What follows belongs to an exercise in optimizing a design on an open flow for small area and a short achievable clock period; a production flow would make more cautious choices.
Where RTL was checked, it was by simulation tests only, not by an equivalence proof against the original.
Not every run is shown, and edits may drop behaviour that the tests do not exercise.
No functional check of the RTL was part of runs 3 to 9, 11 and 12.

<file path="config.mk">
export PLATFORM = sky130hd
export DESIGN_NAME = maxpool_new
export DESIGN_NICKNAME = maxpool_new
export VERILOG_FILES = /design/flow/design.v
export SDC_FILE = /design/flow/constraint.sdc
export NUM_CORES = 4
export LEC_CHECK = 0
export CAP_MARGIN = 20
export CORE_MARGIN = 2
export CORE_UTILIZATION = 40
export SLEW_MARGIN = 20
</file>
<file path="run.sh">
#!/bin/bash
# synth_recipe.tcl (not shown) runs the flow's synth.tcl, then flattens the netlist and writes it again
# the make line also repeats each setting of config.mk as NAME=value (left out here)
make -C /OpenROAD-flow-scripts/flow DESIGN_CONFIG=/design/flow/config.mk WORK_HOME=/design/flow/orfs CLKGATE_MAP_FILE= SYNTH_SCRIPT=/design/flow/synth_recipe.tcl finish
</file>
<file path="design.v">
`timescale 1ns / 1ps
module maxpool_new(
	input [4:0] stride,
	input  maxpool_enable, 
	output reg [18:0] address1 , write_address,
	output reg maxpool_done, patch_end,
	input clk ,
	input reset,
	input [9:0]  w1 ,h1,
	input [4:0] w2,h2,
	output reg [9:0] width, height
    );
reg [9:0] H1_index_outer , V1_index_outer ;
reg [5:0]	v1_index_inner , h1_index_inner ;
reg patch_begin ;
always @ (posedge clk) begin	 
		if (reset) begin
			H1_index_outer = 0;
			V1_index_outer = 0;
			v1_index_inner = 0;
			h1_index_inner = 0;
			address1 = 0;
			write_address = 0;
			patch_begin = 1;
			patch_end = 0;
			maxpool_done = 0;
			width = 0;
			height = 0;
		end
		else if (maxpool_enable) begin
				if (patch_begin) begin
						v1_index_inner = 0;
						h1_index_inner = 0;
						patch_end = 0;
						patch_begin = 0;
				end	
				if (!maxpool_done) begin
					address1 = address1 + 2'b01;
					h1_index_inner = h1_index_inner + 2'b01 ;
					if (h1_index_inner == w2) begin			 
						v1_index_inner = v1_index_inner + 1;
						h1_index_inner = 6'b0;								
						address1 = (v1_index_inner + V1_index_outer )* w1 + H1_index_outer;
					end	
					if (v1_index_inner == h2) begin			 
						H1_index_outer = H1_index_outer + stride;
						address1 = V1_index_outer * w1 + H1_index_outer ;
						patch_end = 1;
						patch_begin =1;
						v1_index_inner = 6'b0;
					end
					if ((H1_index_outer + w2) > w1	) begin		 
						width = H1_index_outer/w2;
						patch_begin = 1;
						V1_index_outer = V1_index_outer + stride;
						H1_index_outer = 10'b0000000000;
						address1 = V1_index_outer * w1;
					end
					if (address1 == h1*w1 ) 		maxpool_done = 1;		 
					if (maxpool_done)   height = V1_index_outer/h2 ;
					if (patch_begin)	write_address	= write_address + 1;
				end
		end
    end
endmodule 
</file>
<file path="constraint.sdc">
create_clock -name core_clock -period 25.0 [get_ports {clk}]
set_input_delay 5.0000 -clock core_clock [delete_from_list [all_inputs] [get_ports {clk}]]
set_output_delay 5.0000 -clock core_clock [all_outputs]
set_load 0.01 [all_outputs]
</file>
==> run_results.csv, run 1 <==
group,metric,value,unit
clocking,htreeDepth,3,
logic_synthesis,synth_mux_area_share,3.185,%
logic_synthesis,synth_edf_count,0,
final_layout,multi_input_area_share,76.63,%
floorplanning,taps,782,
routing,num_vias,20840,
global_routing,grt_max_degree,64,
place,postPlaceCellArea,0.02642,mm^2
routing,drtAntennaViolNets,0,
global_routing,antenna_found_initial,1,
final_layout,clk_share,1.149,%
global_routing,grtUsageMet1,33.46,%
setup_path,cp_max_fo,14,
logic_synthesis,synth_xor_area_share,6.772,%
clocking,ctsHoldBuffers,0,
setup_path,start_kind,"primary input",
clocking,post_cts_resized,3,
hold_path,min_path_cells,2,
global_routing,use_met2,35.15,%
logic_synthesis,synth_area_leaders,"fa_1 23%, ha_1 17%, dfxtp_1 7.7%",
floorplanning,initial_core_util,40.37,%
sta,finalCriticalPeriod,23.77,ns
logic_synthesis,synth_top_cell_by_area,"fa_1",
final_layout,final_common_cell,"inv_1",
final_layout,final_cells,3905,
logic_synthesis,yosys.cell_count.top_type,"inv_1",
logic_synthesis,synthCells,3037,
setup_path,arrival,24.06,ns
floorplanning,die_w,250.4,um
logic_synthesis,synth_common_cells,"392 x inv_1, 345 x nand2_1, 329 x ha_1",
outcome,outcome,"timing/DRC/antenna clean",
final_layout,nets,3760,
place,gp_congestion,0.9040,
setup_path,regToRegStartpoint,"patch_begin",
final_layout,final_cell_mix,"392 x inv_1, 345 x nand2_1, 328 x ha_1",
routing,dr_wl_met2,30.80,mm
routing,drtIter0Drc,1647,
clocking,cts_buffers,9,
sta,finalCritPeriodShare,95.07,%
logic_synthesis,synth-compound-area-share,12.57,%
clocking,numClockSinks,93,
setup_path,critPathLaunch,"w2[2]",
logic_synthesis,synth_top_family_by_area,"adder cells",
logic_synthesis,yosys_warnings,1,
global_routing,grt_util_met3,2.598,%
sta,drv_slew,0,
setup_path,worst-setup-path-type,"primary input to register",
place,placed_cells,3883,
setup_path,cp.required,25.29,ns
clocking,clock_latency,0.40,ns
logic_synthesis,synthSimpleGateAreaFrac,22.00,%
logic_synthesis,synth-seq-cells,93,
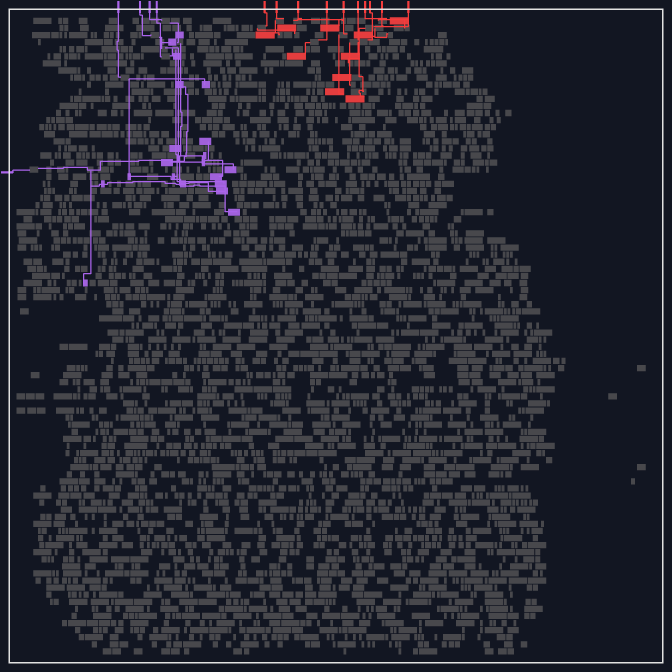
**Above:** run 1 (nets reached from selected ports).
port	color	bits	direction	edge	end cells	buffers	wire
`height`	red	10	output	top	10	10	268 um
`w2`	purple	5	input	4 top, 1 left	20	9	664 um
Port-buffer cells: 97
Top Ports: 98

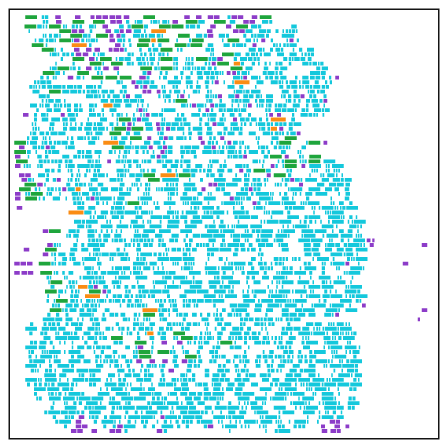
**Above:** run 1 (placement by cell class).
class	color	cells	share of their area
registers	green	93	7.2%
remaining buffers and delay cells	purple	187	6.3%
remaining logic cells	cyan	2,826	85%
clock drivers and dummy loads	orange	16	1.2%
fraction of area in registers: 6.922%
core area: 0.06013 mm^2
design area: 0.02690 mm^2
final core utilization: 44.73%

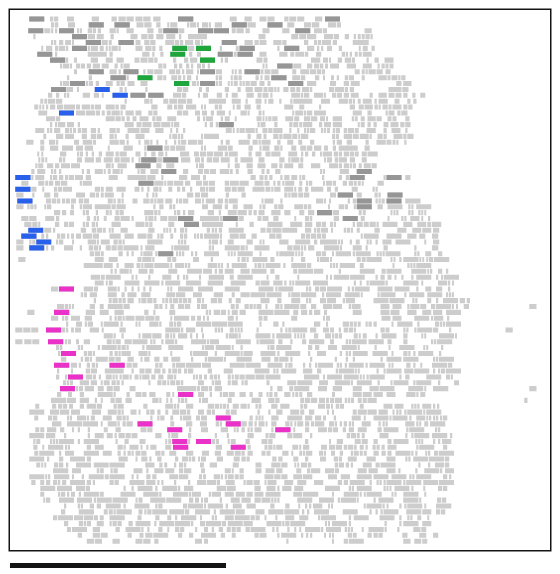
**Above:** run 1 (sequential cells grouped by signal name).
Bar = 100 um.
netlist name	color	placed flops
`address1`	magenta	19
`h1_index_inner`	green	6
`width`	blue	10
register area: 0.001862 mm^2

**Run 1: met2 routing**

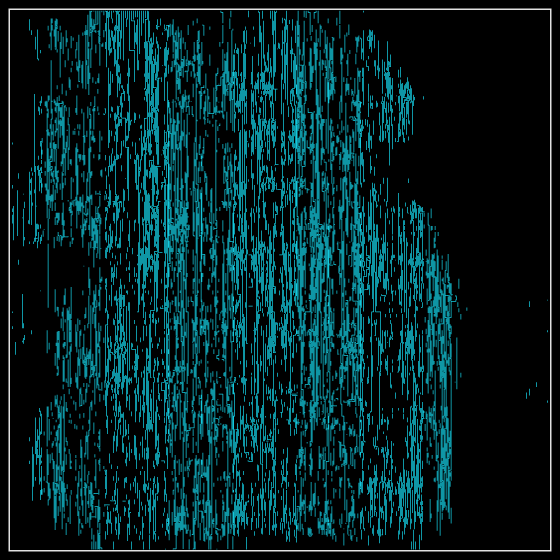

--- run 2 (diff from run 1) ---
==> design.v (replaced) <==
module maxpool_new(
	input [4:0] stride,
	input  maxpool_enable,
	output reg [18:0] address1 , write_address,
	output reg maxpool_done, patch_end,
	input clk ,
	input reset,
	input [9:0]  w1 ,h1,
	input [4:0] w2,h2,
	output [9:0] width, height
    );
reg [9:0] w1r;
reg [4:0] w2r, h2r, sr;
reg [4:0]  hi, vi;       
reg [9:0]  H;            
reg [18:0] R;            
reg [14:0] M;            
reg [9:0]  Vrem;         
reg [9:0]  qw;           
reg [4:0]  rw;           
reg        wvalid;       
reg [9:0]  qh;           
reg [4:0]  rh;           
assign width  = wvalid ? qw : 10'd0;
assign height = maxpool_done ? qh : 10'd0;
wire [9:0]  C     = w1r - {5'd0, w2r};           
wire [9:0]  D1    = C + 10'd1;                   
wire        wrap  = (hi == w2r - 5'd1);
wire        vlast = (vi == h2r - 5'd1);
wire        pend  = wrap & vlast;
wire [9:0]  Hs    = H + {5'd0, sr};
wire        lastwin = (Hs > C);
wire        rowend  = pend & lastwin;
wire [4:0]  vi1   = vi + 5'd1;
wire [18:0] a_step = address1 + (wrap ? {9'd0, D1} : 19'd1);
wire [18:0] r_sum  = R + (lastwin ? {4'd0, M} : {9'd0, Hs});
wire [5:0]  rw_t  = {1'b0, rw} + {1'b0, sr};
wire        rw_ge = (rw_t >= {1'b0, w2r});
wire [5:0]  rh_t  = {1'b0, rh} + {1'b0, sr};
wire        rh_ge = (rh_t >= {1'b0, h2r});
wire        mcap  = wrap & (vi1 == sr) & (write_address == 19'd0);
wire [18:0] r_new = mcap ? a_step : r_sum;
wire done_n = rowend ? (Vrem == {5'd0, sr})
                     : (wrap & ~vlast & (H == 10'd0) & ({5'd0, vi1} == Vrem));
always @(posedge clk) begin
	w1r <= w1;
	w2r <= w2;
	h2r <= h2;
	sr  <= stride;
end
always @(posedge clk) begin
	if (reset) begin
		address1 <= 19'd0;
		write_address <= 19'd0;
		maxpool_done <= 1'b0;
		patch_end <= 1'b0;
		hi <= 5'd0;
		vi <= 5'd0;
		H <= 10'd0;
		R <= 19'd0;
		M <= 15'd0;
		Vrem <= h1;
		qw <= 10'd0;
		rw <= 5'd0;
		wvalid <= 1'b0;
		qh <= 10'd0;
		rh <= 5'd0;
	end else if (maxpool_enable) begin
		patch_end <= 1'b0;
		if (!maxpool_done) begin
			hi <= wrap ? 5'd0 : hi + 5'd1;
			if (wrap) vi <= vlast ? 5'd0 : vi1;
			if (mcap)
				M <= a_step[14:0];
			if (pend) begin
				patch_end <= 1'b1;
				write_address <= write_address + 19'd1;
				if (!wvalid) begin
					qw <= qw + {9'd0, rw_ge};
					rw <= rw_ge ? rw_t[4:0] - w2r : rw_t[4:0];
				end
			end
			if (rowend) begin
				address1 <= r_new;
				R <= r_new;
				H <= 10'd0;
				wvalid <= 1'b1;
				Vrem <= Vrem - {5'd0, sr};
				qh <= qh + {9'd0, rh_ge};
				rh <= rh_ge ? rh_t[4:0] - h2r : rh_t[4:0];
			end else if (pend) begin
				address1 <= r_sum;
				H <= Hs;
			end else begin
				address1 <= a_step;
			end
			maxpool_done <= done_n;
		end
	end
end
endmodule
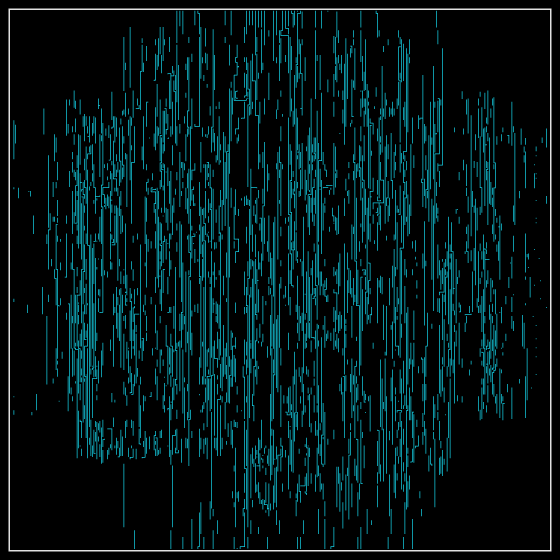
**Above:** run 2 (met2 routing).
nets with wire on the layer	1,147
main direction	vertical
share of all routed wire	47%
wire length on this layer	12,500 um
longest straight run	75.8 um
via count: 8,726
final WL: 26.82 mm
M2 GR Usage: 33.28%

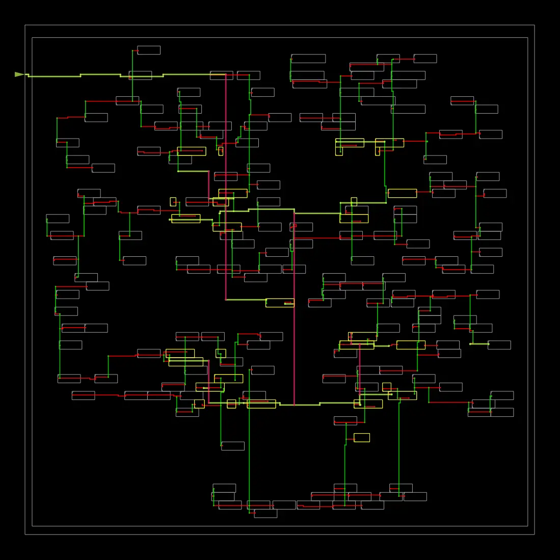
**Above:** run 2 (clock wiring as the flow saved it).
total CTS buffers: 17
skew final: 0.009162 ns
clock latency (worst-skew pair): 0.43 ns
Sink Count: 160
Seq cells: 160

==> run 2 against run 1 <==
  * Area after synthesis fell by 58%
  * Design area down 55%
  * Flip-flop and latch count is 67 higher
  * Highest routed layer unchanged
  * Core utilization is 3.2 points higher
  * Critical path depth is 84 lower
  * Via count fell by 58%
  * Setup slack gained 16 ns
  * Largest cell class unchanged
  * Non-clock buffer count down 83
  * Clock skew fell by 0.010 ns
  * Register-to-register slack improved by 13 ns
==> run_results.csv, run 2 <==
group,metric,value,unit
setup_path,regToRegEndpoint,"address1[8]",
logic_synthesis,synthSimpleGateAreaFrac,22.23,%
sta,drv_slew,0,
routing,wl_met1,12.70,mm
routing,drtAntennaViolNets,0,
final_layout,nets,1422,
logic_synthesis,synthCells,1219,
global_routing,grt_max_degree,79,
sta,finalCriticalPeriod,7.343,ns
hold_path,min_path_cells,2,
clocking,htreeDepth,4,
logic_synthesis,synth_xor_area_share,11.65,%
logic_synthesis,yosys.cell_count.top_type,"dfxtp_1",
outcome,outcome,"timing/DRC/antenna clean",
final_layout,seq_area_share,27.29,%
setup_path,arrival,7.63,ns
global_routing,grt_util_met3,3.189,%
floorplanning,die_w,164.5,um
clocking,clockBufferDepth,2,
logic_synthesis,synth-compound-area-share,15.90,%
setup_path,critPathLaunch,"maxpool_enable",
logic_synthesis,synth_top_family_by_area,"simple AND/OR/NAND/NOR gates",
global_routing,antenna_found_initial,0,
routing,drtIter0Drc,525,
setup_path,worst-setup-path-type,"primary input to register",
clocking,post_cts_resized,0,
routing,dr_wl_met2,12.50,mm
place,gp_congestion,0.8402,
setup_path,start_kind,"primary input",
floorplanning,initial_core_util,40.82,%
logic_synthesis,synth-seq-cells,160,
final_layout,ff_latch_area,0.003303,mm^2
place,placed_cells,1606,
floorplanning,taps,330,
setup_path,cp.required,25.29,ns
global_routing,grtUsageMet1,27.09,%
place,place_ws,17.21,ns
logic_synthesis,synth_common_cells,"150 x dfxtp_1, 134 x nor2_1, 118 x nand2_1",
logic_synthesis,synth_area_leaders,"dfxtp_1 29%, ha_1 9.7%, xnor2_1 5.9%",
logic_synthesis,synth_edf_count,10,
final_layout,final_common_cell,"dfxtp_1",
clocking,ctsHoldBuffers,0,
logic_synthesis,yosys_warnings,1,
place,portBuffers,97,
setup_path,regToRegStartpoint,"sr[1]",
logic_synthesis,synth_top_cell_by_area,"dfxtp_1",
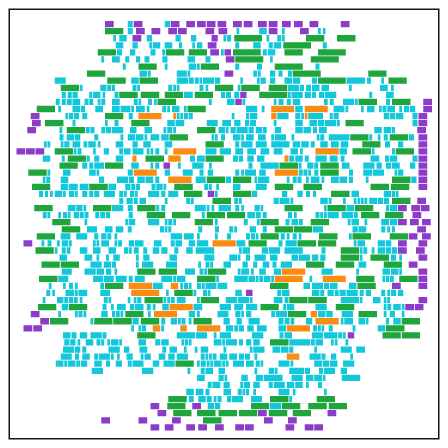
**Above:** run 2 (placement by cell class).
class	color	cells	share of their area
remaining buffers and delay cells	purple	104	8.7%
remaining logic cells	cyan	1,012	58%
clock drivers and dummy loads	orange	30	4.9%
registers	green	160	28%
design area: 0.01210 mm^2
# rows: 58
final core utilization: 47.93%
core area: 0.02525 mm^2

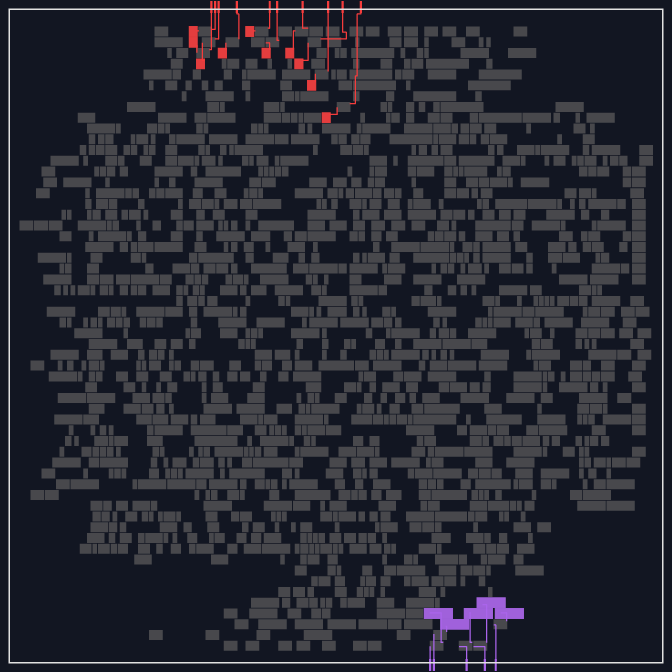
**Above:** run 2 (nets reached from selected ports).
port	color	bits	direction	edge	end cells	buffers	wire
`w2`	purple	5	input	bottom	5	5	65.5 um
`height`	red	10	output	top	10	10	133 um

--- run 3 (changed files replaced; the others as in run 2) ---
==> design.v <==
module maxpool_new(
	input [4:0] stride,
	input  maxpool_enable,
	output reg [18:0] address1 , write_address,
	output reg maxpool_done, patch_end,
	input clk ,
	input reset,
	input [9:0]  w1 ,h1,
	input [4:0] w2,h2,
	output [9:0] width, height
    );
reg [9:0] w1r;
reg [4:0] w2m1, h2m1, sr;
reg [4:0]  hi, vi;       
reg [9:0]  Hn;           
reg [18:0] R;            
reg [18:0] N;            
reg [9:0]  Vrem;         
reg [9:0]  qw;           
reg [4:0]  rw;           
reg        wvalid;       
reg [9:0]  qh;           
reg [4:0]  rh;           
assign width  = wvalid ? qw : 10'd0;
assign height = maxpool_done ? qh : 10'd0;
wire [18:0] a_n, R_n, N_n, wa_n;
wire [4:0]  hi_n, vi_n, rw_n, rh_n;
wire [9:0]  Hn_n, Vrem_n, qw_n, qh_n;
wire        done_n, pe_n;
wire        u_run, u_vi, u_pend, u_rowend, u_ncap, u_w;
maxpool_next nx (
	.w1r(w1r), .w2m1(w2m1), .h2m1(h2m1), .sr(sr),
	.address1(address1), .write_address(write_address), .maxpool_done(maxpool_done),
	.hi(hi), .vi(vi), .Hn(Hn), .R(R), .N(N), .Vrem(Vrem),
	.qw(qw), .rw(rw), .wvalid(wvalid), .qh(qh), .rh(rh),
	.a_n(a_n), .R_n(R_n), .N_n(N_n), .wa_n(wa_n), .hi_n(hi_n), .vi_n(vi_n), .rw_n(rw_n), .rh_n(rh_n),
	.Hn_n(Hn_n), .Vrem_n(Vrem_n), .qw_n(qw_n), .qh_n(qh_n), .done_n(done_n), .pe_n(pe_n),
	.u_run(u_run), .u_vi(u_vi), .u_pend(u_pend), .u_rowend(u_rowend), .u_ncap(u_ncap), .u_w(u_w)
);
always @(posedge clk) begin
	w1r  <= w1;
	w2m1 <= w2 - 5'd1;
	h2m1 <= h2 - 5'd1;
	sr   <= stride;
end
always @(posedge clk) begin
	if (reset) begin
		address1 <= 19'd0;
		write_address <= 19'd0;
		maxpool_done <= 1'b0;
		patch_end <= 1'b0;
		hi <= 5'd0;
		vi <= 5'd0;
		Hn <= {5'd0, stride};
		R <= 19'd0;
		Vrem <= h1;
		qw <= 10'd0;
		rw <= 5'd0;
		wvalid <= 1'b0;
		qh <= 10'd0;
		rh <= 5'd0;
	end else if (maxpool_enable) begin
		patch_end <= pe_n;
		if (u_run) begin
			address1 <= a_n;
			hi <= hi_n;
			maxpool_done <= done_n;
		end
		if (u_vi) vi <= vi_n;
		if (u_pend) begin
			write_address <= wa_n;
			Hn <= Hn_n;
		end
		if (u_w) begin
			qw <= qw_n;
			rw <= rw_n;
		end
		if (u_rowend) begin
			R <= R_n;
			Vrem <= Vrem_n;
			qh <= qh_n;
			rh <= rh_n;
			wvalid <= 1'b1;
		end
	end
end
always @(posedge clk) begin
	if (maxpool_enable & u_ncap) N <= N_n;
end
endmodule
module maxpool_next(
	input [9:0]  w1r,
	input [4:0]  w2m1, h2m1, sr,
	input [18:0] address1, write_address,
	input        maxpool_done,
	input [4:0]  hi, vi,
	input [9:0]  Hn,
	input [18:0] R, N,
	input [9:0]  Vrem,
	input [9:0]  qw,
	input [4:0]  rw,
	input        wvalid,
	input [9:0]  qh,
	input [4:0]  rh,
	output [18:0] a_n, R_n, N_n, wa_n,
	output [4:0]  hi_n, vi_n, rw_n, rh_n,
	output [9:0]  Hn_n, Vrem_n, qw_n, qh_n,
	output        done_n, pe_n,
	output        u_run, u_vi, u_pend, u_rowend, u_ncap, u_w
);
wire [9:0]  D1      = w1r - {5'd0, w2m1};          
wire        wrap    = (hi == w2m1);
wire        vlast   = (vi == h2m1);
wire        pend    = wrap & vlast;
wire        lastwin = (Hn >= D1);                  
wire        rowend  = pend & lastwin;
wire [4:0]  vi1     = vi + 5'd1;
wire        firstw  = (Hn == {5'd0, sr});          
wire [18:0] a_step  = address1 + (wrap ? {9'd0, D1} : 19'd1);
wire [18:0] r_sum   = R + {9'd0, Hn};
wire        ncap    = wrap & (vi1 == sr) & firstw;
assign u_run    = ~maxpool_done;
assign u_vi     = u_run & wrap;
assign u_pend   = u_run & pend;
assign u_rowend = u_run & rowend;
assign u_ncap   = u_run & ncap;
assign u_w      = u_pend & ~wvalid;
assign N_n  = a_step;
assign R_n  = ncap ? a_step : N;
assign a_n  = rowend ? R_n : pend ? r_sum : a_step;
assign hi_n = wrap ? 5'd0 : hi + 5'd1;
assign vi_n = vlast ? 5'd0 : vi1;
assign wa_n = write_address + 19'd1;
assign Hn_n = lastwin ? {5'd0, sr} : Hn + {5'd0, sr};
assign Vrem_n = Vrem - {5'd0, sr};
wire [5:0]  rw_t  = {1'b0, rw} + {1'b0, sr};
wire        rw_ge = (rw_t > {1'b0, w2m1});
assign rw_n = rw_ge ? rw_t[4:0] - w2m1 - 5'd1 : rw_t[4:0];
assign qw_n = qw + {9'd0, rw_ge};
wire [5:0]  rh_t  = {1'b0, rh} + {1'b0, sr};
wire        rh_ge = (rh_t > {1'b0, h2m1});
assign rh_n = rh_ge ? rh_t[4:0] - h2m1 - 5'd1 : rh_t[4:0];
assign qh_n = qh + {9'd0, rh_ge};
assign done_n = rowend ? (Vrem == {5'd0, sr})
                       : (wrap & ~vlast & firstw & ({5'd0, vi1} == Vrem));
assign pe_n = u_pend;
endmodule
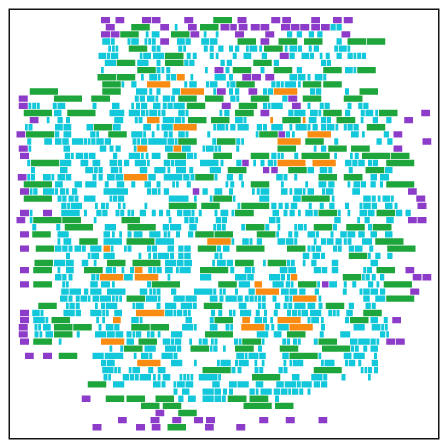
**Above:** run 3 (placement by cell class).
class	color	cells	share of their area
registers	green	164	31%
remaining logic cells	cyan	979	55%
clock drivers and dummy loads	orange	32	5.3%
remaining buffers and delay cells	purple	103	8.8%
final core utilization: 48.01%
design area: 0.01198 mm^2

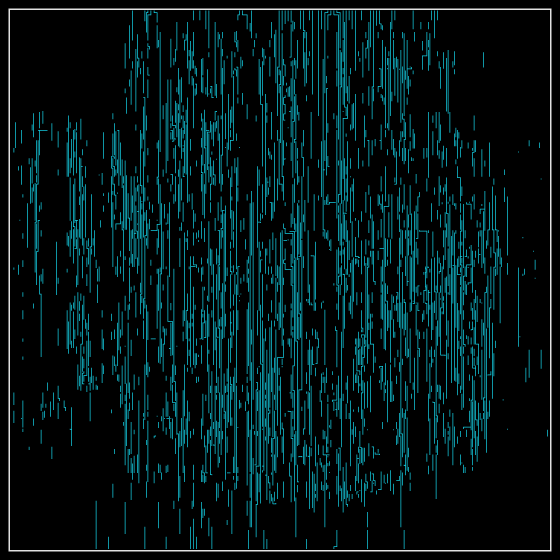
**Above:** run 3 (met2 routing).
share of all routed wire	47%
main direction	vertical
longest straight run	59.5 um
nets with wire on the layer	1,106
via count: 8,517
M2 GR Usage: 32.59%
final WL: 26.33 mm

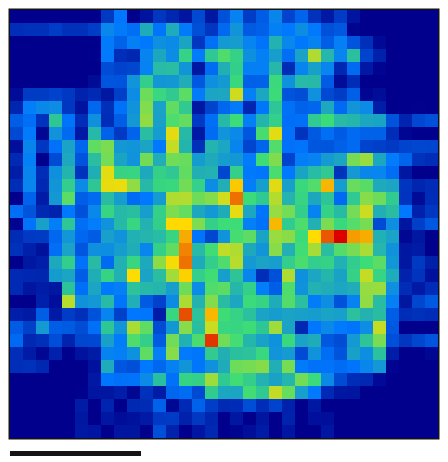
**Above:** run 3 (signal metal coverage by tile).
Bar = 50 um. The die is cut into 33 by 33 equal tiles; dark blue is low, red is high, scaled to the fullest tile. Values are wire area over tile area, all layers added.
nearly empty tiles	17%
tiles over half the peak	13%
fullest tile	0.60
densest ninth of the die	center
mean over tiles	0.16
routed length per instance: 16.37 um
total track usage: 19.96%

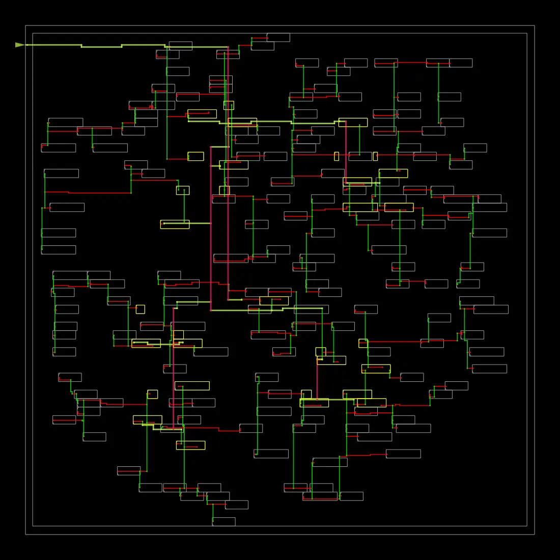
**Above:** run 3 (clock wiring as the flow saved it).
Sink Count: 164
skew final: 0.01015 ns
Seq cells: 164

==> run 3 against run 2 <==
  * Design area decreased by 0.99%
  * Wire length decreased by 1.8%
  * Flip-flop and latch count increased by 4
  * Critical path type unchanged
==> run_results.csv, run 3 <==
group,metric,value,unit
outcome,outcome,"timing/DRC/antenna clean",
final_layout,clk_share,5.095,%
logic_synthesis,synth_area_leaders,"dfxtp_1 26%, edfxtp_1 10%, ha_1 9.4%",
final_layout,ff_latch_area,0.003623,mm^2
floorplanning,taps,330,
floorplanning,core,0.02496,mm^2
floorplanning,initial_core_util,40.49,%
place,gp_congestion,0.8369,
global_routing,grt_util_met3,3.463,%
setup_path,cp_max_fo,27,
logic_synthesis,synth-compound-area-share,16.69,%
floorplanning,std_cell_rows,58,
final_layout,final_cell_mix,"130 x dfxtp_1, 122 x nand2_1, 106 x nor2_1",
setup_path,arrival,8.14,ns
place,placed_cells,1576,
setup_path,cp.required,25.35,ns
sta,finalCritPeriodShare,31.14,%
sta,finalCriticalPeriod,7.784,ns
clocking,clock_latency,0.44,ns
logic_synthesis,yosys_warnings,1,
floorplanning,die_w,163.0,um
logic_synthesis,synth-seq-cells,164,
setup_path,regToRegEndpoint,"address1[13]",
place,place_ws,16.79,ns
logic_synthesis,synth_xor_area_share,10.30,%
logic_synthesis,yosys.cell_count.top_type,"dfxtp_1",
setup_path,regToRegStartpoint,"w2m1[1]",
global_routing,grtUsageMet1,26.84,%
clocking,cts_buffers,17,
**Run 3: nets reached from selected ports**

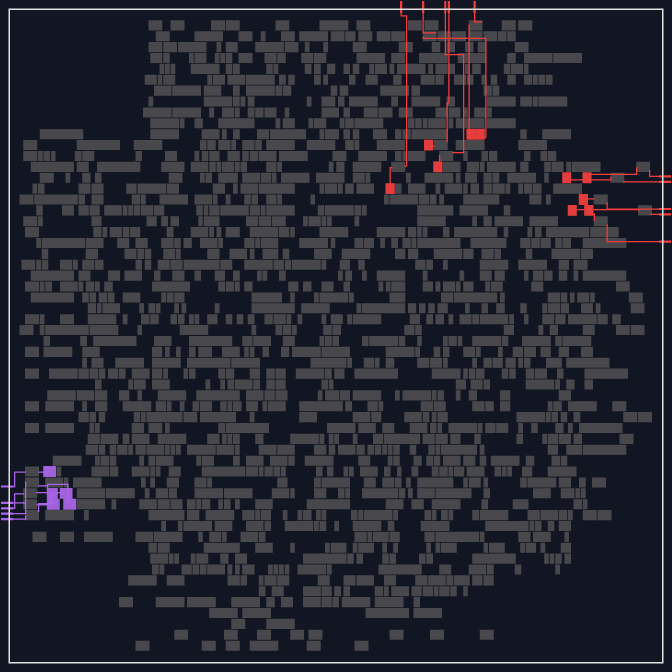

--- run 4 (diff from run 3) ---
--- a/config.mk
+++ b/config.mk
@@ -9,3 +9,4 @@
 export CORE_MARGIN = 2
 export CORE_UTILIZATION = 40
 export SLEW_MARGIN = 20
+export SYNTH_HIERARCHICAL = 1
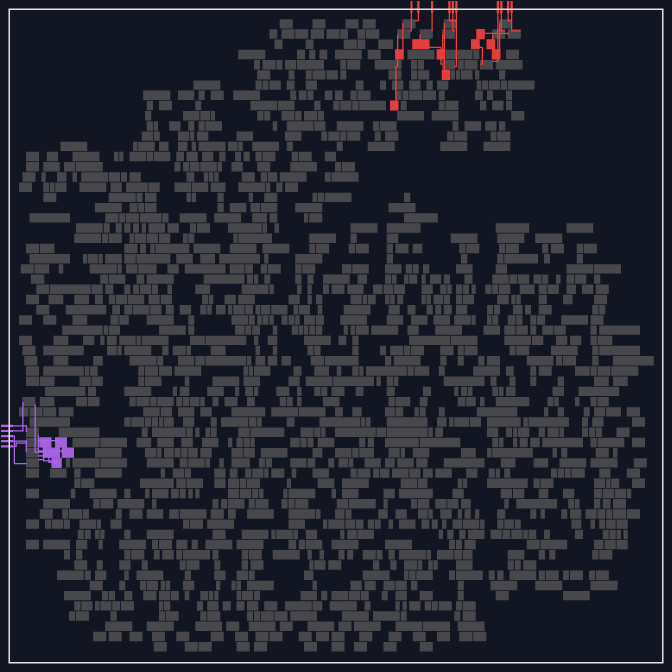
**Above:** run 4 (nets reached from selected ports).
port	color	bits	direction	edge	end cells	buffers	wire
`w2`	purple	5	input	left	7	5	94.6 um
`height`	red	10	output	top	10	10	151 um

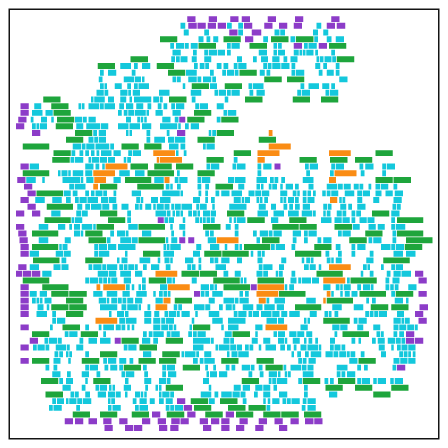
**Above:** run 4 (placement by cell class).
class	color	cells	share of their area
clock drivers and dummy loads	orange	32	4.4%
registers	green	164	29%
remaining buffers and delay cells	purple	105	8.1%
remaining logic cells	cyan	1,070	59%
# rows: 62
design area: 0.01316 mm^2
core area: 0.02855 mm^2
final core utilization: 46.11%
fraction of area in registers: 27.53%

==> run 4 against run 3 <==
  * Still clean on timing, DRC and antenna
  * Area after synthesis grew 14%
  * Hold slack gained 0.084 ns
  * Die area grew 14%
  * Core utilization shrank 1.9 points
  * Maximum frequency grew 13%
  * Critical endpoint is now Vrem[6]
==> run_results.csv, run 4 <==
group,metric,value,unit
outcome,outcome,"timing/DRC/antenna clean",
setup_path,arrival,6.97,ns
final_layout,ff_latch_area,0.003623,mm^2
hold_path,min_path_cells,2,
logic_synthesis,synth_top_cell_by_area,"dfxtp_1",
sta,drv_slew,0,
global_routing,use_met2,32.50,%
final_layout,n_sequential_cell,164,
routing,drtIter0Drc,503,
setup_path,critPathLaunch,"maxpool_enable",
setup_path,worst-setup-path-type,"primary input to register",
logic_synthesis,synth_top_family_by_area,"compound AO/OA/AOI/OAI gates",
setup_path,regToRegEndpoint,"R[18]",
global_routing,grt_util_met3,3.158,%
logic_synthesis,yosys_warnings,7,
setup_path,start_kind,"primary input",
logic_synthesis,synth_area_leaders,"dfxtp_1 23%, edfxtp_1 8.9%, a21bo_2 8.6%",
setup_path,cp.required,25.08,ns
final_layout,final_cell_mix,"141 x nand3_1, 137 x a21oi_1, 130 x dfxtp_1",
logic_synthesis,synth-compound-area-share,23.62,%
place,gp_congestion,0.8557,
clocking,cts_buffers,17,
floorplanning,die_w,173.7,um
logic_synthesis,synth_xor_area_share,9.571,%
clocking,clock_latency,0.43,ns
place,place_ws,17.64,ns
logic_synthesis,synthCells,1314,
final_layout,multi_input_area_share,54.60,%
global_routing,grt_max_degree,120,
place,portBuffers,97,
clocking,clockBufferDepth,2,
place,postPlaceCellArea,0.01260,mm^2
floorplanning,ios,98,
final_layout,final_cells,1755,
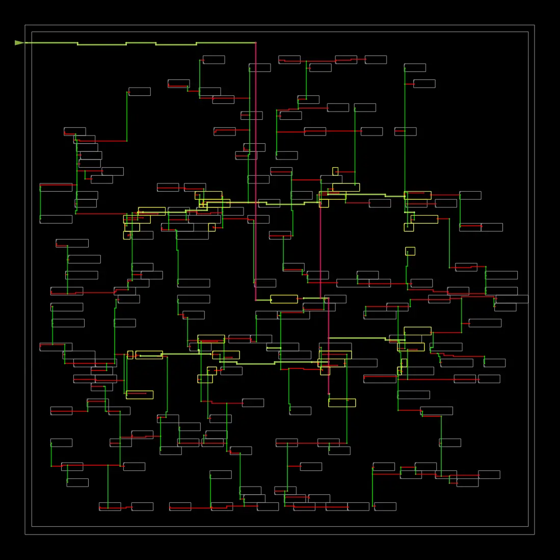
**Above:** run 4 (clock wiring as the flow saved it).
skew final: 0.01214 ns
# clk buffers: 21

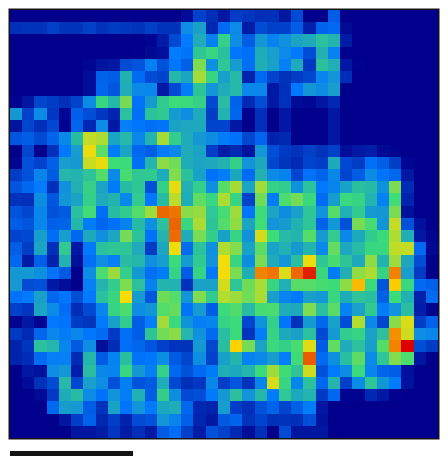
**Above:** run 4 (signal metal coverage by tile).
Bar = 50 um. The die is cut into 35 by 35 equal tiles; dark blue is low, red is high, scaled to the fullest tile. Values are wire area over tile area, all layers added.
emptiest ninth of the die	upper right
nearly empty tiles	20%
tiles over half the peak	11%
mean over tiles	0.14
fullest tile	0.57
densest ninth of the die	center
via count: 9,428
total track usage: 18.64%
final WL: 27.99 mm
routed length per instance: 15.95 um

**Run 4: met2 routing**

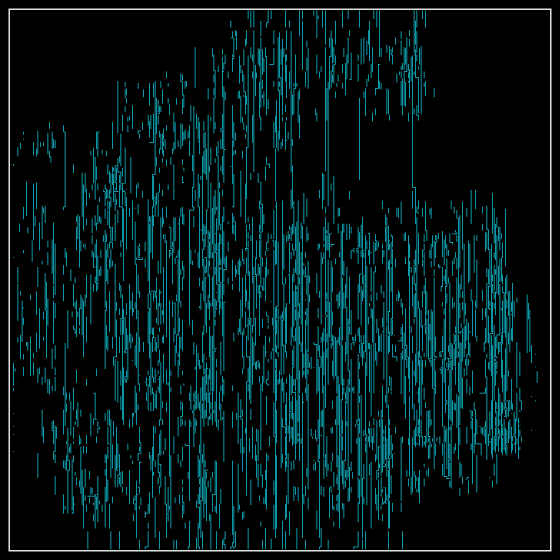

==> run 5: a larger rewrite; changed files in full <==
==> design.v <==
module maxpool_new(
	input [4:0] stride,
	input  maxpool_enable,
	output reg [18:0] address1 , write_address,
	output reg maxpool_done, patch_end,
	input clk ,
	input reset,
	input [9:0]  w1 ,h1,
	input [4:0] w2,h2,
	output [9:0] width, height
    );
reg [9:0] w1r;
reg [4:0] w2m1, h2m1, sr;
reg [4:0]  hi, vi;       
reg [9:0]  Hn;           
reg [18:0] R;            
reg [18:0] N;            
reg [9:0]  Vrem;         
reg [9:0]  qw;           
reg [4:0]  rw;           
reg        wvalid;       
reg [9:0]  qh;           
reg [4:0]  rh;           
assign width  = wvalid ? qw : 10'd0;
assign height = maxpool_done ? qh : 10'd0;
wire [18:0] a_d, wa_d, R_d, N_d;
wire [4:0]  hi_d, vi_d, rw_d, rh_d;
wire [9:0]  Hn_d, Vrem_d, qw_d, qh_d;
wire        done_d, pe_d, wv_d;
wire        ce_run, ce_pe, ce_vi, ce_pend, ce_w, ce_row, ce_ncap;
maxpool_next nx (
	.reset(reset), .en(maxpool_enable), .stride(stride), .h1(h1),
	.w1r(w1r), .w2m1(w2m1), .h2m1(h2m1), .sr(sr),
	.address1(address1), .write_address(write_address), .maxpool_done(maxpool_done),
	.hi(hi), .vi(vi), .Hn(Hn), .R(R), .N(N), .Vrem(Vrem),
	.qw(qw), .rw(rw), .wvalid(wvalid), .qh(qh), .rh(rh),
	.a_d(a_d), .wa_d(wa_d), .R_d(R_d), .N_d(N_d),
	.hi_d(hi_d), .vi_d(vi_d), .rw_d(rw_d), .rh_d(rh_d),
	.Hn_d(Hn_d), .Vrem_d(Vrem_d), .qw_d(qw_d), .qh_d(qh_d),
	.done_d(done_d), .pe_d(pe_d), .wv_d(wv_d),
	.ce_run(ce_run), .ce_pe(ce_pe), .ce_vi(ce_vi), .ce_pend(ce_pend),
	.ce_w(ce_w), .ce_row(ce_row), .ce_ncap(ce_ncap)
);
always @(posedge clk) begin
	w1r  <= w1;
	w2m1 <= w2 - 5'd1;
	h2m1 <= h2 - 5'd1;
	sr   <= stride;
end
always @(posedge clk) begin
	if (ce_run) begin
		address1 <= a_d;
		hi <= hi_d;
		maxpool_done <= done_d;
	end
	if (ce_pe) patch_end <= pe_d;
	if (ce_vi) vi <= vi_d;
	if (ce_pend) begin
		write_address <= wa_d;
		Hn <= Hn_d;
	end
	if (ce_w) begin
		qw <= qw_d;
		rw <= rw_d;
	end
	if (ce_row) begin
		R <= R_d;
		Vrem <= Vrem_d;
		qh <= qh_d;
		rh <= rh_d;
		wvalid <= wv_d;
	end
	if (ce_ncap) N <= N_d;
end
endmodule
module maxpool_next(
	input        reset, en,
	input [4:0]  stride,
	input [9:0]  h1,
	input [9:0]  w1r,
	input [4:0]  w2m1, h2m1, sr,
	input [18:0] address1, write_address,
	input        maxpool_done,
	input [4:0]  hi, vi,
	input [9:0]  Hn,
	input [18:0] R, N,
	input [9:0]  Vrem,
	input [9:0]  qw,
	input [4:0]  rw,
	input        wvalid,
	input [9:0]  qh,
	input [4:0]  rh,
	output [18:0] a_d, wa_d, R_d, N_d,
	output [4:0]  hi_d, vi_d, rw_d, rh_d,
	output [9:0]  Hn_d, Vrem_d, qw_d, qh_d,
	output        done_d, pe_d, wv_d,
	output        ce_run, ce_pe, ce_vi, ce_pend, ce_w, ce_row, ce_ncap
);
wire [9:0]  D1      = w1r - {5'd0, w2m1};          
wire        wrap    = (hi == w2m1);
wire        vlast   = (vi == h2m1);
wire        pend    = wrap & vlast;
wire        lastwin = (Hn >= D1);                  
wire        rowend  = pend & lastwin;
wire [4:0]  vi1     = vi + 5'd1;
wire        firstw  = (Hn == {5'd0, sr});          
wire [18:0] a_step  = address1 + (wrap ? {9'd0, D1} : 19'd1);
wire [18:0] r_sum   = R + {9'd0, Hn};
wire        ncap    = wrap & (vi1 == sr) & firstw;
wire run = en & ~maxpool_done;
assign ce_run  = reset | run;
assign ce_pe   = reset | en;
assign ce_vi   = reset | run & wrap;
assign ce_pend = reset | run & pend;
assign ce_w    = reset | run & pend & ~wvalid;
assign ce_row  = reset | run & rowend;
assign ce_ncap = run & ncap;
wire [18:0] Rn  = ncap ? a_step : N;
wire [18:0] a_n = rowend ? Rn : pend ? r_sum : a_step;
wire [5:0]  rw_t  = {1'b0, rw} + {1'b0, sr};
wire        rw_ge = (rw_t > {1'b0, w2m1});
wire [5:0]  rh_t  = {1'b0, rh} + {1'b0, sr};
wire        rh_ge = (rh_t > {1'b0, h2m1});
wire done_n = rowend ? (Vrem == {5'd0, sr})
                     : (wrap & ~vlast & firstw & ({5'd0, vi1} == Vrem));
assign N_d    = a_step;
assign a_d    = reset ? 19'd0 : a_n;
assign R_d    = reset ? 19'd0 : Rn;
assign wa_d   = reset ? 19'd0 : write_address + 19'd1;
assign hi_d   = reset ? 5'd0 : wrap ? 5'd0 : hi + 5'd1;
assign vi_d   = reset ? 5'd0 : vlast ? 5'd0 : vi1;
assign Hn_d   = reset ? {5'd0, stride} : lastwin ? {5'd0, sr} : Hn + {5'd0, sr};
assign Vrem_d = reset ? h1 : Vrem - {5'd0, sr};
assign rw_d   = reset ? 5'd0 : rw_ge ? rw_t[4:0] - w2m1 - 5'd1 : rw_t[4:0];
assign qw_d   = reset ? 10'd0 : qw + {9'd0, rw_ge};
assign rh_d   = reset ? 5'd0 : rh_ge ? rh_t[4:0] - h2m1 - 5'd1 : rh_t[4:0];
assign qh_d   = reset ? 10'd0 : qh + {9'd0, rh_ge};
assign done_d = ~reset & done_n;
assign pe_d   = ~reset & ~maxpool_done & pend;
assign wv_d   = ~reset;
endmodule
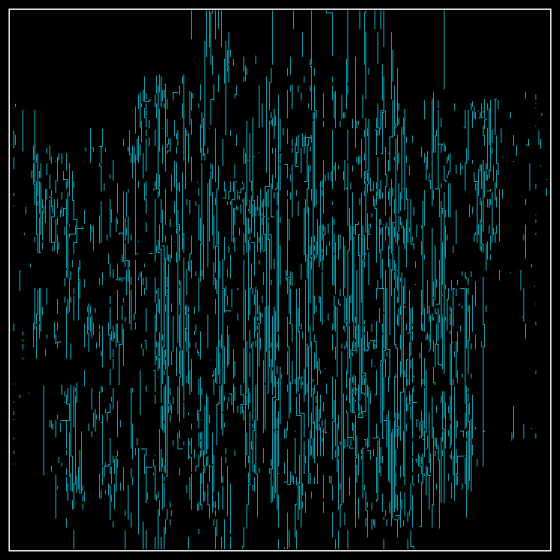
**Above:** run 5 (met2 routing).
share of all routed wire	48%
main direction	vertical
nets with wire on the layer	1,023
M2 GR Usage: 32.03%
via count: 7,719
final WL: 24.74 mm

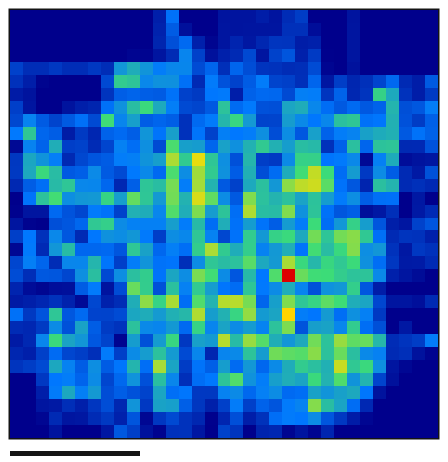
**Above:** run 5 (signal metal coverage by tile).
Bar = 50 um. The die is cut into 33 by 33 equal tiles; dark blue is low, red is high, scaled to the fullest tile. Values are wire area over tile area, all layers added.
densest ninth of the die	center
mean over tiles	0.14
fullest tile	0.65
emptiest ninth of the die	upper left
nearly empty tiles	16%
tiles over half the peak	6.3%
total track usage: 18.83%
routed length per instance: 17.04 um

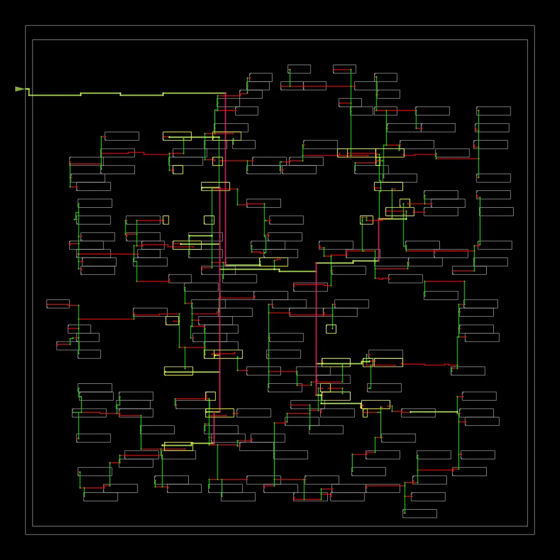
**Above:** run 5 (clock wiring as the flow saved it).
skew final: 0.01270 ns
clock latency (worst-skew pair): 0.44 ns
# clk buffers: 17

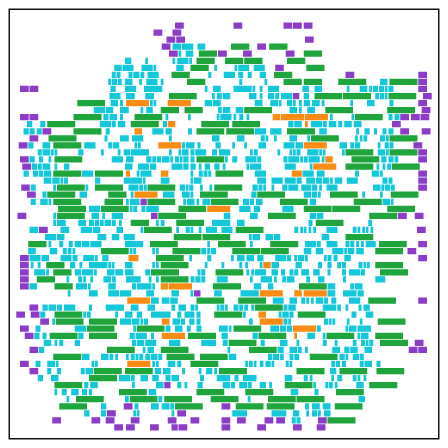
**Above:** run 5 (placement by cell class).
class	color	cells	share of their area
registers	green	164	40%
remaining logic cells	cyan	824	47%
clock drivers and dummy loads	orange	32	4.6%
remaining buffers and delay cells	purple	102	8.5%
# rows: 58
final core utilization: 48.27%

==> run 5 against run 4 <==
  * Setup slack got worse by 0.71 ns
  * Design area decreased by 7.1%
  * Critical path depth increased by 4
  * Wire length decreased by 12%
  * Maximum frequency decreased by 9.4%
  * First-iteration DRC count increased by 21%
  * Non-clock buffer count decreased by 3
  * Clock skew increased by 0.00056 ns
  * Final cell count decreased by 17%
  * Highest routed layer unchanged
==> run_results.csv, run 5 <==
group,metric,value,unit
routing,drtAntennaViolNets,0,
final_layout,ff_latch_area,0.004674,mm^2
setup_path,cp.required,25.07,ns
floorplanning,die_w,165.1,um
final_layout,n_sequential_cell,164,
logic_synthesis,synth-seq-cells,164,
routing,wl_met1,11.52,mm
logic_synthesis,synth_common_cells,"139 x edfxtp_1, 97 x nor2_1, 86 x nand2_1",
setup_path,critPathLaunch,"reset",
place,gp_congestion,0.8244,
final_layout,multi_input_area_share,43.61,%
logic_synthesis,synth_top_cell_by_area,"edfxtp_1",
place,postPlaceCellArea,0.01168,mm^2
place,portBuffers,97,
routing,drtIter0Drc,608,
floorplanning,taps,330,
clocking,ctsHoldBuffers,0,
outcome,outcome,"timing/DRC/antenna clean",
sta,finalCriticalPeriod,7.599,ns
global_routing,antenna_found_initial,0,
floorplanning,core,0.02533,mm^2
logic_synthesis,synth_xor_area_share,10.50,%
logic_synthesis,synthSimpleGateAreaFrac,16.34,%
global_routing,grt_max_degree,74,
**Run 5: nets reached from selected ports**

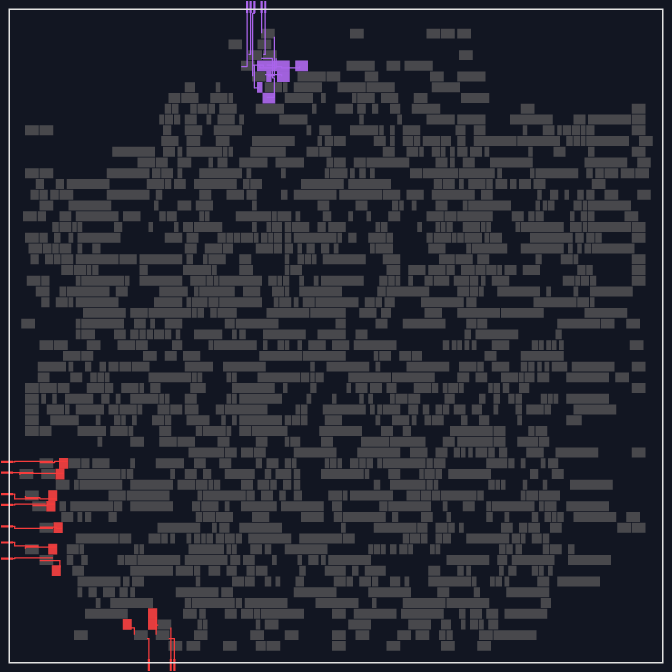

--- run 6 (diff from run 5) ---
--- a/config.mk
+++ b/config.mk
@@ -5,8 +5,8 @@
 export SDC_FILE = /design/flow/constraint.sdc
 export NUM_CORES = 4
 export LEC_CHECK = 0
-export CAP_MARGIN = 20
+export CAP_MARGIN = 50
 export CORE_MARGIN = 2
 export CORE_UTILIZATION = 40
-export SLEW_MARGIN = 20
+export SLEW_MARGIN = 70
 export SYNTH_HIERARCHICAL = 1
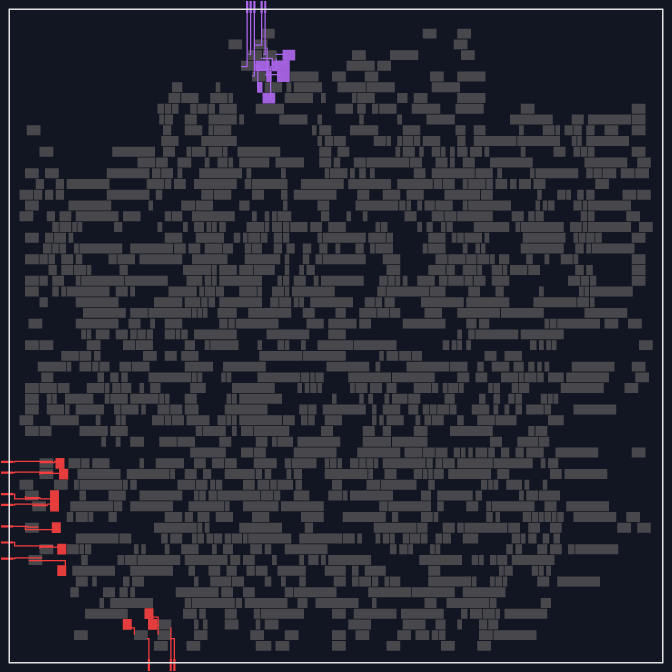
**Above:** run 6 (nets reached from selected ports).
port	color	bits	direction	edge	end cells	buffers	wire
`height`	red	10	output	7 left, 3 bottom	10	10	150 um
`w2`	purple	5	input	top	7	5	112 um

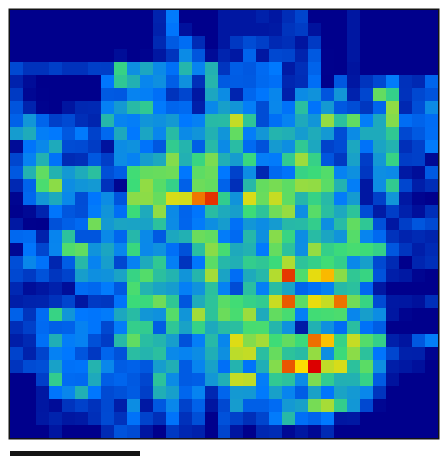
**Above:** run 6 (signal metal coverage by tile).
Bar = 50 um. The die is cut into 33 by 33 equal tiles; dark blue is low, red is high, scaled to the fullest tile. Values are wire area over tile area, all layers added.
mean over tiles	0.14
tiles over half the peak	11%
emptiest ninth of the die	upper left
routed length per instance: 17.08 um
total track usage: 19.08%
final WL: 24.85 mm
via count: 7,702

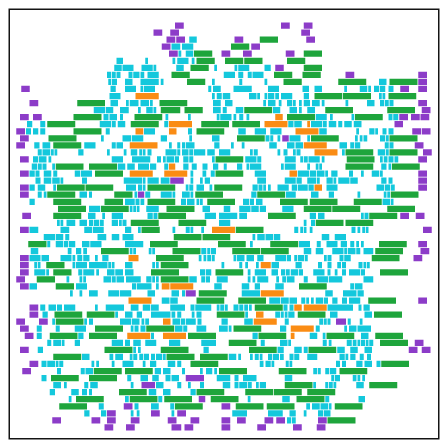
**Above:** run 6 (placement by cell class).
class	color	cells	share of their area
clock drivers and dummy loads	orange	32	4.8%
registers	green	164	39%
remaining buffers and delay cells	purple	105	8.9%
remaining logic cells	cyan	824	47%
fraction of area in registers: 37.71%
final core utilization: 48.96%

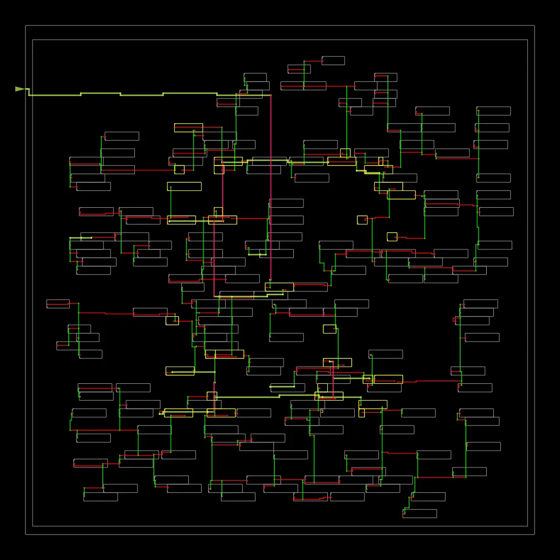
**Above:** run 6 (clock wiring as the flow saved it).
skew final: 0.01533 ns
clock latency (worst-skew pair): 0.43 ns

==> run 6 against run 5 <==
  * Synthesized cell count is the same
  * Setup slack improved by 0.85 ns
  * Still clean on timing, DRC and antenna
  * Clock skew grew 0.0026 ns
  * Largest cell class unchanged
  * Via count decreased by 0.22%
==> run_results.csv, run 6 <==
group,metric,value,unit
floorplanning,core,0.02533,mm^2
logic_synthesis,synthCells,1017,
final_layout,final_area,0.01240,mm^2
place,gp_congestion,0.8244,
routing,dr_wl_met2,11.94,mm
clocking,post_cts_resized,0,
final_layout,clkbuf_count,17,
floorplanning,taps,330,
setup_path,arrival,6.84,ns
logic_synthesis,yosys_warnings,7,
final_layout,final_common_cell,"edfxtp_1",
clocking,ctsHoldBuffers,0,
sta,drv_slew,0,
logic_synthesis,synthSimpleGateAreaFrac,16.34,%
logic_synthesis,synth-seq-cells,164,
routing,wl_met1,11.56,mm
clocking,htreeDepth,4,
place,placed_cells,1422,
global_routing,grtUsageMet1,25.59,%
hold_path,min_path_cells,2,
logic_synthesis,synth_area_leaders,"edfxtp_1 40%, ha_1 9.2%, xor2_1 5.0%",
routing,drtIter0Drc,587,
logic_synthesis,synth_common_cells,"139 x edfxtp_1, 97 x nor2_1, 86 x nand2_1",
setup_path,critPathLaunch,"reset",
clocking,numClockSinks,164,
place,postPlaceCellArea,0.01179,mm^2
place,place_ws,17.63,ns
logic_synthesis,synth_mux_area_share,1.181,%
final_layout,multi_input_area_share,43.67,%
sta,finalCriticalPeriod,6.754,ns
final_layout,clk_share,4.622,%
floorplanning,die_w,165.1,um
final_layout,final_cell_mix,"139 x edfxtp_1, 96 x clkdlybuf4s50_1, 94 x nor2_1",
setup_path,cp.required,25.09,ns
global_routing,grt_max_degree,46,
final_layout,final_cells,1455,
logic_synthesis,synth-compound-area-share,12.33,%
outcome,outcome,"timing/DRC/antenna clean",
**Run 6: met2 routing**

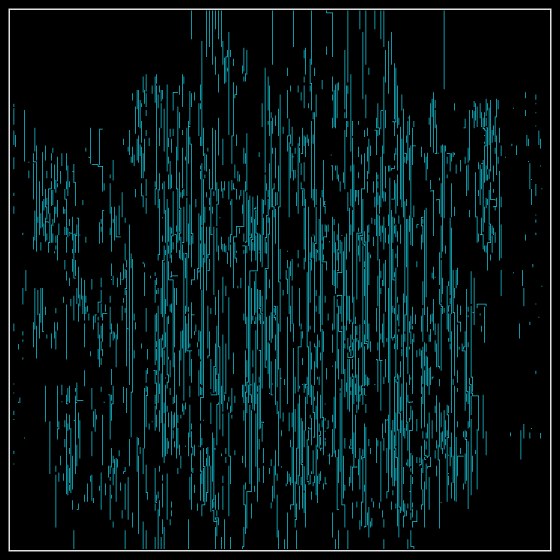

--- run 7 (changed files replaced; the others as in run 6) ---
==> design.v <==
module maxpool_new(
	input [4:0] stride,
	input  maxpool_enable,
	output reg [18:0] address1 , write_address,
	output reg maxpool_done, patch_end,
	input clk ,
	input reset,
	input [9:0]  w1 ,h1,
	input [4:0] w2,h2,
	output [9:0] width, height
    );
reg [9:0] w1r;
reg [4:0] w2m1, h2m1, sr;
reg [4:0]  hi, vi;       
reg [9:0]  Hn;           
reg        fw;           
reg [18:0] R;            
reg [18:0] N;            
reg [9:0]  Vrem;         
reg [9:0]  qw;           
reg [4:0]  rw;           
reg        wvalid;       
reg [9:0]  qh;           
reg [4:0]  rh;           
assign width  = wvalid ? qw : 10'd0;
assign height = maxpool_done ? qh : 10'd0;
wire [18:0] a_n, wa_n, R_n, N_n;
wire [4:0]  hi_n, vi_n, rw_n, rh_n;
wire [9:0]  Hn_n, Vrem_n, qw_n, qh_n;
wire        done_n, pe_n, fw_n;
wire        c_run, c_vi, c_pend, c_w, c_row, c_ncap;
maxpool_step st (
	.w1r(w1r), .w2m1(w2m1), .h2m1(h2m1), .sr(sr),
	.address1(address1), .write_address(write_address), .maxpool_done(maxpool_done),
	.hi(hi), .vi(vi), .Hn(Hn), .fw(fw), .R(R), .N(N), .Vrem(Vrem),
	.qw(qw), .rw(rw), .wvalid(wvalid), .qh(qh), .rh(rh),
	.a_n(a_n), .wa_n(wa_n), .R_n(R_n), .N_n(N_n),
	.hi_n(hi_n), .vi_n(vi_n), .rw_n(rw_n), .rh_n(rh_n),
	.Hn_n(Hn_n), .Vrem_n(Vrem_n), .qw_n(qw_n), .qh_n(qh_n),
	.done_n(done_n), .pe_n(pe_n), .fw_n(fw_n),
	.c_run(c_run), .c_vi(c_vi), .c_pend(c_pend), .c_w(c_w), .c_row(c_row), .c_ncap(c_ncap)
);
wire [18:0] a_d, wa_d, R_d, N_d;
wire [4:0]  hi_d, vi_d, rw_d, rh_d;
wire [9:0]  Hn_d, Vrem_d, qw_d, qh_d;
wire        done_d, pe_d, fw_d, wv_d;
wire        ce_run, ce_pe, ce_vi, ce_pend, ce_w, ce_row, ce_ncap;
maxpool_gate gt (
	.reset(reset), .en(maxpool_enable), .stride(stride), .h1(h1),
	.a_n(a_n), .wa_n(wa_n), .R_n(R_n), .N_n(N_n),
	.hi_n(hi_n), .vi_n(vi_n), .rw_n(rw_n), .rh_n(rh_n),
	.Hn_n(Hn_n), .Vrem_n(Vrem_n), .qw_n(qw_n), .qh_n(qh_n),
	.done_n(done_n), .pe_n(pe_n), .fw_n(fw_n),
	.c_run(c_run), .c_vi(c_vi), .c_pend(c_pend), .c_w(c_w), .c_row(c_row), .c_ncap(c_ncap),
	.a_d(a_d), .wa_d(wa_d), .R_d(R_d), .N_d(N_d),
	.hi_d(hi_d), .vi_d(vi_d), .rw_d(rw_d), .rh_d(rh_d),
	.Hn_d(Hn_d), .Vrem_d(Vrem_d), .qw_d(qw_d), .qh_d(qh_d),
	.done_d(done_d), .pe_d(pe_d), .fw_d(fw_d), .wv_d(wv_d),
	.ce_run(ce_run), .ce_pe(ce_pe), .ce_vi(ce_vi), .ce_pend(ce_pend),
	.ce_w(ce_w), .ce_row(ce_row), .ce_ncap(ce_ncap)
);
always @(posedge clk) begin
	w1r  <= w1;
	w2m1 <= w2 - 5'd1;
	h2m1 <= h2 - 5'd1;
	sr   <= stride;
end
always @(posedge clk) begin
	if (ce_run) begin
		address1 <= a_d;
		hi <= hi_d;
		maxpool_done <= done_d;
	end
	if (ce_pe) patch_end <= pe_d;
	if (ce_vi) vi <= vi_d;
	if (ce_pend) begin
		write_address <= wa_d;
		Hn <= Hn_d;
		fw <= fw_d;
	end
	if (ce_w) begin
		qw <= qw_d;
		rw <= rw_d;
	end
	if (ce_row) begin
		R <= R_d;
		Vrem <= Vrem_d;
		qh <= qh_d;
		rh <= rh_d;
		wvalid <= wv_d;
	end
	if (ce_ncap) N <= N_d;
end
endmodule
module maxpool_step(
	input [9:0]  w1r,
	input [4:0]  w2m1, h2m1, sr,
	input [18:0] address1, write_address,
	input        maxpool_done,
	input [4:0]  hi, vi,
	input [9:0]  Hn,
	input        fw,
	input [18:0] R, N,
	input [9:0]  Vrem,
	input [9:0]  qw,
	input [4:0]  rw,
	input        wvalid,
	input [9:0]  qh,
	input [4:0]  rh,
	output [18:0] a_n, wa_n, R_n, N_n,
	output [4:0]  hi_n, vi_n, rw_n, rh_n,
	output [9:0]  Hn_n, Vrem_n, qw_n, qh_n,
	output        done_n, pe_n, fw_n,
	output        c_run, c_vi, c_pend, c_w, c_row, c_ncap
);
wire [9:0]  D1      = w1r - {5'd0, w2m1};          
wire        wrap    = (hi == w2m1);
wire        vlast   = (vi == h2m1);
wire        pend    = wrap & vlast;
wire        lastwin = (Hn >= D1);                  
wire        rowend  = pend & lastwin;
wire [4:0]  vi1     = vi + 5'd1;
wire [18:0] a_step  = address1 + (wrap ? {9'd0, D1} : 19'd1);
wire [18:0] r_sum   = R + {9'd0, Hn};
wire        ncap    = wrap & (vi1 == sr) & fw;
assign c_run  = ~maxpool_done;
assign c_vi   = c_run & wrap;
assign c_pend = c_run & pend;
assign c_w    = c_pend & ~wvalid;
assign c_row  = c_run & rowend;
assign c_ncap = c_run & ncap;
wire [5:0]  rw_t  = {1'b0, rw} + {1'b0, sr};
wire        rw_ge = (rw_t > {1'b0, w2m1});
wire [5:0]  rh_t  = {1'b0, rh} + {1'b0, sr};
wire        rh_ge = (rh_t > {1'b0, h2m1});
assign N_n    = a_step;
assign R_n    = ncap ? a_step : N;
assign a_n    = rowend ? R_n : pend ? r_sum : a_step;
assign wa_n   = write_address + 19'd1;
assign hi_n   = wrap ? 5'd0 : hi + 5'd1;
assign vi_n   = vlast ? 5'd0 : vi1;
assign Hn_n   = lastwin ? {5'd0, sr} : Hn + {5'd0, sr};
assign fw_n   = lastwin;
assign Vrem_n = Vrem - {5'd0, sr};
assign rw_n   = rw_ge ? rw_t[4:0] - w2m1 - 5'd1 : rw_t[4:0];
assign qw_n   = qw + {9'd0, rw_ge};
assign rh_n   = rh_ge ? rh_t[4:0] - h2m1 - 5'd1 : rh_t[4:0];
assign qh_n   = qh + {9'd0, rh_ge};
assign done_n = rowend ? (Vrem == {5'd0, sr})
                       : (wrap & ~vlast & fw & ({5'd0, vi1} == Vrem));
assign pe_n   = c_pend;
endmodule
module maxpool_gate(
	input        reset, en,
	input [4:0]  stride,
	input [9:0]  h1,
	input [18:0] a_n, wa_n, R_n, N_n,
	input [4:0]  hi_n, vi_n, rw_n, rh_n,
	input [9:0]  Hn_n, Vrem_n, qw_n, qh_n,
	input        done_n, pe_n, fw_n,
	input        c_run, c_vi, c_pend, c_w, c_row, c_ncap,
	output [18:0] a_d, wa_d, R_d, N_d,
	output [4:0]  hi_d, vi_d, rw_d, rh_d,
	output [9:0]  Hn_d, Vrem_d, qw_d, qh_d,
	output        done_d, pe_d, fw_d, wv_d,
	output        ce_run, ce_pe, ce_vi, ce_pend, ce_w, ce_row, ce_ncap
);
assign ce_run  = reset | en & c_run;
assign ce_pe   = reset | en;
assign ce_vi   = reset | en & c_vi;
assign ce_pend = reset | en & c_pend;
assign ce_w    = reset | en & c_w;
assign ce_row  = reset | en & c_row;
assign ce_ncap = en & c_ncap;
assign a_d    = reset ? 19'd0 : a_n;
assign wa_d   = reset ? 19'd0 : wa_n;
assign R_d    = reset ? 19'd0 : R_n;
assign N_d    = N_n;
assign hi_d   = reset ? 5'd0 : hi_n;
assign vi_d   = reset ? 5'd0 : vi_n;
assign rw_d   = reset ? 5'd0 : rw_n;
assign rh_d   = reset ? 5'd0 : rh_n;
assign Hn_d   = reset ? {5'd0, stride} : Hn_n;
assign Vrem_d = reset ? h1 : Vrem_n;
assign qw_d   = reset ? 10'd0 : qw_n;
assign qh_d   = reset ? 10'd0 : qh_n;
assign done_d = ~reset & done_n;
assign pe_d   = ~reset & pe_n;
assign fw_d   = reset | fw_n;
assign wv_d   = ~reset;
endmodule
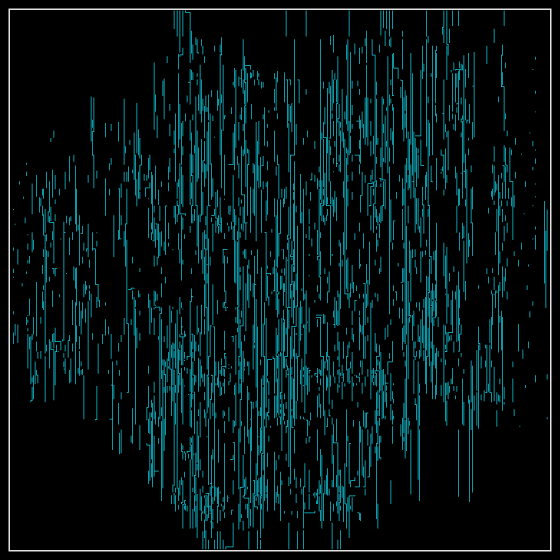
**Above:** run 7 (met2 routing).
share of all routed wire	45%
longest straight run	57.5 um
nets with wire on the layer	1,085
main direction	vertical
wire length on this layer	12,100 um
via count: 8,171
final WL: 27.08 mm
M2 GR Usage: 28.42%

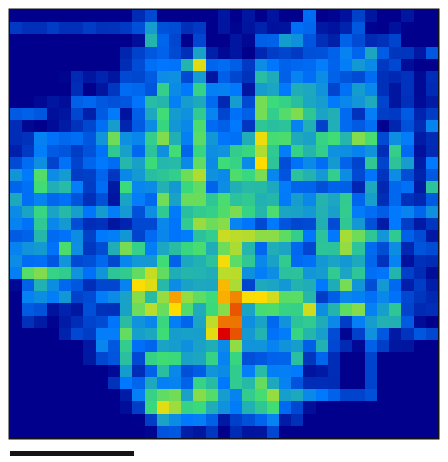
**Above:** run 7 (signal metal coverage by tile).
Bar = 50 um. The die is cut into 35 by 35 equal tiles; dark blue is low, red is high, scaled to the fullest tile. Values are wire area over tile area, all layers added.
densest ninth of the die	center
mean over tiles	0.14
nearly empty tiles	19%
tiles over half the peak	9.1%
fullest tile	0.61
routed length per instance: 17.09 um
total track usage: 18.30%

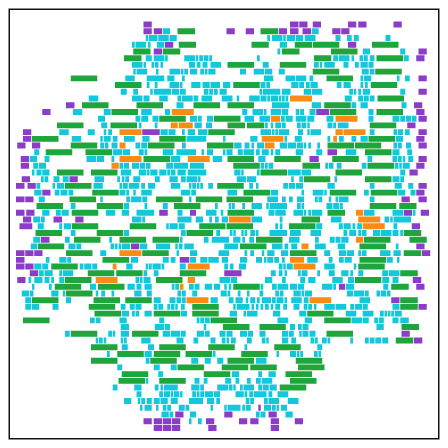
**Above:** run 7 (placement by cell class).
class	color	cells	share of their area
clock drivers and dummy loads	orange	32	4.4%
registers	green	165	37%
remaining logic cells	cyan	904	51%
remaining buffers and delay cells	purple	106	8.4%
# rows: 61
core area: 0.02801 mm^2
design area: 0.01333 mm^2
fraction of area in registers: 35.31%

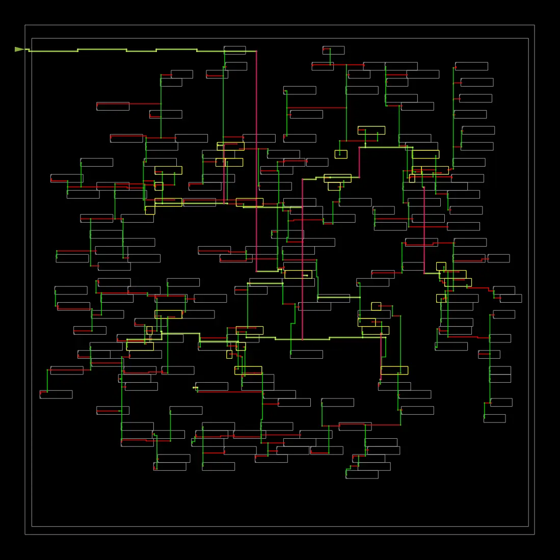
**Above:** run 7 (clock wiring as the flow saved it).
Seq cells: 165
clock latency (worst-skew pair): 0.44 ns
skew final: 0.01280 ns

==> run 7 against run 6 <==
  * Wire length up 9.0%
  * Critical path depth down 4
  * Area after synthesis up 10%
  * Hold slack better by 0.020 ns
  * Count of clock-buffer cells in the layout unchanged
  * First-iteration DRC count down 13%
  * Still clean on timing, DRC and antenna
==> run_results.csv, run 7 <==
group,metric,value,unit
setup_path,arrival,1.74,ns
logic_synthesis,synthSimpleGateAreaFrac,19.71,%
global_routing,grtUsageMet1,26.04,%
place,postPlaceCellArea,0.01269,mm^2
place,gp_congestion,0.8428,
floorplanning,taps,378,
final_layout,multi_input_area_share,46.15,%
logic_synthesis,synth_mux_area_share,2.733,%
logic_synthesis,synth_common_cells,"140 x edfxtp_1, 92 x inv_1, 79 x xnor2_1",
setup_path,critPathLaunch,"maxpool_done",
routing,dr_wl_met2,12.14,mm
logic_synthesis,yosys_warnings,7,
setup_path,cp_max_fo,13,
logic_synthesis,synth-compound-area-share,11.04,%
floorplanning,ios,98,
logic_synthesis,synthCells,1121,
logic_synthesis,synth_xor_area_share,9.564,%
final_layout,post-route-util,47.57,%
global_routing,grt_max_degree,66,
setup_path,cp.required,20.00,ns
sta,finalCriticalPeriod,6.738,ns
sta,finalCritPeriodShare,26.95,%
place,place_ws,18.17,ns
global_routing,grt_util_met3,3.408,%
outcome,outcome,"timing/DRC/antenna clean",
routing,drtIter0Drc,511,
floorplanning,die_w,173.2,um
final_layout,final_cell_mix,"140 x edfxtp_1, 96 x clkdlybuf4s50_1, 92 x inv_1",
setup_path,worst-setup-path-type,"register to primary output",
place,portBuffers,97,
logic_synthesis,synth_top_cell_by_area,"edfxtp_1",
clocking,post_cts_resized,0,
clocking,cts_buffers,17,
routing,drtAntennaViolNets,0,
clocking,htreeDepth,4,
final_layout,ff_latch_area,0.004706,mm^2
hold_path,min_path_cells,2,
routing,wl_met1,13.13,mm
clocking,numClockSinks,165,
**Run 7: nets reached from selected ports**

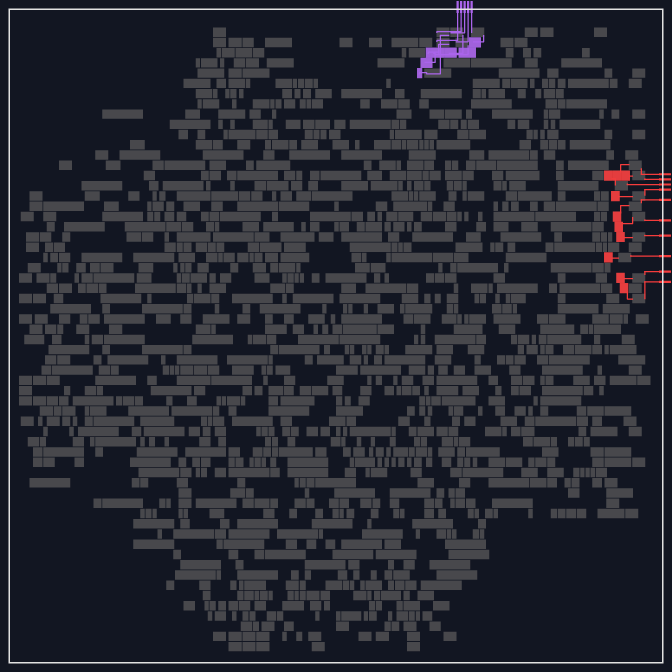

--- run 8 (diff from run 7) ---
--- a/config.mk
+++ b/config.mk
@@ -5,6 +5,7 @@
 export SDC_FILE = /design/flow/constraint.sdc
 export NUM_CORES = 4
 export LEC_CHECK = 0
+export ABC_AREA = 1
 export CAP_MARGIN = 50
 export CORE_MARGIN = 2
 export CORE_UTILIZATION = 40
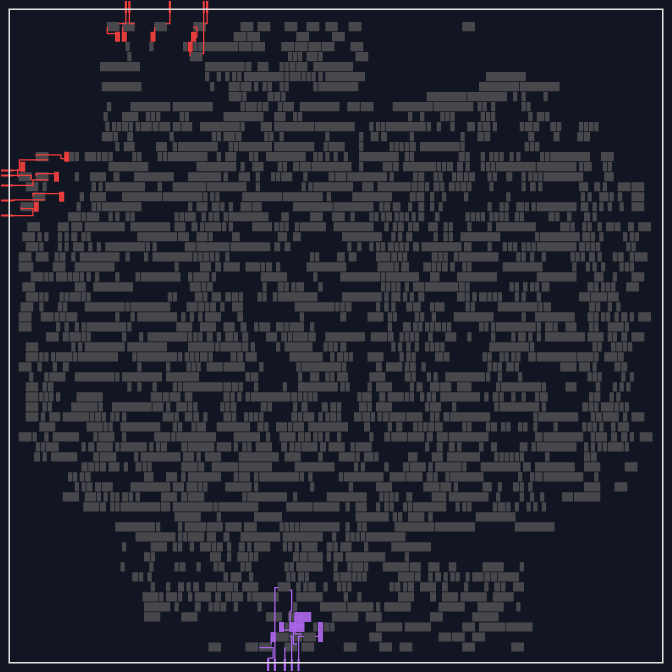
**Above:** run 8 (nets reached from selected ports).
port	color	bits	direction	edge	end cells	buffers	wire
`height`	red	10	output	5 left, 5 top	10	10	127 um
`w2`	purple	5	input	bottom	9	5	91.3 um

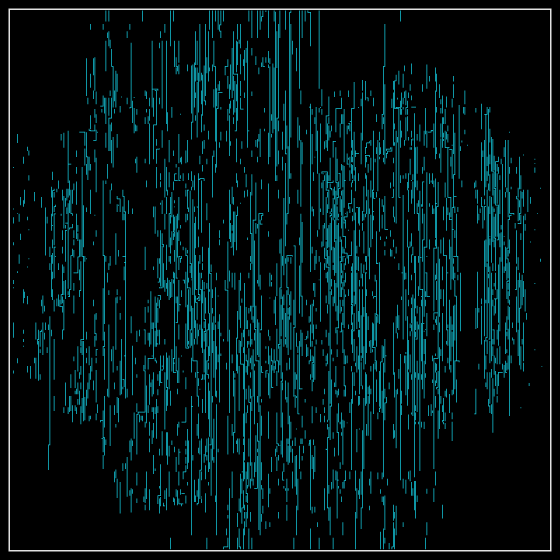
**Above:** run 8 (met2 routing).
wire length on this layer	12,900 um
longest straight run	61.2 um
nets with wire on the layer	1,335
share of all routed wire	46%
M2 GR Usage: 31.32%
final WL: 27.87 mm
via count: 9,703

==> run 8 against run 7 <==
  * Still clean on timing, DRC and antenna
  * Hold slack better by 0.038 ns
  * Non-clock buffer count increased by 3
  * Die area rose by 4.8%
  * First-iteration DRC count grew 11%
  * Critical path depth grew 2
  * Flip-flop and latch count did not move
  * Clock skew is essentially flat
  * Critical endpoint is now height[1]
==> run_results.csv, run 8 <==
group,metric,value,unit
final_layout,ff_latch_area,0.004706,mm^2
logic_synthesis,synth-compound-area-share,3.846,%
global_routing,antenna_found_initial,0,
setup_path,regToRegEndpoint,"qh[8]",
setup_path,start_kind,"register",
setup_path,worst-setup-path-type,"register to primary output",
setup_path,regToRegStartpoint,"sr[0]",
clocking,cts_buffers,17,
floorplanning,ios,98,
final_layout,nets,1779,
floorplanning,core,0.02956,mm^2
final_layout,final_cell_mix,"427 x nand2_1, 292 x inv_1, 188 x nor2_1",
hold_path,min_path_cells,4,
global_routing,grtUsageMet1,24.96,%
final_layout,final_common_cell,"nand2_1",
logic_synthesis,synth_top_family_by_area,"simple AND/OR/NAND/NOR gates",
logic_synthesis,synthCells,1581,
outcome,outcome,"timing/DRC/antenna clean",
clocking,htreeDepth,4,
logic_synthesis,synth-seq-cells,165,
final_layout,post-route-util,46.73,%
final_layout,multi_input_area_share,42.45,%
floorplanning,std_cell_rows,63,
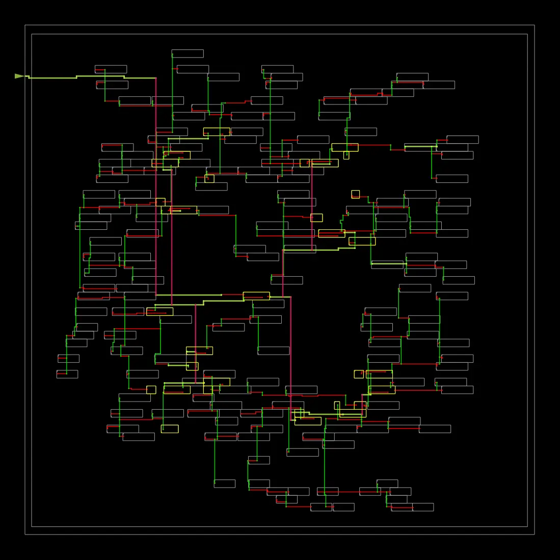
**Above:** run 8 (clock wiring as the flow saved it).
skew final: 0.01262 ns
Sink Count: 165

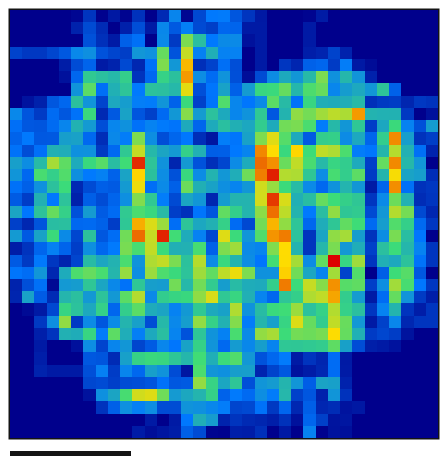
**Above:** run 8 (signal metal coverage by tile).
Bar = 50 um. The die is cut into 35 by 35 equal tiles; dark blue is low, red is high, scaled to the fullest tile. Values are wire area over tile area, all layers added.
tiles over half the peak	15%
fullest tile	0.51
mean over tiles	0.14
routed length per instance: 13.53 um
total track usage: 18.57%

**Run 8: placement by cell class**

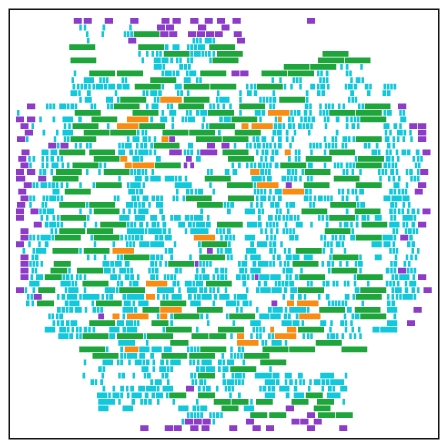

## Run 9: files that changed since run 8, shown whole
removed: run.sh
==> design.v <==
module maxpool_new(
	input [4:0] stride,
	input  maxpool_enable,
	output reg [18:0] address1 , write_address,
	output reg maxpool_done, patch_end,
	input clk ,
	input reset,
	input [9:0]  w1 ,h1,
	input [4:0] w2,h2,
	output reg [9:0] width,
	output [9:0] height
    );
reg [9:0] w1r;
reg [4:0] w2m1, h2m1, sr;
reg [4:0]  hi, vi;       
reg [9:0]  Hn;           
reg        fw;           
reg [18:0] R;            
reg [18:0] N;            
reg [9:0]  Vrem;         
reg [9:0]  q;            
reg [4:0]  r;            
reg        wvalid;       
assign height = maxpool_done ? q : 10'd0;
wire [18:0] a_n, wa_n, R_n, N_n;
wire [4:0]  hi_n, vi_n, r_n;
wire [9:0]  Hn_n, Vrem_n, q_n, width_n;
wire        done_n, pe_n, fw_n;
wire        c_run, c_vi, c_pend, c_qr, c_row, c_width, c_ncap;
maxpool_step st (
	.w1r(w1r), .w2m1(w2m1), .h2m1(h2m1), .sr(sr),
	.address1(address1), .write_address(write_address), .maxpool_done(maxpool_done),
	.hi(hi), .vi(vi), .Hn(Hn), .fw(fw), .R(R), .N(N), .Vrem(Vrem),
	.q(q), .r(r), .wvalid(wvalid),
	.a_n(a_n), .wa_n(wa_n), .R_n(R_n), .N_n(N_n),
	.hi_n(hi_n), .vi_n(vi_n), .r_n(r_n),
	.Hn_n(Hn_n), .Vrem_n(Vrem_n), .q_n(q_n), .width_n(width_n),
	.done_n(done_n), .pe_n(pe_n), .fw_n(fw_n),
	.c_run(c_run), .c_vi(c_vi), .c_pend(c_pend), .c_qr(c_qr), .c_row(c_row),
	.c_width(c_width), .c_ncap(c_ncap)
);
wire [18:0] a_d, wa_d, R_d, N_d;
wire [4:0]  hi_d, vi_d, r_d;
wire [9:0]  Hn_d, Vrem_d, q_d, width_d;
wire        done_d, pe_d, fw_d, wv_d;
maxpool_gate gt (
	.reset(reset), .en(maxpool_enable), .stride(stride), .h1(h1),
	.address1(address1), .write_address(write_address), .maxpool_done(maxpool_done),
	.patch_end(patch_end), .hi(hi), .vi(vi), .Hn(Hn), .fw(fw), .R(R), .N(N),
	.Vrem(Vrem), .q(q), .r(r), .wvalid(wvalid), .width(width),
	.a_n(a_n), .wa_n(wa_n), .R_n(R_n), .N_n(N_n),
	.hi_n(hi_n), .vi_n(vi_n), .r_n(r_n),
	.Hn_n(Hn_n), .Vrem_n(Vrem_n), .q_n(q_n), .width_n(width_n),
	.done_n(done_n), .pe_n(pe_n), .fw_n(fw_n),
	.c_run(c_run), .c_vi(c_vi), .c_pend(c_pend), .c_qr(c_qr), .c_row(c_row),
	.c_width(c_width), .c_ncap(c_ncap),
	.a_d(a_d), .wa_d(wa_d), .R_d(R_d), .N_d(N_d),
	.hi_d(hi_d), .vi_d(vi_d), .r_d(r_d),
	.Hn_d(Hn_d), .Vrem_d(Vrem_d), .q_d(q_d), .width_d(width_d),
	.done_d(done_d), .pe_d(pe_d), .fw_d(fw_d), .wv_d(wv_d)
);
always @(posedge clk) begin
	w1r  <= w1;
	w2m1 <= w2 - 5'd1;
	h2m1 <= h2 - 5'd1;
	sr   <= stride;
	address1      <= a_d;
	write_address <= wa_d;
	maxpool_done  <= done_d;
	patch_end     <= pe_d;
	hi     <= hi_d;
	vi     <= vi_d;
	Hn     <= Hn_d;
	fw     <= fw_d;
	R      <= R_d;
	N      <= N_d;
	Vrem   <= Vrem_d;
	q      <= q_d;
	r      <= r_d;
	wvalid <= wv_d;
	width  <= width_d;
end
endmodule
module maxpool_step(
	input [9:0]  w1r,
	input [4:0]  w2m1, h2m1, sr,
	input [18:0] address1, write_address,
	input        maxpool_done,
	input [4:0]  hi, vi,
	input [9:0]  Hn,
	input        fw,
	input [18:0] R, N,
	input [9:0]  Vrem,
	input [9:0]  q,
	input [4:0]  r,
	input        wvalid,
	output [18:0] a_n, wa_n, R_n, N_n,
	output [4:0]  hi_n, vi_n, r_n,
	output [9:0]  Hn_n, Vrem_n, q_n, width_n,
	output        done_n, pe_n, fw_n,
	output        c_run, c_vi, c_pend, c_qr, c_row, c_width, c_ncap
);
function [19:0] radd;
	input [18:0] x, y;
	input        ci;
	integer i;
	reg c;
	begin
		c = ci;
		for (i = 0; i < 19; i = i + 1) begin
			radd[i] = x[i] ^ y[i] ^ c;
			c = (x[i] & y[i]) | (c & (x[i] ^ y[i]));
		end
		radd[19] = c;
	end
endfunction
function [18:0] fadd;
	input [18:0] x;
	input [9:0]  y;
	reg [5:0] lo, m0, m1;
	reg [18:0] hi0, hi1;
	reg c10;
	begin
		lo  = radd({14'd0, x[4:0]}, {14'd0, y[4:0]}, 1'b0);
		m0  = radd({14'd0, x[9:5]}, {14'd0, y[9:5]}, 1'b0);
		m1  = radd({14'd0, x[9:5]}, {14'd0, y[9:5]}, 1'b1);
		hi0 = {10'd0, x[18:10]};
		hi1 = radd({10'd0, x[18:10]}, 19'd0, 1'b1);
		c10 = lo[5] ? m1[5] : m0[5];
		fadd = {c10 ? hi1[8:0] : hi0[8:0], lo[5] ? m1[4:0] : m0[4:0], lo[4:0]};
	end
endfunction
wire [9:0]  D1      = w1r - {5'd0, w2m1};          
wire        wrap    = (hi == w2m1);
wire        vlast   = (vi == h2m1);
wire        pend    = wrap & vlast;
wire [19:0] hd      = radd({9'd0, Hn}, {9'd0, ~D1}, 1'b1);
wire        lastwin = hd[10];                      
wire        rowend  = pend & lastwin;
wire [19:0] vi1w    = radd({14'd0, vi}, 19'd0, 1'b1);
wire [4:0]  vi1     = vi1w[4:0];
wire [18:0] a_step  = fadd(address1, wrap ? D1 : 10'd1);
wire [18:0] r_sum   = fadd(R, Hn);
wire        ncap    = wrap & (vi1 == sr) & fw;
assign c_run   = ~maxpool_done;
assign c_vi    = c_run & wrap;
assign c_pend  = c_run & pend;
assign c_qr    = c_pend & (~wvalid | lastwin);
assign c_row   = c_run & rowend;
assign c_width = c_row & ~wvalid;
assign c_ncap  = c_run & ncap;
wire [4:0]  dm1   = wvalid ? h2m1 : w2m1;
wire [19:0] rt    = radd({14'd0, r}, {14'd0, sr}, 1'b0);              
wire [19:0] rs    = radd({13'd0, rt[5:0]}, {13'd1, ~dm1}, 1'b0);      
wire        ge    = rs[6];
wire [19:0] qi    = radd({9'd0, q}, 19'd0, ge);
wire        s_h2  = (sr == h2m1 + 5'd1);                              
wire        first = rowend & ~wvalid;
wire [19:0] wa1   = radd(write_address, 19'd0, 1'b1);
wire [19:0] hi1   = radd({14'd0, hi}, 19'd0, 1'b1);
wire [19:0] hs    = radd({9'd0, Hn}, {14'd0, sr}, 1'b0);
wire [19:0] vs    = radd({9'd0, Vrem}, {9'd0, 5'h1f, ~sr}, 1'b1);
assign N_n    = a_step;
assign R_n    = ncap ? a_step : N;
assign a_n    = rowend ? R_n : pend ? r_sum : a_step;
assign wa_n   = wa1[18:0];
assign hi_n   = wrap ? 5'd0 : hi1[4:0];
assign vi_n   = vlast ? 5'd0 : vi1;
assign Hn_n   = lastwin ? {5'd0, sr} : hs[9:0];
assign fw_n   = lastwin;
assign Vrem_n = vs[9:0];
assign width_n = qi[9:0];
assign q_n    = first ? {9'd0, s_h2} : qi[9:0];
assign r_n    = first ? (s_h2 ? 5'd0 : sr) : ge ? rs[4:0] : rt[4:0];
assign done_n = rowend ? (Vrem == {5'd0, sr})
                       : (wrap & ~vlast & fw & ({5'd0, vi1} == Vrem));
assign pe_n   = c_pend;
endmodule
module maxpool_gate(
	input        reset, en,
	input [4:0]  stride,
	input [9:0]  h1,
	input [18:0] address1, write_address,
	input        maxpool_done, patch_end,
	input [4:0]  hi, vi,
	input [9:0]  Hn,
	input        fw,
	input [18:0] R, N,
	input [9:0]  Vrem, q,
	input [4:0]  r,
	input        wvalid,
	input [9:0]  width,
	input [18:0] a_n, wa_n, R_n, N_n,
	input [4:0]  hi_n, vi_n, r_n,
	input [9:0]  Hn_n, Vrem_n, q_n, width_n,
	input        done_n, pe_n, fw_n,
	input        c_run, c_vi, c_pend, c_qr, c_row, c_width, c_ncap,
	output [18:0] a_d, wa_d, R_d, N_d,
	output [4:0]  hi_d, vi_d, r_d,
	output [9:0]  Hn_d, Vrem_d, q_d, width_d,
	output        done_d, pe_d, fw_d, wv_d
);
wire e_run   = en & c_run;
wire e_vi    = en & c_vi;
wire e_pend  = en & c_pend;
wire e_qr    = en & c_qr;
wire e_row   = en & c_row;
wire e_width = en & c_width;
wire e_ncap  = en & c_ncap;
assign a_d     = reset ? 19'd0 : e_run ? a_n : address1;
assign done_d  = reset ? 1'b0 : e_run ? done_n : maxpool_done;
assign hi_d    = reset ? 5'd0 : e_run ? hi_n : hi;
assign pe_d    = reset ? 1'b0 : en ? pe_n : patch_end;
assign vi_d    = reset ? 5'd0 : e_vi ? vi_n : vi;
assign wa_d    = reset ? 19'd0 : e_pend ? wa_n : write_address;
assign Hn_d    = reset ? {5'd0, stride} : e_pend ? Hn_n : Hn;
assign fw_d    = reset ? 1'b1 : e_pend ? fw_n : fw;
assign q_d     = reset ? 10'd0 : e_qr ? q_n : q;
assign r_d     = reset ? 5'd0 : e_qr ? r_n : r;
assign R_d     = reset ? 19'd0 : e_row ? R_n : R;
assign Vrem_d  = reset ? h1 : e_row ? Vrem_n : Vrem;
assign wv_d    = reset ? 1'b0 : e_row ? 1'b1 : wvalid;
assign width_d = reset ? 10'd0 : e_width ? width_n : width;
assign N_d     = e_ncap ? N_n : N;
endmodule
==> flow/run.sh <==
#!/bin/bash
# Standard layout, with the port buffers made from buf_2 cells and timing
# repair asked to leave more setup slack than the clock period needs.
export BUFFER_PORTS_ARGS="-buffer_cell sky130_fd_sc_hd__buf_2"
export SETUP_SLACK_MARGIN=18
bash standard.sh > standard.log 2>&1
==> standard.sh <==
#!/bin/bash
# synth_recipe.tcl (not shown) runs the flow's synth.tcl, then flattens the netlist and writes it again
# the make line also repeats each setting of config.mk as NAME=value (left out here)
make -C /OpenROAD-flow-scripts/flow DESIGN_CONFIG=/design/flow/config.mk WORK_HOME=/design/flow/orfs CLKGATE_MAP_FILE= SYNTH_SCRIPT=/design/flow/synth_recipe.tcl "${@:-finish}"
==> config.mk <==
export PLATFORM = sky130hd
export DESIGN_NAME = maxpool_new
export DESIGN_NICKNAME = maxpool_new
export VERILOG_FILES = /design/flow/design.v
export SDC_FILE = /design/flow/constraint.sdc
export NUM_CORES = 4
export LEC_CHECK = 0
export CAP_MARGIN = 50
export CORE_MARGIN = 2
export CORE_UTILIZATION = 40
export SLEW_MARGIN = 70
export SYNTH_HIERARCHICAL = 1
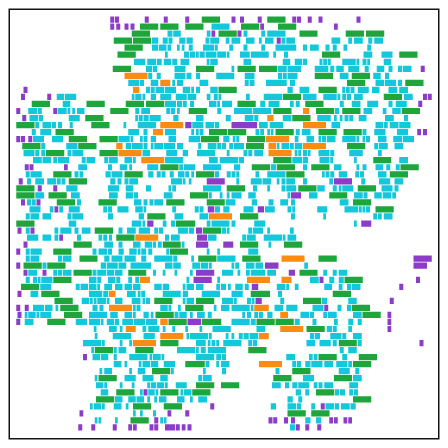
**Above:** run 9 (placement by cell class).
class	color	cells	share of their area
clock drivers and dummy loads	orange	32	5.0%
remaining buffers and delay cells	purple	120	6.9%
remaining logic cells	cyan	893	60%
registers	green	160	28%
design area: 0.01180 mm^2
core area: 0.02584 mm^2
# rows: 59

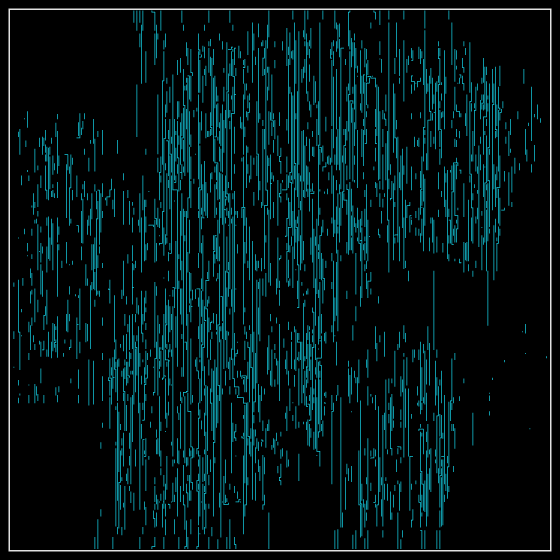
**Above:** run 9 (met2 routing).
nets with wire on the layer	1,086
share of all routed wire	48%
main direction	vertical
longest straight run	60.5 um
M2 GR Usage: 31.55%
via count: 8,139
final WL: 25.11 mm

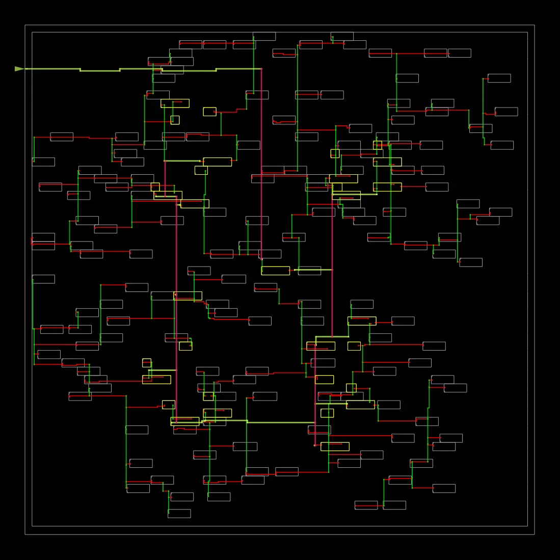
**Above:** run 9 (clock wiring as the flow saved it).
Seq cells: 160
Sink Count: 160
skew final: 0.01258 ns

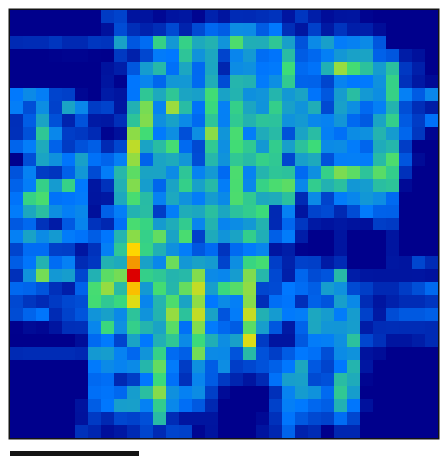
**Above:** run 9 (signal metal coverage by tile).
Bar = 50 um. The die is cut into 33 by 33 equal tiles; dark blue is low, red is high, scaled to the fullest tile. Values are wire area over tile area, all layers added.
nearly empty tiles	17%
mean over tiles	0.14
tiles over half the peak	6.0%
fullest tile	0.65
densest ninth of the die	center
total track usage: 19.03%
routed length per instance: 16.30 um

==> run 9 against run 8 <==
  * Non-clock buffer count increased by 11
  * Area after synthesis down 13%
  * Still clean
  * Count of clock-buffer cells in the layout stayed put
  * Via count shrank 16%
  * Maximum frequency grew 6.8%
  * Hold slack got worse by 0.18 ns
  * Global-route usage is 0.46 points higher
  * Flip-flop and latch count is 5 lower
  * Critical path type is now primary input to register
==> run_results.csv, run 9 <==
group,metric,value,unit
final_layout,ff_latch_area,0.003208,mm^2
routing,wl_met1,11.84,mm
floorplanning,die_w,165.5,um
setup_path,cp_max_fo,70,
final_layout,seq_area_share,27.19,%
sta,finalCriticalPeriod,6.348,ns
floorplanning,initial_core_util,40.40,%
logic_synthesis,synthSimpleGateAreaFrac,14.35,%
clocking,cts_buffers,17,
clocking,clock_latency,0.44,ns
outcome,outcome,"timing/DRC/antenna clean",
sta,finalCritPeriodShare,25.39,%
logic_synthesis,synth_top_family_by_area,"compound AO/OA/AOI/OAI gates",
clocking,ctsHoldBuffers,0,
logic_synthesis,synth-seq-cells,160,
final_layout,nets,1348,
final_layout,clk_share,4.857,%
routing,drtAntennaViolNets,0,
logic_synthesis,synthCells,1136,
place,postPlaceCellArea,0.01116,mm^2
logic_synthesis,synth_common_cells,"160 x dfxtp_1, 118 x nand3_1, 111 x a21oi_1",
hold_path,min_path_cells,1,
routing,drtIter0Drc,462,
global_routing,antenna_found_initial,0,
logic_synthesis,synth_edf_count,0,
floorplanning,taps,335,
final_layout,multi_input_area_share,54.44,%
logic_synthesis,synth_area_leaders,"dfxtp_1 31%, ha_1 10%, fa_1 6.3%",
final_layout,final_cells,1540,
routing,dr_wl_met2,11.96,mm
clocking,clockBufferDepth,2,
setup_path,start_kind,"primary input",
**Run 9: nets reached from selected ports**

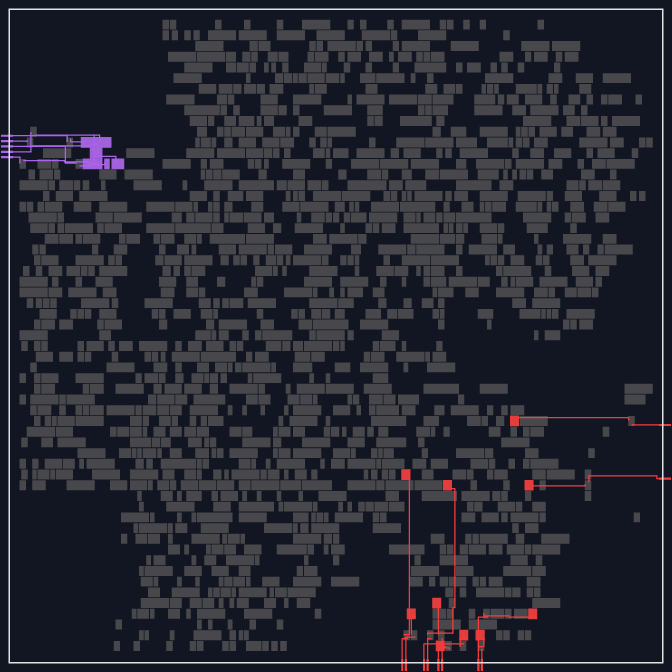

--- run 10 (diff from run 9) ---
--- a/design.v
+++ b/design.v
@@ -200,26 +200,41 @@
 	output [9:0]  Hn_d, Vrem_d, q_d, width_d,
 	output        done_d, pe_d, fw_d, wv_d
 );
-wire e_run   = en & c_run;
-wire e_vi    = en & c_vi;
-wire e_pend  = en & c_pend;
-wire e_qr    = en & c_qr;
-wire e_row   = en & c_row;
-wire e_width = en & c_width;
-wire e_ncap  = en & c_ncap;
-assign a_d     = reset ? 19'd0 : e_run ? a_n : address1;
-assign done_d  = reset ? 1'b0 : e_run ? done_n : maxpool_done;
-assign hi_d    = reset ? 5'd0 : e_run ? hi_n : hi;
-assign pe_d    = reset ? 1'b0 : en ? pe_n : patch_end;
-assign vi_d    = reset ? 5'd0 : e_vi ? vi_n : vi;
-assign wa_d    = reset ? 19'd0 : e_pend ? wa_n : write_address;
-assign Hn_d    = reset ? {5'd0, stride} : e_pend ? Hn_n : Hn;
-assign fw_d    = reset ? 1'b1 : e_pend ? fw_n : fw;
-assign q_d     = reset ? 10'd0 : e_qr ? q_n : q;
-assign r_d     = reset ? 5'd0 : e_qr ? r_n : r;
-assign R_d     = reset ? 19'd0 : e_row ? R_n : R;
-assign Vrem_d  = reset ? h1 : e_row ? Vrem_n : Vrem;
-assign wv_d    = reset ? 1'b0 : e_row ? 1'b1 : wvalid;
-assign width_d = reset ? 10'd0 : e_width ? width_n : width;
-assign N_d     = e_ncap ? N_n : N;
-endmodule
+wire nr = ~reset;
+wire l_run   = nr & en & c_run,   k_run   = nr & ~(en & c_run);
+wire l_pe    = nr & en,           k_pe    = nr & ~en;
+wire l_vi    = nr & en & c_vi,    k_vi    = nr & ~(en & c_vi);
+wire l_pend  = nr & en & c_pend,  k_pend  = nr & ~(en & c_pend);
+wire l_qr    = nr & en & c_qr,    k_qr    = nr & ~(en & c_qr);
+wire l_row   = nr & en & c_row,   k_row   = nr & ~(en & c_row);
+wire l_width = nr & en & c_width, k_width = nr & ~(en & c_width);
+wire l_ncap  = en & c_ncap,       k_ncap  = ~(en & c_ncap);
+mp_sel #(19) s_a_d (.l(l_run), .k(k_run), .n(a_n), .q(address1), .d(a_d));
+mp_sel #(1) s_done_d (.l(l_run), .k(k_run), .n(done_n), .q(maxpool_done), .d(done_d));
+mp_sel #(5) s_hi_d (.l(l_run), .k(k_run), .n(hi_n), .q(hi), .d(hi_d));
+mp_sel #(1) s_pe_d (.l(l_pe), .k(k_pe), .n(pe_n), .q(patch_end), .d(pe_d));
+mp_sel #(5) s_vi_d (.l(l_vi), .k(k_vi), .n(vi_n), .q(vi), .d(vi_d));
+mp_sel #(19) s_wa_d (.l(l_pend), .k(k_pend), .n(wa_n), .q(write_address), .d(wa_d));
+wire [9:0] Hn_d_s;
+mp_sel #(10) s_Hn_d (.l(l_pend), .k(k_pend), .n(Hn_n), .q(Hn), .d(Hn_d_s));
+assign Hn_d = Hn_d_s | {10{reset}} & {5'd0, stride};
+wire fw_d_s;
+mp_sel #(1) s_fw_d (.l(l_pend), .k(k_pend), .n(fw_n), .q(fw), .d(fw_d_s));
+assign fw_d = fw_d_s | reset;
+mp_sel #(10) s_q_d (.l(l_qr), .k(k_qr), .n(q_n), .q(q), .d(q_d));
+mp_sel #(5) s_r_d (.l(l_qr), .k(k_qr), .n(r_n), .q(r), .d(r_d));
+mp_sel #(19) s_R_d (.l(l_row), .k(k_row), .n(R_n), .q(R), .d(R_d));
+wire [9:0] Vrem_d_s;
+mp_sel #(10) s_Vrem_d (.l(l_row), .k(k_row), .n(Vrem_n), .q(Vrem), .d(Vrem_d_s));
+assign Vrem_d = Vrem_d_s | {10{reset}} & h1;
+assign wv_d    = l_row | k_row & wvalid;
+mp_sel #(10) s_width_d (.l(l_width), .k(k_width), .n(width_n), .q(width), .d(width_d));
+mp_sel #(19) s_N_d (.l(l_ncap), .k(k_ncap), .n(N_n), .q(N), .d(N_d));
+endmodule
+module mp_sel #(parameter W = 1) (
+	input          l, k,
+	input  [W-1:0] n, q,
+	output [W-1:0] d
+);
+assign d = {W{l}} & n | {W{k}} & q;
+endmodule
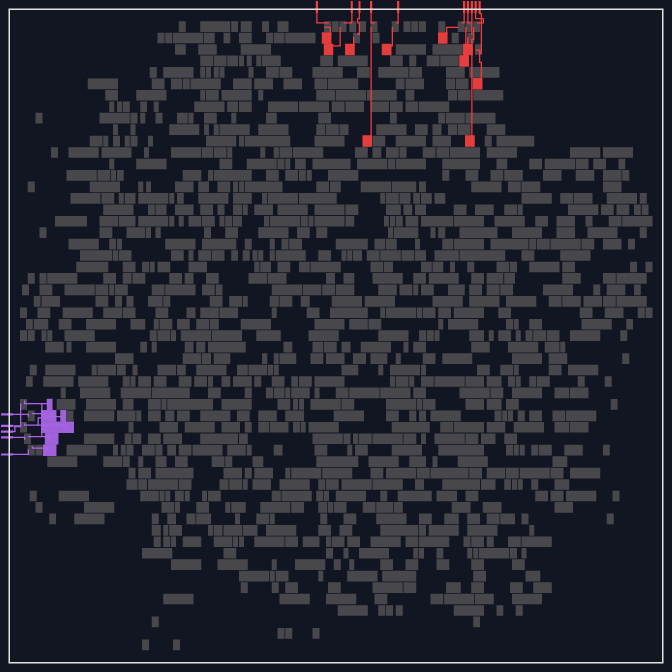
**Above:** run 10 (nets reached from selected ports).
port	color	bits	direction	edge	end cells	buffers	wire
`height`	red	10	output	top	10	10	149 um
`w2`	purple	5	input	left	7	5	68.3 um

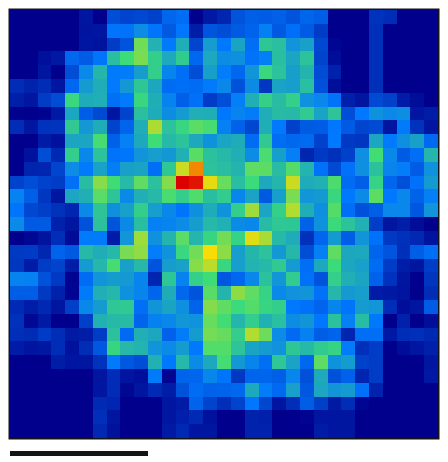
**Above:** run 10 (signal metal coverage by tile).
Bar = 50 um. The die is cut into 31 by 31 equal tiles; dark blue is low, red is high, scaled to the fullest tile. Values are wire area over tile area, all layers added.
tiles over half the peak	6.7%
fullest tile	0.62
emptiest ninth of the die	lower left
nearly empty tiles	17%
final WL: 21.85 mm
via count: 6,693
total track usage: 18.59%
routed length per instance: 17.19 um

==> run 10 against run 9 <==
  * First-iteration DRC count decreased by 1.3%
  * Count of clock-buffer cells in the layout up 1
  * Critical path type is now register to primary output
  * Hold slack worse by 0.017 ns
  * Clock skew fell by 0.0025 ns
  * Synthesized cell count shrank 22%
  * Maximum frequency up 2.2%
  * Setup slack improved by 0.14 ns
  * Still clean
  * Die area shrank 12%
==> run_results.csv, run 10 <==
group,metric,value,unit
logic_synthesis,synth_mux_area_share,2.720,%
routing,drtIter0Drc,456,
place,gp_congestion,0.8435,
setup_path,critPathLaunch,"maxpool_done",
logic_synthesis,synthSimpleGateAreaFrac,9.672,%
floorplanning,die_w,154.9,um
logic_synthesis,yosys_warnings,8,
clocking,numClockSinks,160,
final_layout,seq_area_share,30.90,%
logic_synthesis,synth_area_leaders,"dfxtp_1 35%, a22o_1 13%, ha_1 12%",
place,postPlaceCellArea,0.009719,mm^2
logic_synthesis,synth-compound-area-share,20.37,%
clocking,ctsHoldBuffers,0,
setup_path,worst-setup-path-type,"register to primary output",
logic_synthesis,synth_xor_area_share,5.248,%
global_routing,antenna_found_initial,0,
global_routing,grt_util_met3,3.036,%
routing,dr_wl_met2,10.07,mm
sta,drv_slew,0,
logic_synthesis,synthCells,890,
setup_path,start_kind,"register",
floorplanning,ios,98,
floorplanning,core,0.02250,mm^2
setup_path,cp.required,20.00,ns
routing,drtAntennaViolNets,0,
final_layout,clk_share,6.012,%
global_routing,grt_max_degree,41,
logic_synthesis,synth_common_cells,"160 x dfxtp_1, 134 x a22o_1, 85 x ha_1",
outcome,outcome,"timing/DRC/antenna clean",
floorplanning,std_cell_rows,55,
logic_synthesis,synth_top_cell_by_area,"dfxtp_1",
logic_synthesis,synth_top_family_by_area,"compound AO/OA/AOI/OAI gates",
sta,finalCritPeriodShare,24.84,%
place,place_ws,18.53,ns
final_layout,final_area,0.01039,mm^2
place,placed_cells,1239,
final_layout,n_sequential_cell,160,
clocking,clockBufferDepth,2,
setup_path,cp_max_fo,15,
sta,finalCriticalPeriod,6.211,ns
setup_path,regToRegEndpoint,"R[18]",
global_routing,grtUsageMet1,25.80,%
logic_synthesis,yosys.cell_count.top_type,"dfxtp_1",
setup_path,regToRegStartpoint,"hi[0]",
routing,wl_met1,10.72,mm
final_layout,post-route-util,46.15,%
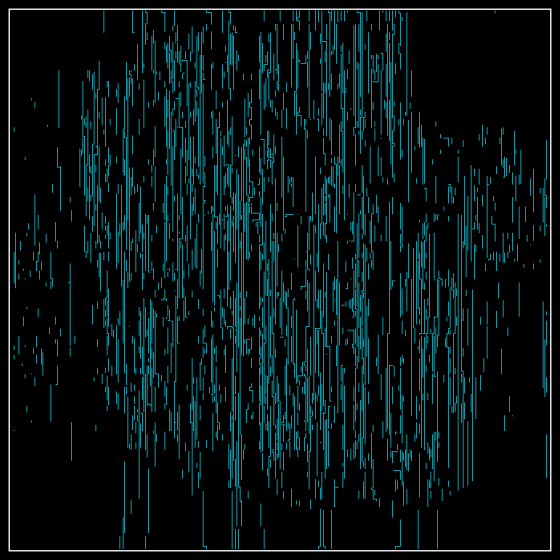
**Above:** run 10 (met2 routing).
share of all routed wire	46%
main direction	vertical
longest straight run	79.2 um
nets with wire on the layer	916
wire length on this layer	10,100 um
M2 GR Usage: 30.16%

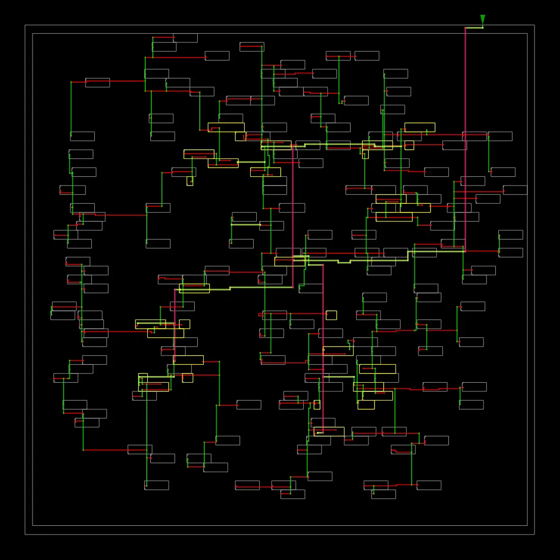
**Above:** run 10 (clock wiring as the flow saved it).
# clk buffers: 18
clock latency (worst-skew pair): 0.43 ns

**Run 10: placement by cell class**

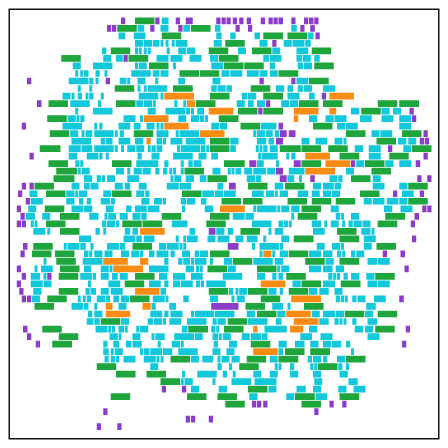

==> run 11: too many edits to list; what changed since run 10 <==
design.v: 240 -> 273 lines; modules unchanged: 1
  maxpool_new: edited, 83 -> 87 lines
  maxpool_step: edited, 95 -> 101 lines
  maxpool_gate: edited, 55 -> 64 lines
  mp_sel2: new, 7 lines
  mp_sel3: new, 7 lines
==> module maxpool_step as of run 11 <==
module maxpool_step(
	input [9:0]  w1r,
	input [4:0]  w2m1, h2m1, sr,
	input        s_h2,
	input [18:0] address1, write_address,
	input        maxpool_done,
	input [4:0]  hi, vi,
	input [9:0]  Hn,
	input        fw,
	input [18:0] W,
	input [9:0]  Vrem,
	input [9:0]  q,
	input [4:0]  r,
	input        wvalid,
	output [18:0] a_step, w_sum, wa_n,
	output [4:0]  hi_n, vi_n, r_n,
	output [9:0]  Hn_n, Vrem_n, q_n, width_n, height_n,
	output        done_n, pe_n, fw_n,
	output        c_run, c_a_step, c_a_w, c_a_N, c_vi, c_pend, c_w_step, c_w_N, c_w_w,
	output        c_qr, c_row, c_width, c_ncap
);
function [19:0] radd;
	input [18:0] x, y;
	input        ci;
	integer i;
	reg c;
	begin
		c = ci;
		for (i = 0; i < 19; i = i + 1) begin
			radd[i] = x[i] ^ y[i] ^ c;
			c = (x[i] & y[i]) | (c & (x[i] ^ y[i]));
		end
		radd[19] = c;
	end
endfunction
function [18:0] fadd;
	input [18:0] x;
	input [9:0]  y;
	reg [5:0] lo, m0, m1;
	reg [18:0] hi0, hi1;
	reg c10;
	begin
		lo  = radd({14'd0, x[4:0]}, {14'd0, y[4:0]}, 1'b0);
		m0  = radd({14'd0, x[9:5]}, {14'd0, y[9:5]}, 1'b0);
		m1  = radd({14'd0, x[9:5]}, {14'd0, y[9:5]}, 1'b1);
		hi0 = {10'd0, x[18:10]};
		hi1 = radd({10'd0, x[18:10]}, 19'd0, 1'b1);
		c10 = lo[5] ? m1[5] : m0[5];
		fadd = {c10 ? hi1[8:0] : hi0[8:0], lo[5] ? m1[4:0] : m0[4:0], lo[4:0]};
	end
endfunction
wire [9:0]  D1      = w1r - {5'd0, w2m1};          
wire        wrap    = (hi == w2m1);
wire        vlast   = (vi == h2m1);
wire        pend    = wrap & vlast;
wire [19:0] hd      = radd({9'd0, Hn}, {9'd0, ~D1}, 1'b1);
wire        lastwin = hd[10];                      
wire        rowend  = pend & lastwin;
wire [19:0] vi1w    = radd({14'd0, vi}, 19'd0, 1'b1);
wire [4:0]  vi1     = vi1w[4:0];
wire        ncap    = wrap & (vi1 == sr) & fw;
assign a_step = fadd(address1, wrap ? D1 : 10'd1);
wire [19:0] ws = radd(W, {14'd0, sr}, 1'b0);
assign w_sum  = ws[18:0];
assign c_run    = ~maxpool_done;
assign c_a_step = c_run & (~pend | rowend & ncap);
assign c_a_w    = c_run & pend & ~rowend;
assign c_a_N    = c_run & rowend & ~ncap;
assign c_vi     = c_run & wrap;
assign c_pend   = c_run & pend;
assign c_w_step = c_pend & rowend & ncap;
assign c_w_N    = c_pend & rowend & ~ncap;
assign c_w_w    = c_pend & ~rowend;
assign c_qr     = c_pend & (~wvalid | lastwin);
assign c_row    = c_run & rowend;
assign c_width  = c_row & ~wvalid;
assign c_ncap   = c_run & ncap;
wire [4:0]  dm1   = wvalid ? h2m1 : w2m1;
wire [19:0] rt    = radd({14'd0, r}, {14'd0, sr}, 1'b0);              
wire [19:0] rs    = radd({13'd0, rt[5:0]}, {13'd1, ~dm1}, 1'b0);      
wire        ge    = rs[6];
wire [19:0] qi    = radd({9'd0, q}, 19'd0, ge);
wire        first = rowend & ~wvalid;
wire [19:0] wa1   = radd(write_address, 19'd0, 1'b1);
wire [19:0] hi1   = radd({14'd0, hi}, 19'd0, 1'b1);
wire [19:0] hs    = radd({9'd0, Hn}, {14'd0, sr}, 1'b0);
wire [19:0] vs    = radd({9'd0, Vrem}, {9'd0, 5'h1f, ~sr}, 1'b1);
assign wa_n    = wa1[18:0];
assign hi_n    = wrap ? 5'd0 : hi1[4:0];
assign vi_n    = vlast ? 5'd0 : vi1;
assign Hn_n    = lastwin ? {5'd0, sr} : hs[9:0];
assign fw_n    = lastwin;
assign Vrem_n  = vs[9:0];
assign width_n = qi[9:0];
assign q_n     = first ? {9'd0, s_h2} : qi[9:0];
assign height_n = rowend ? q_n : q;
assign r_n     = first ? (s_h2 ? 5'd0 : sr) : ge ? rs[4:0] : rt[4:0];
assign done_n  = rowend ? (Vrem == {5'd0, sr})
                        : (wrap & ~vlast & fw & ({5'd0, vi1} == Vrem));
assign pe_n    = c_pend;
endmodule
==> module mp_sel2 as of run 11 <==
module mp_sel2 #(parameter W = 1) (
	input          l0, l1, k,
	input  [W-1:0] n0, n1, q,
	output [W-1:0] d
);
assign d = {W{l0}} & n0 | {W{l1}} & n1 | {W{k}} & q;
endmodule
==> module mp_sel3 as of run 11 <==
module mp_sel3 #(parameter W = 1) (
	input          l0, l1, l2, k,
	input  [W-1:0] n0, n1, n2, q,
	output [W-1:0] d
);
assign d = {W{l0}} & n0 | {W{l1}} & n1 | {W{l2}} & n2 | {W{k}} & q;
endmodule
==> flow/run.sh (replaced) <==
#!/bin/bash
# Standard layout, with the port buffers made from buf_1 cells and timing
# repair asked to leave more setup slack than the clock period needs.
export BUFFER_PORTS_ARGS="-buffer_cell sky130_fd_sc_hd__buf_1"
export SETUP_SLACK_MARGIN=18
bash standard.sh > standard.log 2>&1
--- a/config.mk
+++ b/config.mk
@@ -9,4 +9,5 @@
 export CORE_MARGIN = 2
 export CORE_UTILIZATION = 40
+export CTS_BUF_LIST = sky130_fd_sc_hd__clkbuf_8
 export SLEW_MARGIN = 70
 export SYNTH_HIERARCHICAL = 1
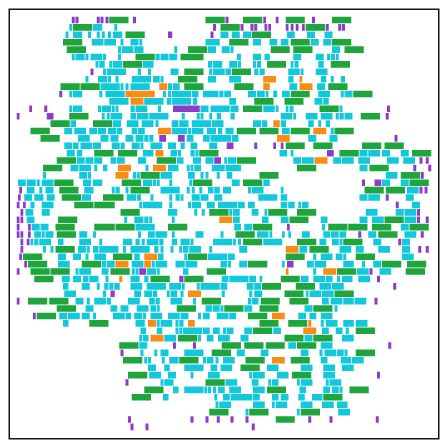
**Above:** run 11 (placement by cell class).
class	color	cells	share of their area
registers	green	171	35%
remaining logic cells	cyan	691	57%
clock drivers and dummy loads	orange	32	3.8%
remaining buffers and delay cells	purple	109	4.8%
final core utilization: 44.17%
# rows: 56

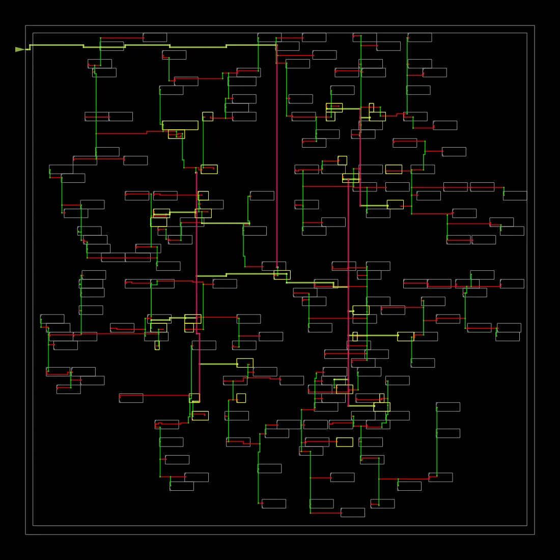
**Above:** run 11 (clock wiring as the flow saved it).
skew final: 0.01035 ns
Sink Count: 171

==> run 11 against run 10 <==
  * Critical endpoint is now maxpool_done
  * Maximum frequency increased by 0.86%
  * Sequential share of layout area increased by 2.5 points
  * Highest routed layer unchanged
  * Final cell count increased by 4.0%
  * Still clean on timing, DRC and antenna
  * Setup slack improved by 0.053 ns
  * Die area increased by 3.2%
==> run_results.csv, run 11 <==
group,metric,value,unit
global_routing,grt_util_met3,3.276,%
logic_synthesis,synth_edf_count,0,
sta,drv_slew,0,
clocking,htreeDepth,4,
place,postPlaceCellArea,0.009888,mm^2
floorplanning,initial_core_util,40.44,%
global_routing,antenna_found_initial,0,
logic_synthesis,synth_top_cell_by_area,"dfxtp_1",
logic_synthesis,synth_common_cells,"171 x dfxtp_1, 88 x ha_1, 88 x inv_1",
clocking,clockBufferDepth,2,
outcome,outcome,"timing/DRC/antenna clean",
logic_synthesis,synth_xor_area_share,4.376,%
setup_path,arrival,1.16,ns
place,place_ws,18.44,ns
final_layout,final_area,0.01027,mm^2
final_layout,ff_latch_area,0.003431,mm^2
final_layout,n_sequential_cell,171,
logic_synthesis,yosys.cell_count.top_type,"dfxtp_1",
final_layout,nets,1145,
floorplanning,taps,319,
logic_synthesis,synth_top_family_by_area,"compound AO/OA/AOI/OAI gates",
sta,finalCritPeriodShare,24.63,%
setup_path,start_kind,"register",
setup_path,worst-setup-path-type,"register to primary output",
global_routing,grtUsageMet1,23.93,%
clocking,cts_buffers,17,
clocking,post_cts_resized,0,
routing,wl_met1,10.20,mm
final_layout,multi_input_area_share,51.23,%
setup_path,regToRegEndpoint,"height[9]",
logic_synthesis,synth_mux_area_share,1.968,%
logic_synthesis,synth-compound-area-share,20.84,%
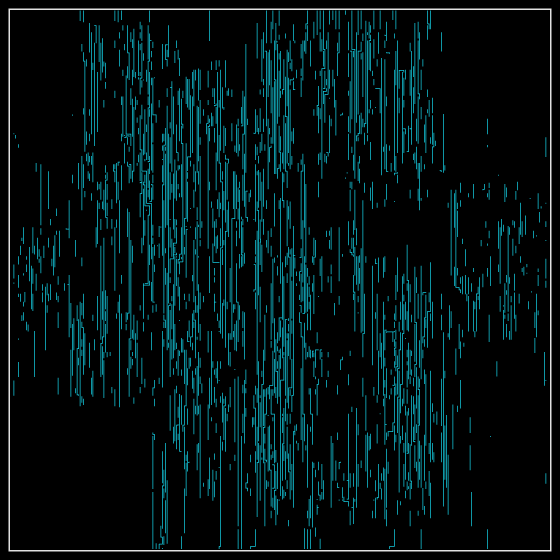
**Above:** run 11 (met2 routing).
share of all routed wire	46%
longest straight run	50.7 um
nets with wire on the layer	932
main direction	vertical
final WL: 21.28 mm
via count: 6,808
M2 GR Usage: 28.28%

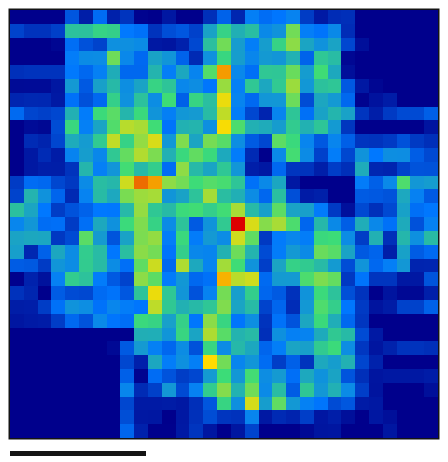
**Above:** run 11 (signal metal coverage by tile).
Bar = 50 um. The die is cut into 31 by 31 equal tiles; dark blue is low, red is high, scaled to the fullest tile. Values are wire area over tile area, all layers added.
nearly empty tiles	19%
tiles over half the peak	10%
emptiest ninth of the die	lower left
densest ninth of the die	center
fullest tile	0.56
routed length per instance: 16.09 um
total track usage: 17.68%

**Run 11: nets reached from selected ports**

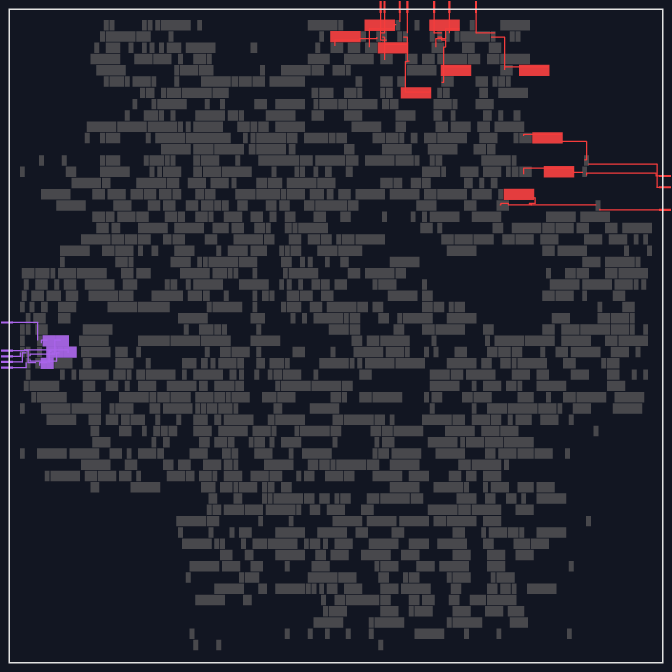

--- run 12 (diff from run 11) ---
--- a/design.v
+++ b/design.v
@@ -21,6 +21,7 @@
 reg [9:0]  q;            
 reg [4:0]  r;            
 reg        wvalid;       
+reg        done_i;       
 wire [18:0] a_step, w_sum, wa_n;
 wire [4:0]  hi_n, vi_n, r_n;
 wire [9:0]  Hn_n, Vrem_n, q_n, width_n, height_n;
@@ -29,7 +30,7 @@
 wire        c_qr, c_row, c_width, c_ncap;
 maxpool_step st (
 	.w1r(w1r), .w2m1(w2m1), .h2m1(h2m1), .sr(sr), .s_h2(s_h2),
-	.address1(address1), .write_address(write_address), .maxpool_done(maxpool_done),
+	.address1(address1), .write_address(write_address), .maxpool_done(done_i),
 	.hi(hi), .vi(vi), .Hn(Hn), .fw(fw), .W(W), .Vrem(Vrem),
 	.q(q), .r(r), .wvalid(wvalid),
 	.a_step(a_step), .w_sum(w_sum), .wa_n(wa_n),
@@ -43,11 +44,11 @@
 wire [18:0] a_d, wa_d, W_d, N_d;
 wire [4:0]  hi_d, vi_d, r_d;
 wire [9:0]  Hn_d, Vrem_d, q_d, width_d, height_d;
-wire        done_d, pe_d, fw_d, wv_d;
+wire        done_d, done_i_d, pe_d, fw_d, wv_d;
 maxpool_gate gt (
 	.reset(reset), .en(maxpool_enable), .stride(stride), .h1(h1),
 	.address1(address1), .write_address(write_address), .maxpool_done(maxpool_done),
-	.patch_end(patch_end), .hi(hi), .vi(vi), .Hn(Hn), .fw(fw), .W(W), .N(N),
+	.done_i(done_i), .patch_end(patch_end), .hi(hi), .vi(vi), .Hn(Hn), .fw(fw), .W(W), .N(N),
 	.Vrem(Vrem), .q(q), .r(r), .wvalid(wvalid), .width(width), .height(height),
 	.a_step(a_step), .w_sum(w_sum), .wa_n(wa_n),
 	.hi_n(hi_n), .vi_n(vi_n), .r_n(r_n),
@@ -59,7 +60,7 @@
 	.a_d(a_d), .wa_d(wa_d), .W_d(W_d), .N_d(N_d),
 	.hi_d(hi_d), .vi_d(vi_d), .r_d(r_d),
 	.Hn_d(Hn_d), .Vrem_d(Vrem_d), .q_d(q_d), .width_d(width_d), .height_d(height_d),
-	.done_d(done_d), .pe_d(pe_d), .fw_d(fw_d), .wv_d(wv_d)
+	.done_d(done_d), .done_i_d(done_i_d), .pe_d(pe_d), .fw_d(fw_d), .wv_d(wv_d)
 );
 always @(posedge clk) begin
 	w1r  <= w1;
@@ -70,6 +71,7 @@
 	address1      <= a_d;
 	write_address <= wa_d;
 	maxpool_done  <= done_d;
+	done_i        <= done_i_d;
 	patch_end     <= pe_d;
 	hi     <= hi_d;
 	vi     <= vi_d;
@@ -191,7 +193,7 @@
 	input [4:0]  stride,
 	input [9:0]  h1,
 	input [18:0] address1, write_address,
-	input        maxpool_done, patch_end,
+	input        maxpool_done, done_i, patch_end,
 	input [4:0]  hi, vi,
 	input [9:0]  Hn,
 	input        fw,
@@ -209,7 +211,7 @@
 	output [18:0] a_d, wa_d, W_d, N_d,
 	output [4:0]  hi_d, vi_d, r_d,
 	output [9:0]  Hn_d, Vrem_d, q_d, width_d, height_d,
-	output        done_d, pe_d, fw_d, wv_d
+	output        done_d, done_i_d, pe_d, fw_d, wv_d
 );
 wire ne = ~reset & en;
 wire nr = ~reset;
@@ -234,6 +236,7 @@
 mp_sel #(19) s_N  (.l(l_ncap), .k(k_ncap), .n(a_step), .q(N), .d(N_d));
 mp_sel #(19) s_wa (.l(l_pend), .k(k_pend), .n(wa_n), .q(write_address), .d(wa_d));
 mp_sel #(1)  s_dn (.l(l_run), .k(k_run), .n(done_n), .q(maxpool_done), .d(done_d));
+mp_sel #(1)  s_di (.l(l_run), .k(k_run), .n(done_n), .q(done_i), .d(done_i_d));
 mp_sel #(5)  s_hi (.l(l_run), .k(k_run), .n(hi_n), .q(hi), .d(hi_d));
 mp_sel #(1)  s_pe (.l(l_pe), .k(k_pe), .n(pe_n), .q(patch_end), .d(pe_d));
 mp_sel #(5)  s_vi (.l(l_vi), .k(k_vi), .n(vi_n), .q(vi), .d(vi_d));
--- a/config.mk
+++ b/config.mk
@@ -8,6 +8,6 @@
 export CAP_MARGIN = 50
 export CORE_MARGIN = 2
 export CORE_UTILIZATION = 40
-export CTS_BUF_LIST = sky130_fd_sc_hd__clkbuf_8
+export CTS_BUF_LIST = sky130_fd_sc_hd__clkbuf_4 sky130_fd_sc_hd__clkbuf_8
 export SLEW_MARGIN = 70
 export SYNTH_HIERARCHICAL = 1
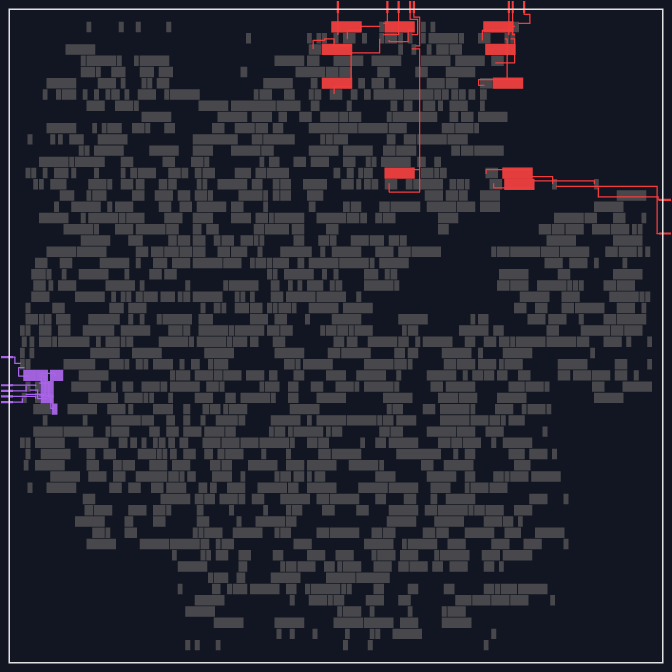
**Above:** run 12 (nets reached from selected ports).
port	color	bits	direction	edge	end cells	buffers	wire
`w2`	purple	5	input	left	7	5	64.4 um
`height`	red	10	output	8 top, 2 right	10	10	306 um

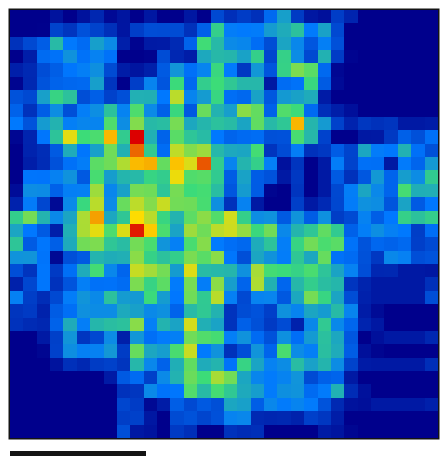
**Above:** run 12 (signal metal coverage by tile).
Bar = 50 um. The die is cut into 32 by 32 equal tiles; dark blue is low, red is high, scaled to the fullest tile. Values are wire area over tile area, all layers added.
emptiest ninth of the die	upper right
nearly empty tiles	18%
mean over tiles	0.13
tiles over half the peak	12%
densest ninth of the die	center
routed length per instance: 16.04 um
final WL: 21.29 mm
total track usage: 17.63%
via count: 6,859

==> run 12 against run 11 <==
  * Synthesized cell count grew 0.44%
  * Maximum frequency grew 1.4%
  * Flip-flop and latch count grew 1
  * Die area grew 0.55%
  * Largest cell class unchanged
  * Count of clock-buffer cells in the layout is the same
  * Highest routed layer unchanged
  * Hold slack lost 0.0054 ns
  * Critical path type unchanged
  * Design area grew 1.3%
  * Still clean
==> run_results.csv, run 12 <==
group,metric,value,unit
clocking,clock_latency,0.46,ns
final_layout,n_sequential_cell,172,
final_layout,clk_share,4.354,%
clocking,htreeDepth,4,
global_routing,grtUsageMet1,23.36,%
sta,finalCritPeriodShare,24.29,%
clocking,cts_buffers,17,
clocking,post_cts_resized,0,
place,postPlaceCellArea,0.009935,mm^2
logic_synthesis,synth_area_leaders,"dfxtp_1 36%, ha_1 12%, a22o_1 8.1%",
final_layout,clkbuf_count,20,
place,place_ws,18.47,ns
floorplanning,ios,98,
floorplanning,core,0.02333,mm^2
floorplanning,initial_core_util,40.55,%
outcome,outcome,"timing/DRC/antenna clean",
routing,dr_wl_met2,9.840,mm
logic_synthesis,synth_top_family_by_area,"compound AO/OA/AOI/OAI gates",
logic_synthesis,synth-seq-cells,172,
final_layout,ff_latch_area,0.003448,mm^2
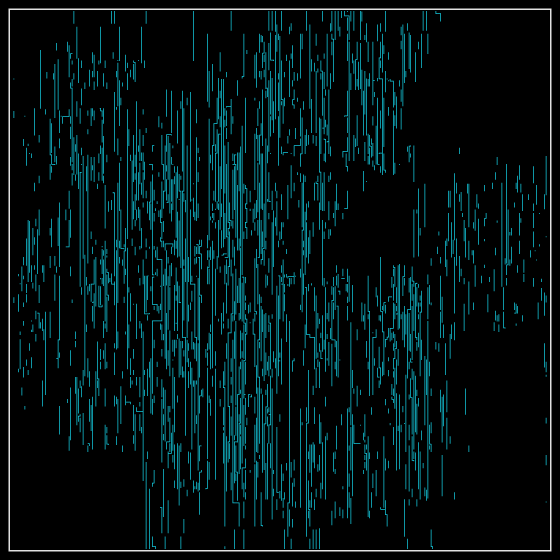
**Above:** run 12 (met2 routing).
nets with wire on the layer	936
wire length on this layer	9,840 um
longest straight run	56.1 um
main direction	vertical
share of all routed wire	46%
M2 GR Usage: 29.42%

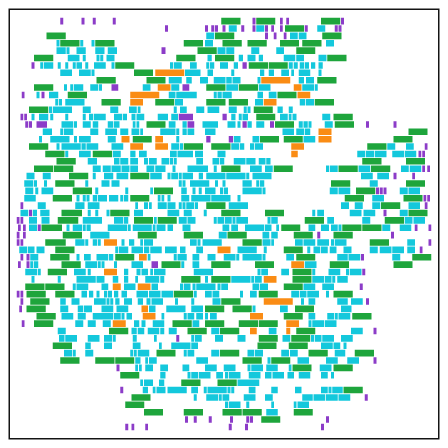
**Above:** run 12 (placement by cell class).
class	color	cells	share of their area
remaining buffers and delay cells	purple	109	4.5%
remaining logic cells	cyan	695	56%
registers	green	172	34%
clock drivers and dummy loads	orange	32	4.5%
design area: 0.01040 mm^2
final core utilization: 44.59%

afterwards: timing with drivers on the ports:
No port has a modelled driver above. Below, the same layouts with a new extraction and two added sets of constraints.
Step 1, drivers: a clkbuf_16 drives clk and a buf_2 each remaining input, both assumed.
Step 2, shift: input delay + t, output delay - t, t = (earliest + latest rising clock arrival at the registers) / 2. This alone moves slack from input paths to output paths.
a / b / c = no drivers / after step 1 / after step 2; a / b = the first two.
run	shift t [ns]	setup WS [ns]	worst data-port slew with drivers (ns)
run 1	0.445	1.233 / 1.253 / 0.808	0.04
run 2	0.475	17.657 / 17.667 / 17.192	0.05
run 3	0.482	17.216 / 17.232 / 16.750	0.03
run 4	0.473	18.114 / 18.122 / 17.649	0.04
run 5	0.475	17.401 / 17.420 / 16.945	0.04
run 6	0.474	18.246 / 18.237 / 17.783	0.04
run 7	0.482	18.262 / 18.214 / 18.185	0.05
run 8	0.479	18.219 / 18.172 / 18.299	0.07
run 9	0.477	18.652 / 18.620 / 18.169	0.05
run 10	0.467	18.789 / 18.743 / 18.481	0.05
run 11	0.502	18.842 / 18.797 / 18.524	0.04
run 12	0.502	18.928 / 18.882 / 18.499	0.04
After both steps every run listed still meets setup and hold. For run 9, which loses most, drivers alone change the setup slack by -0.032 ns; drivers and shift together by -0.483 ns.
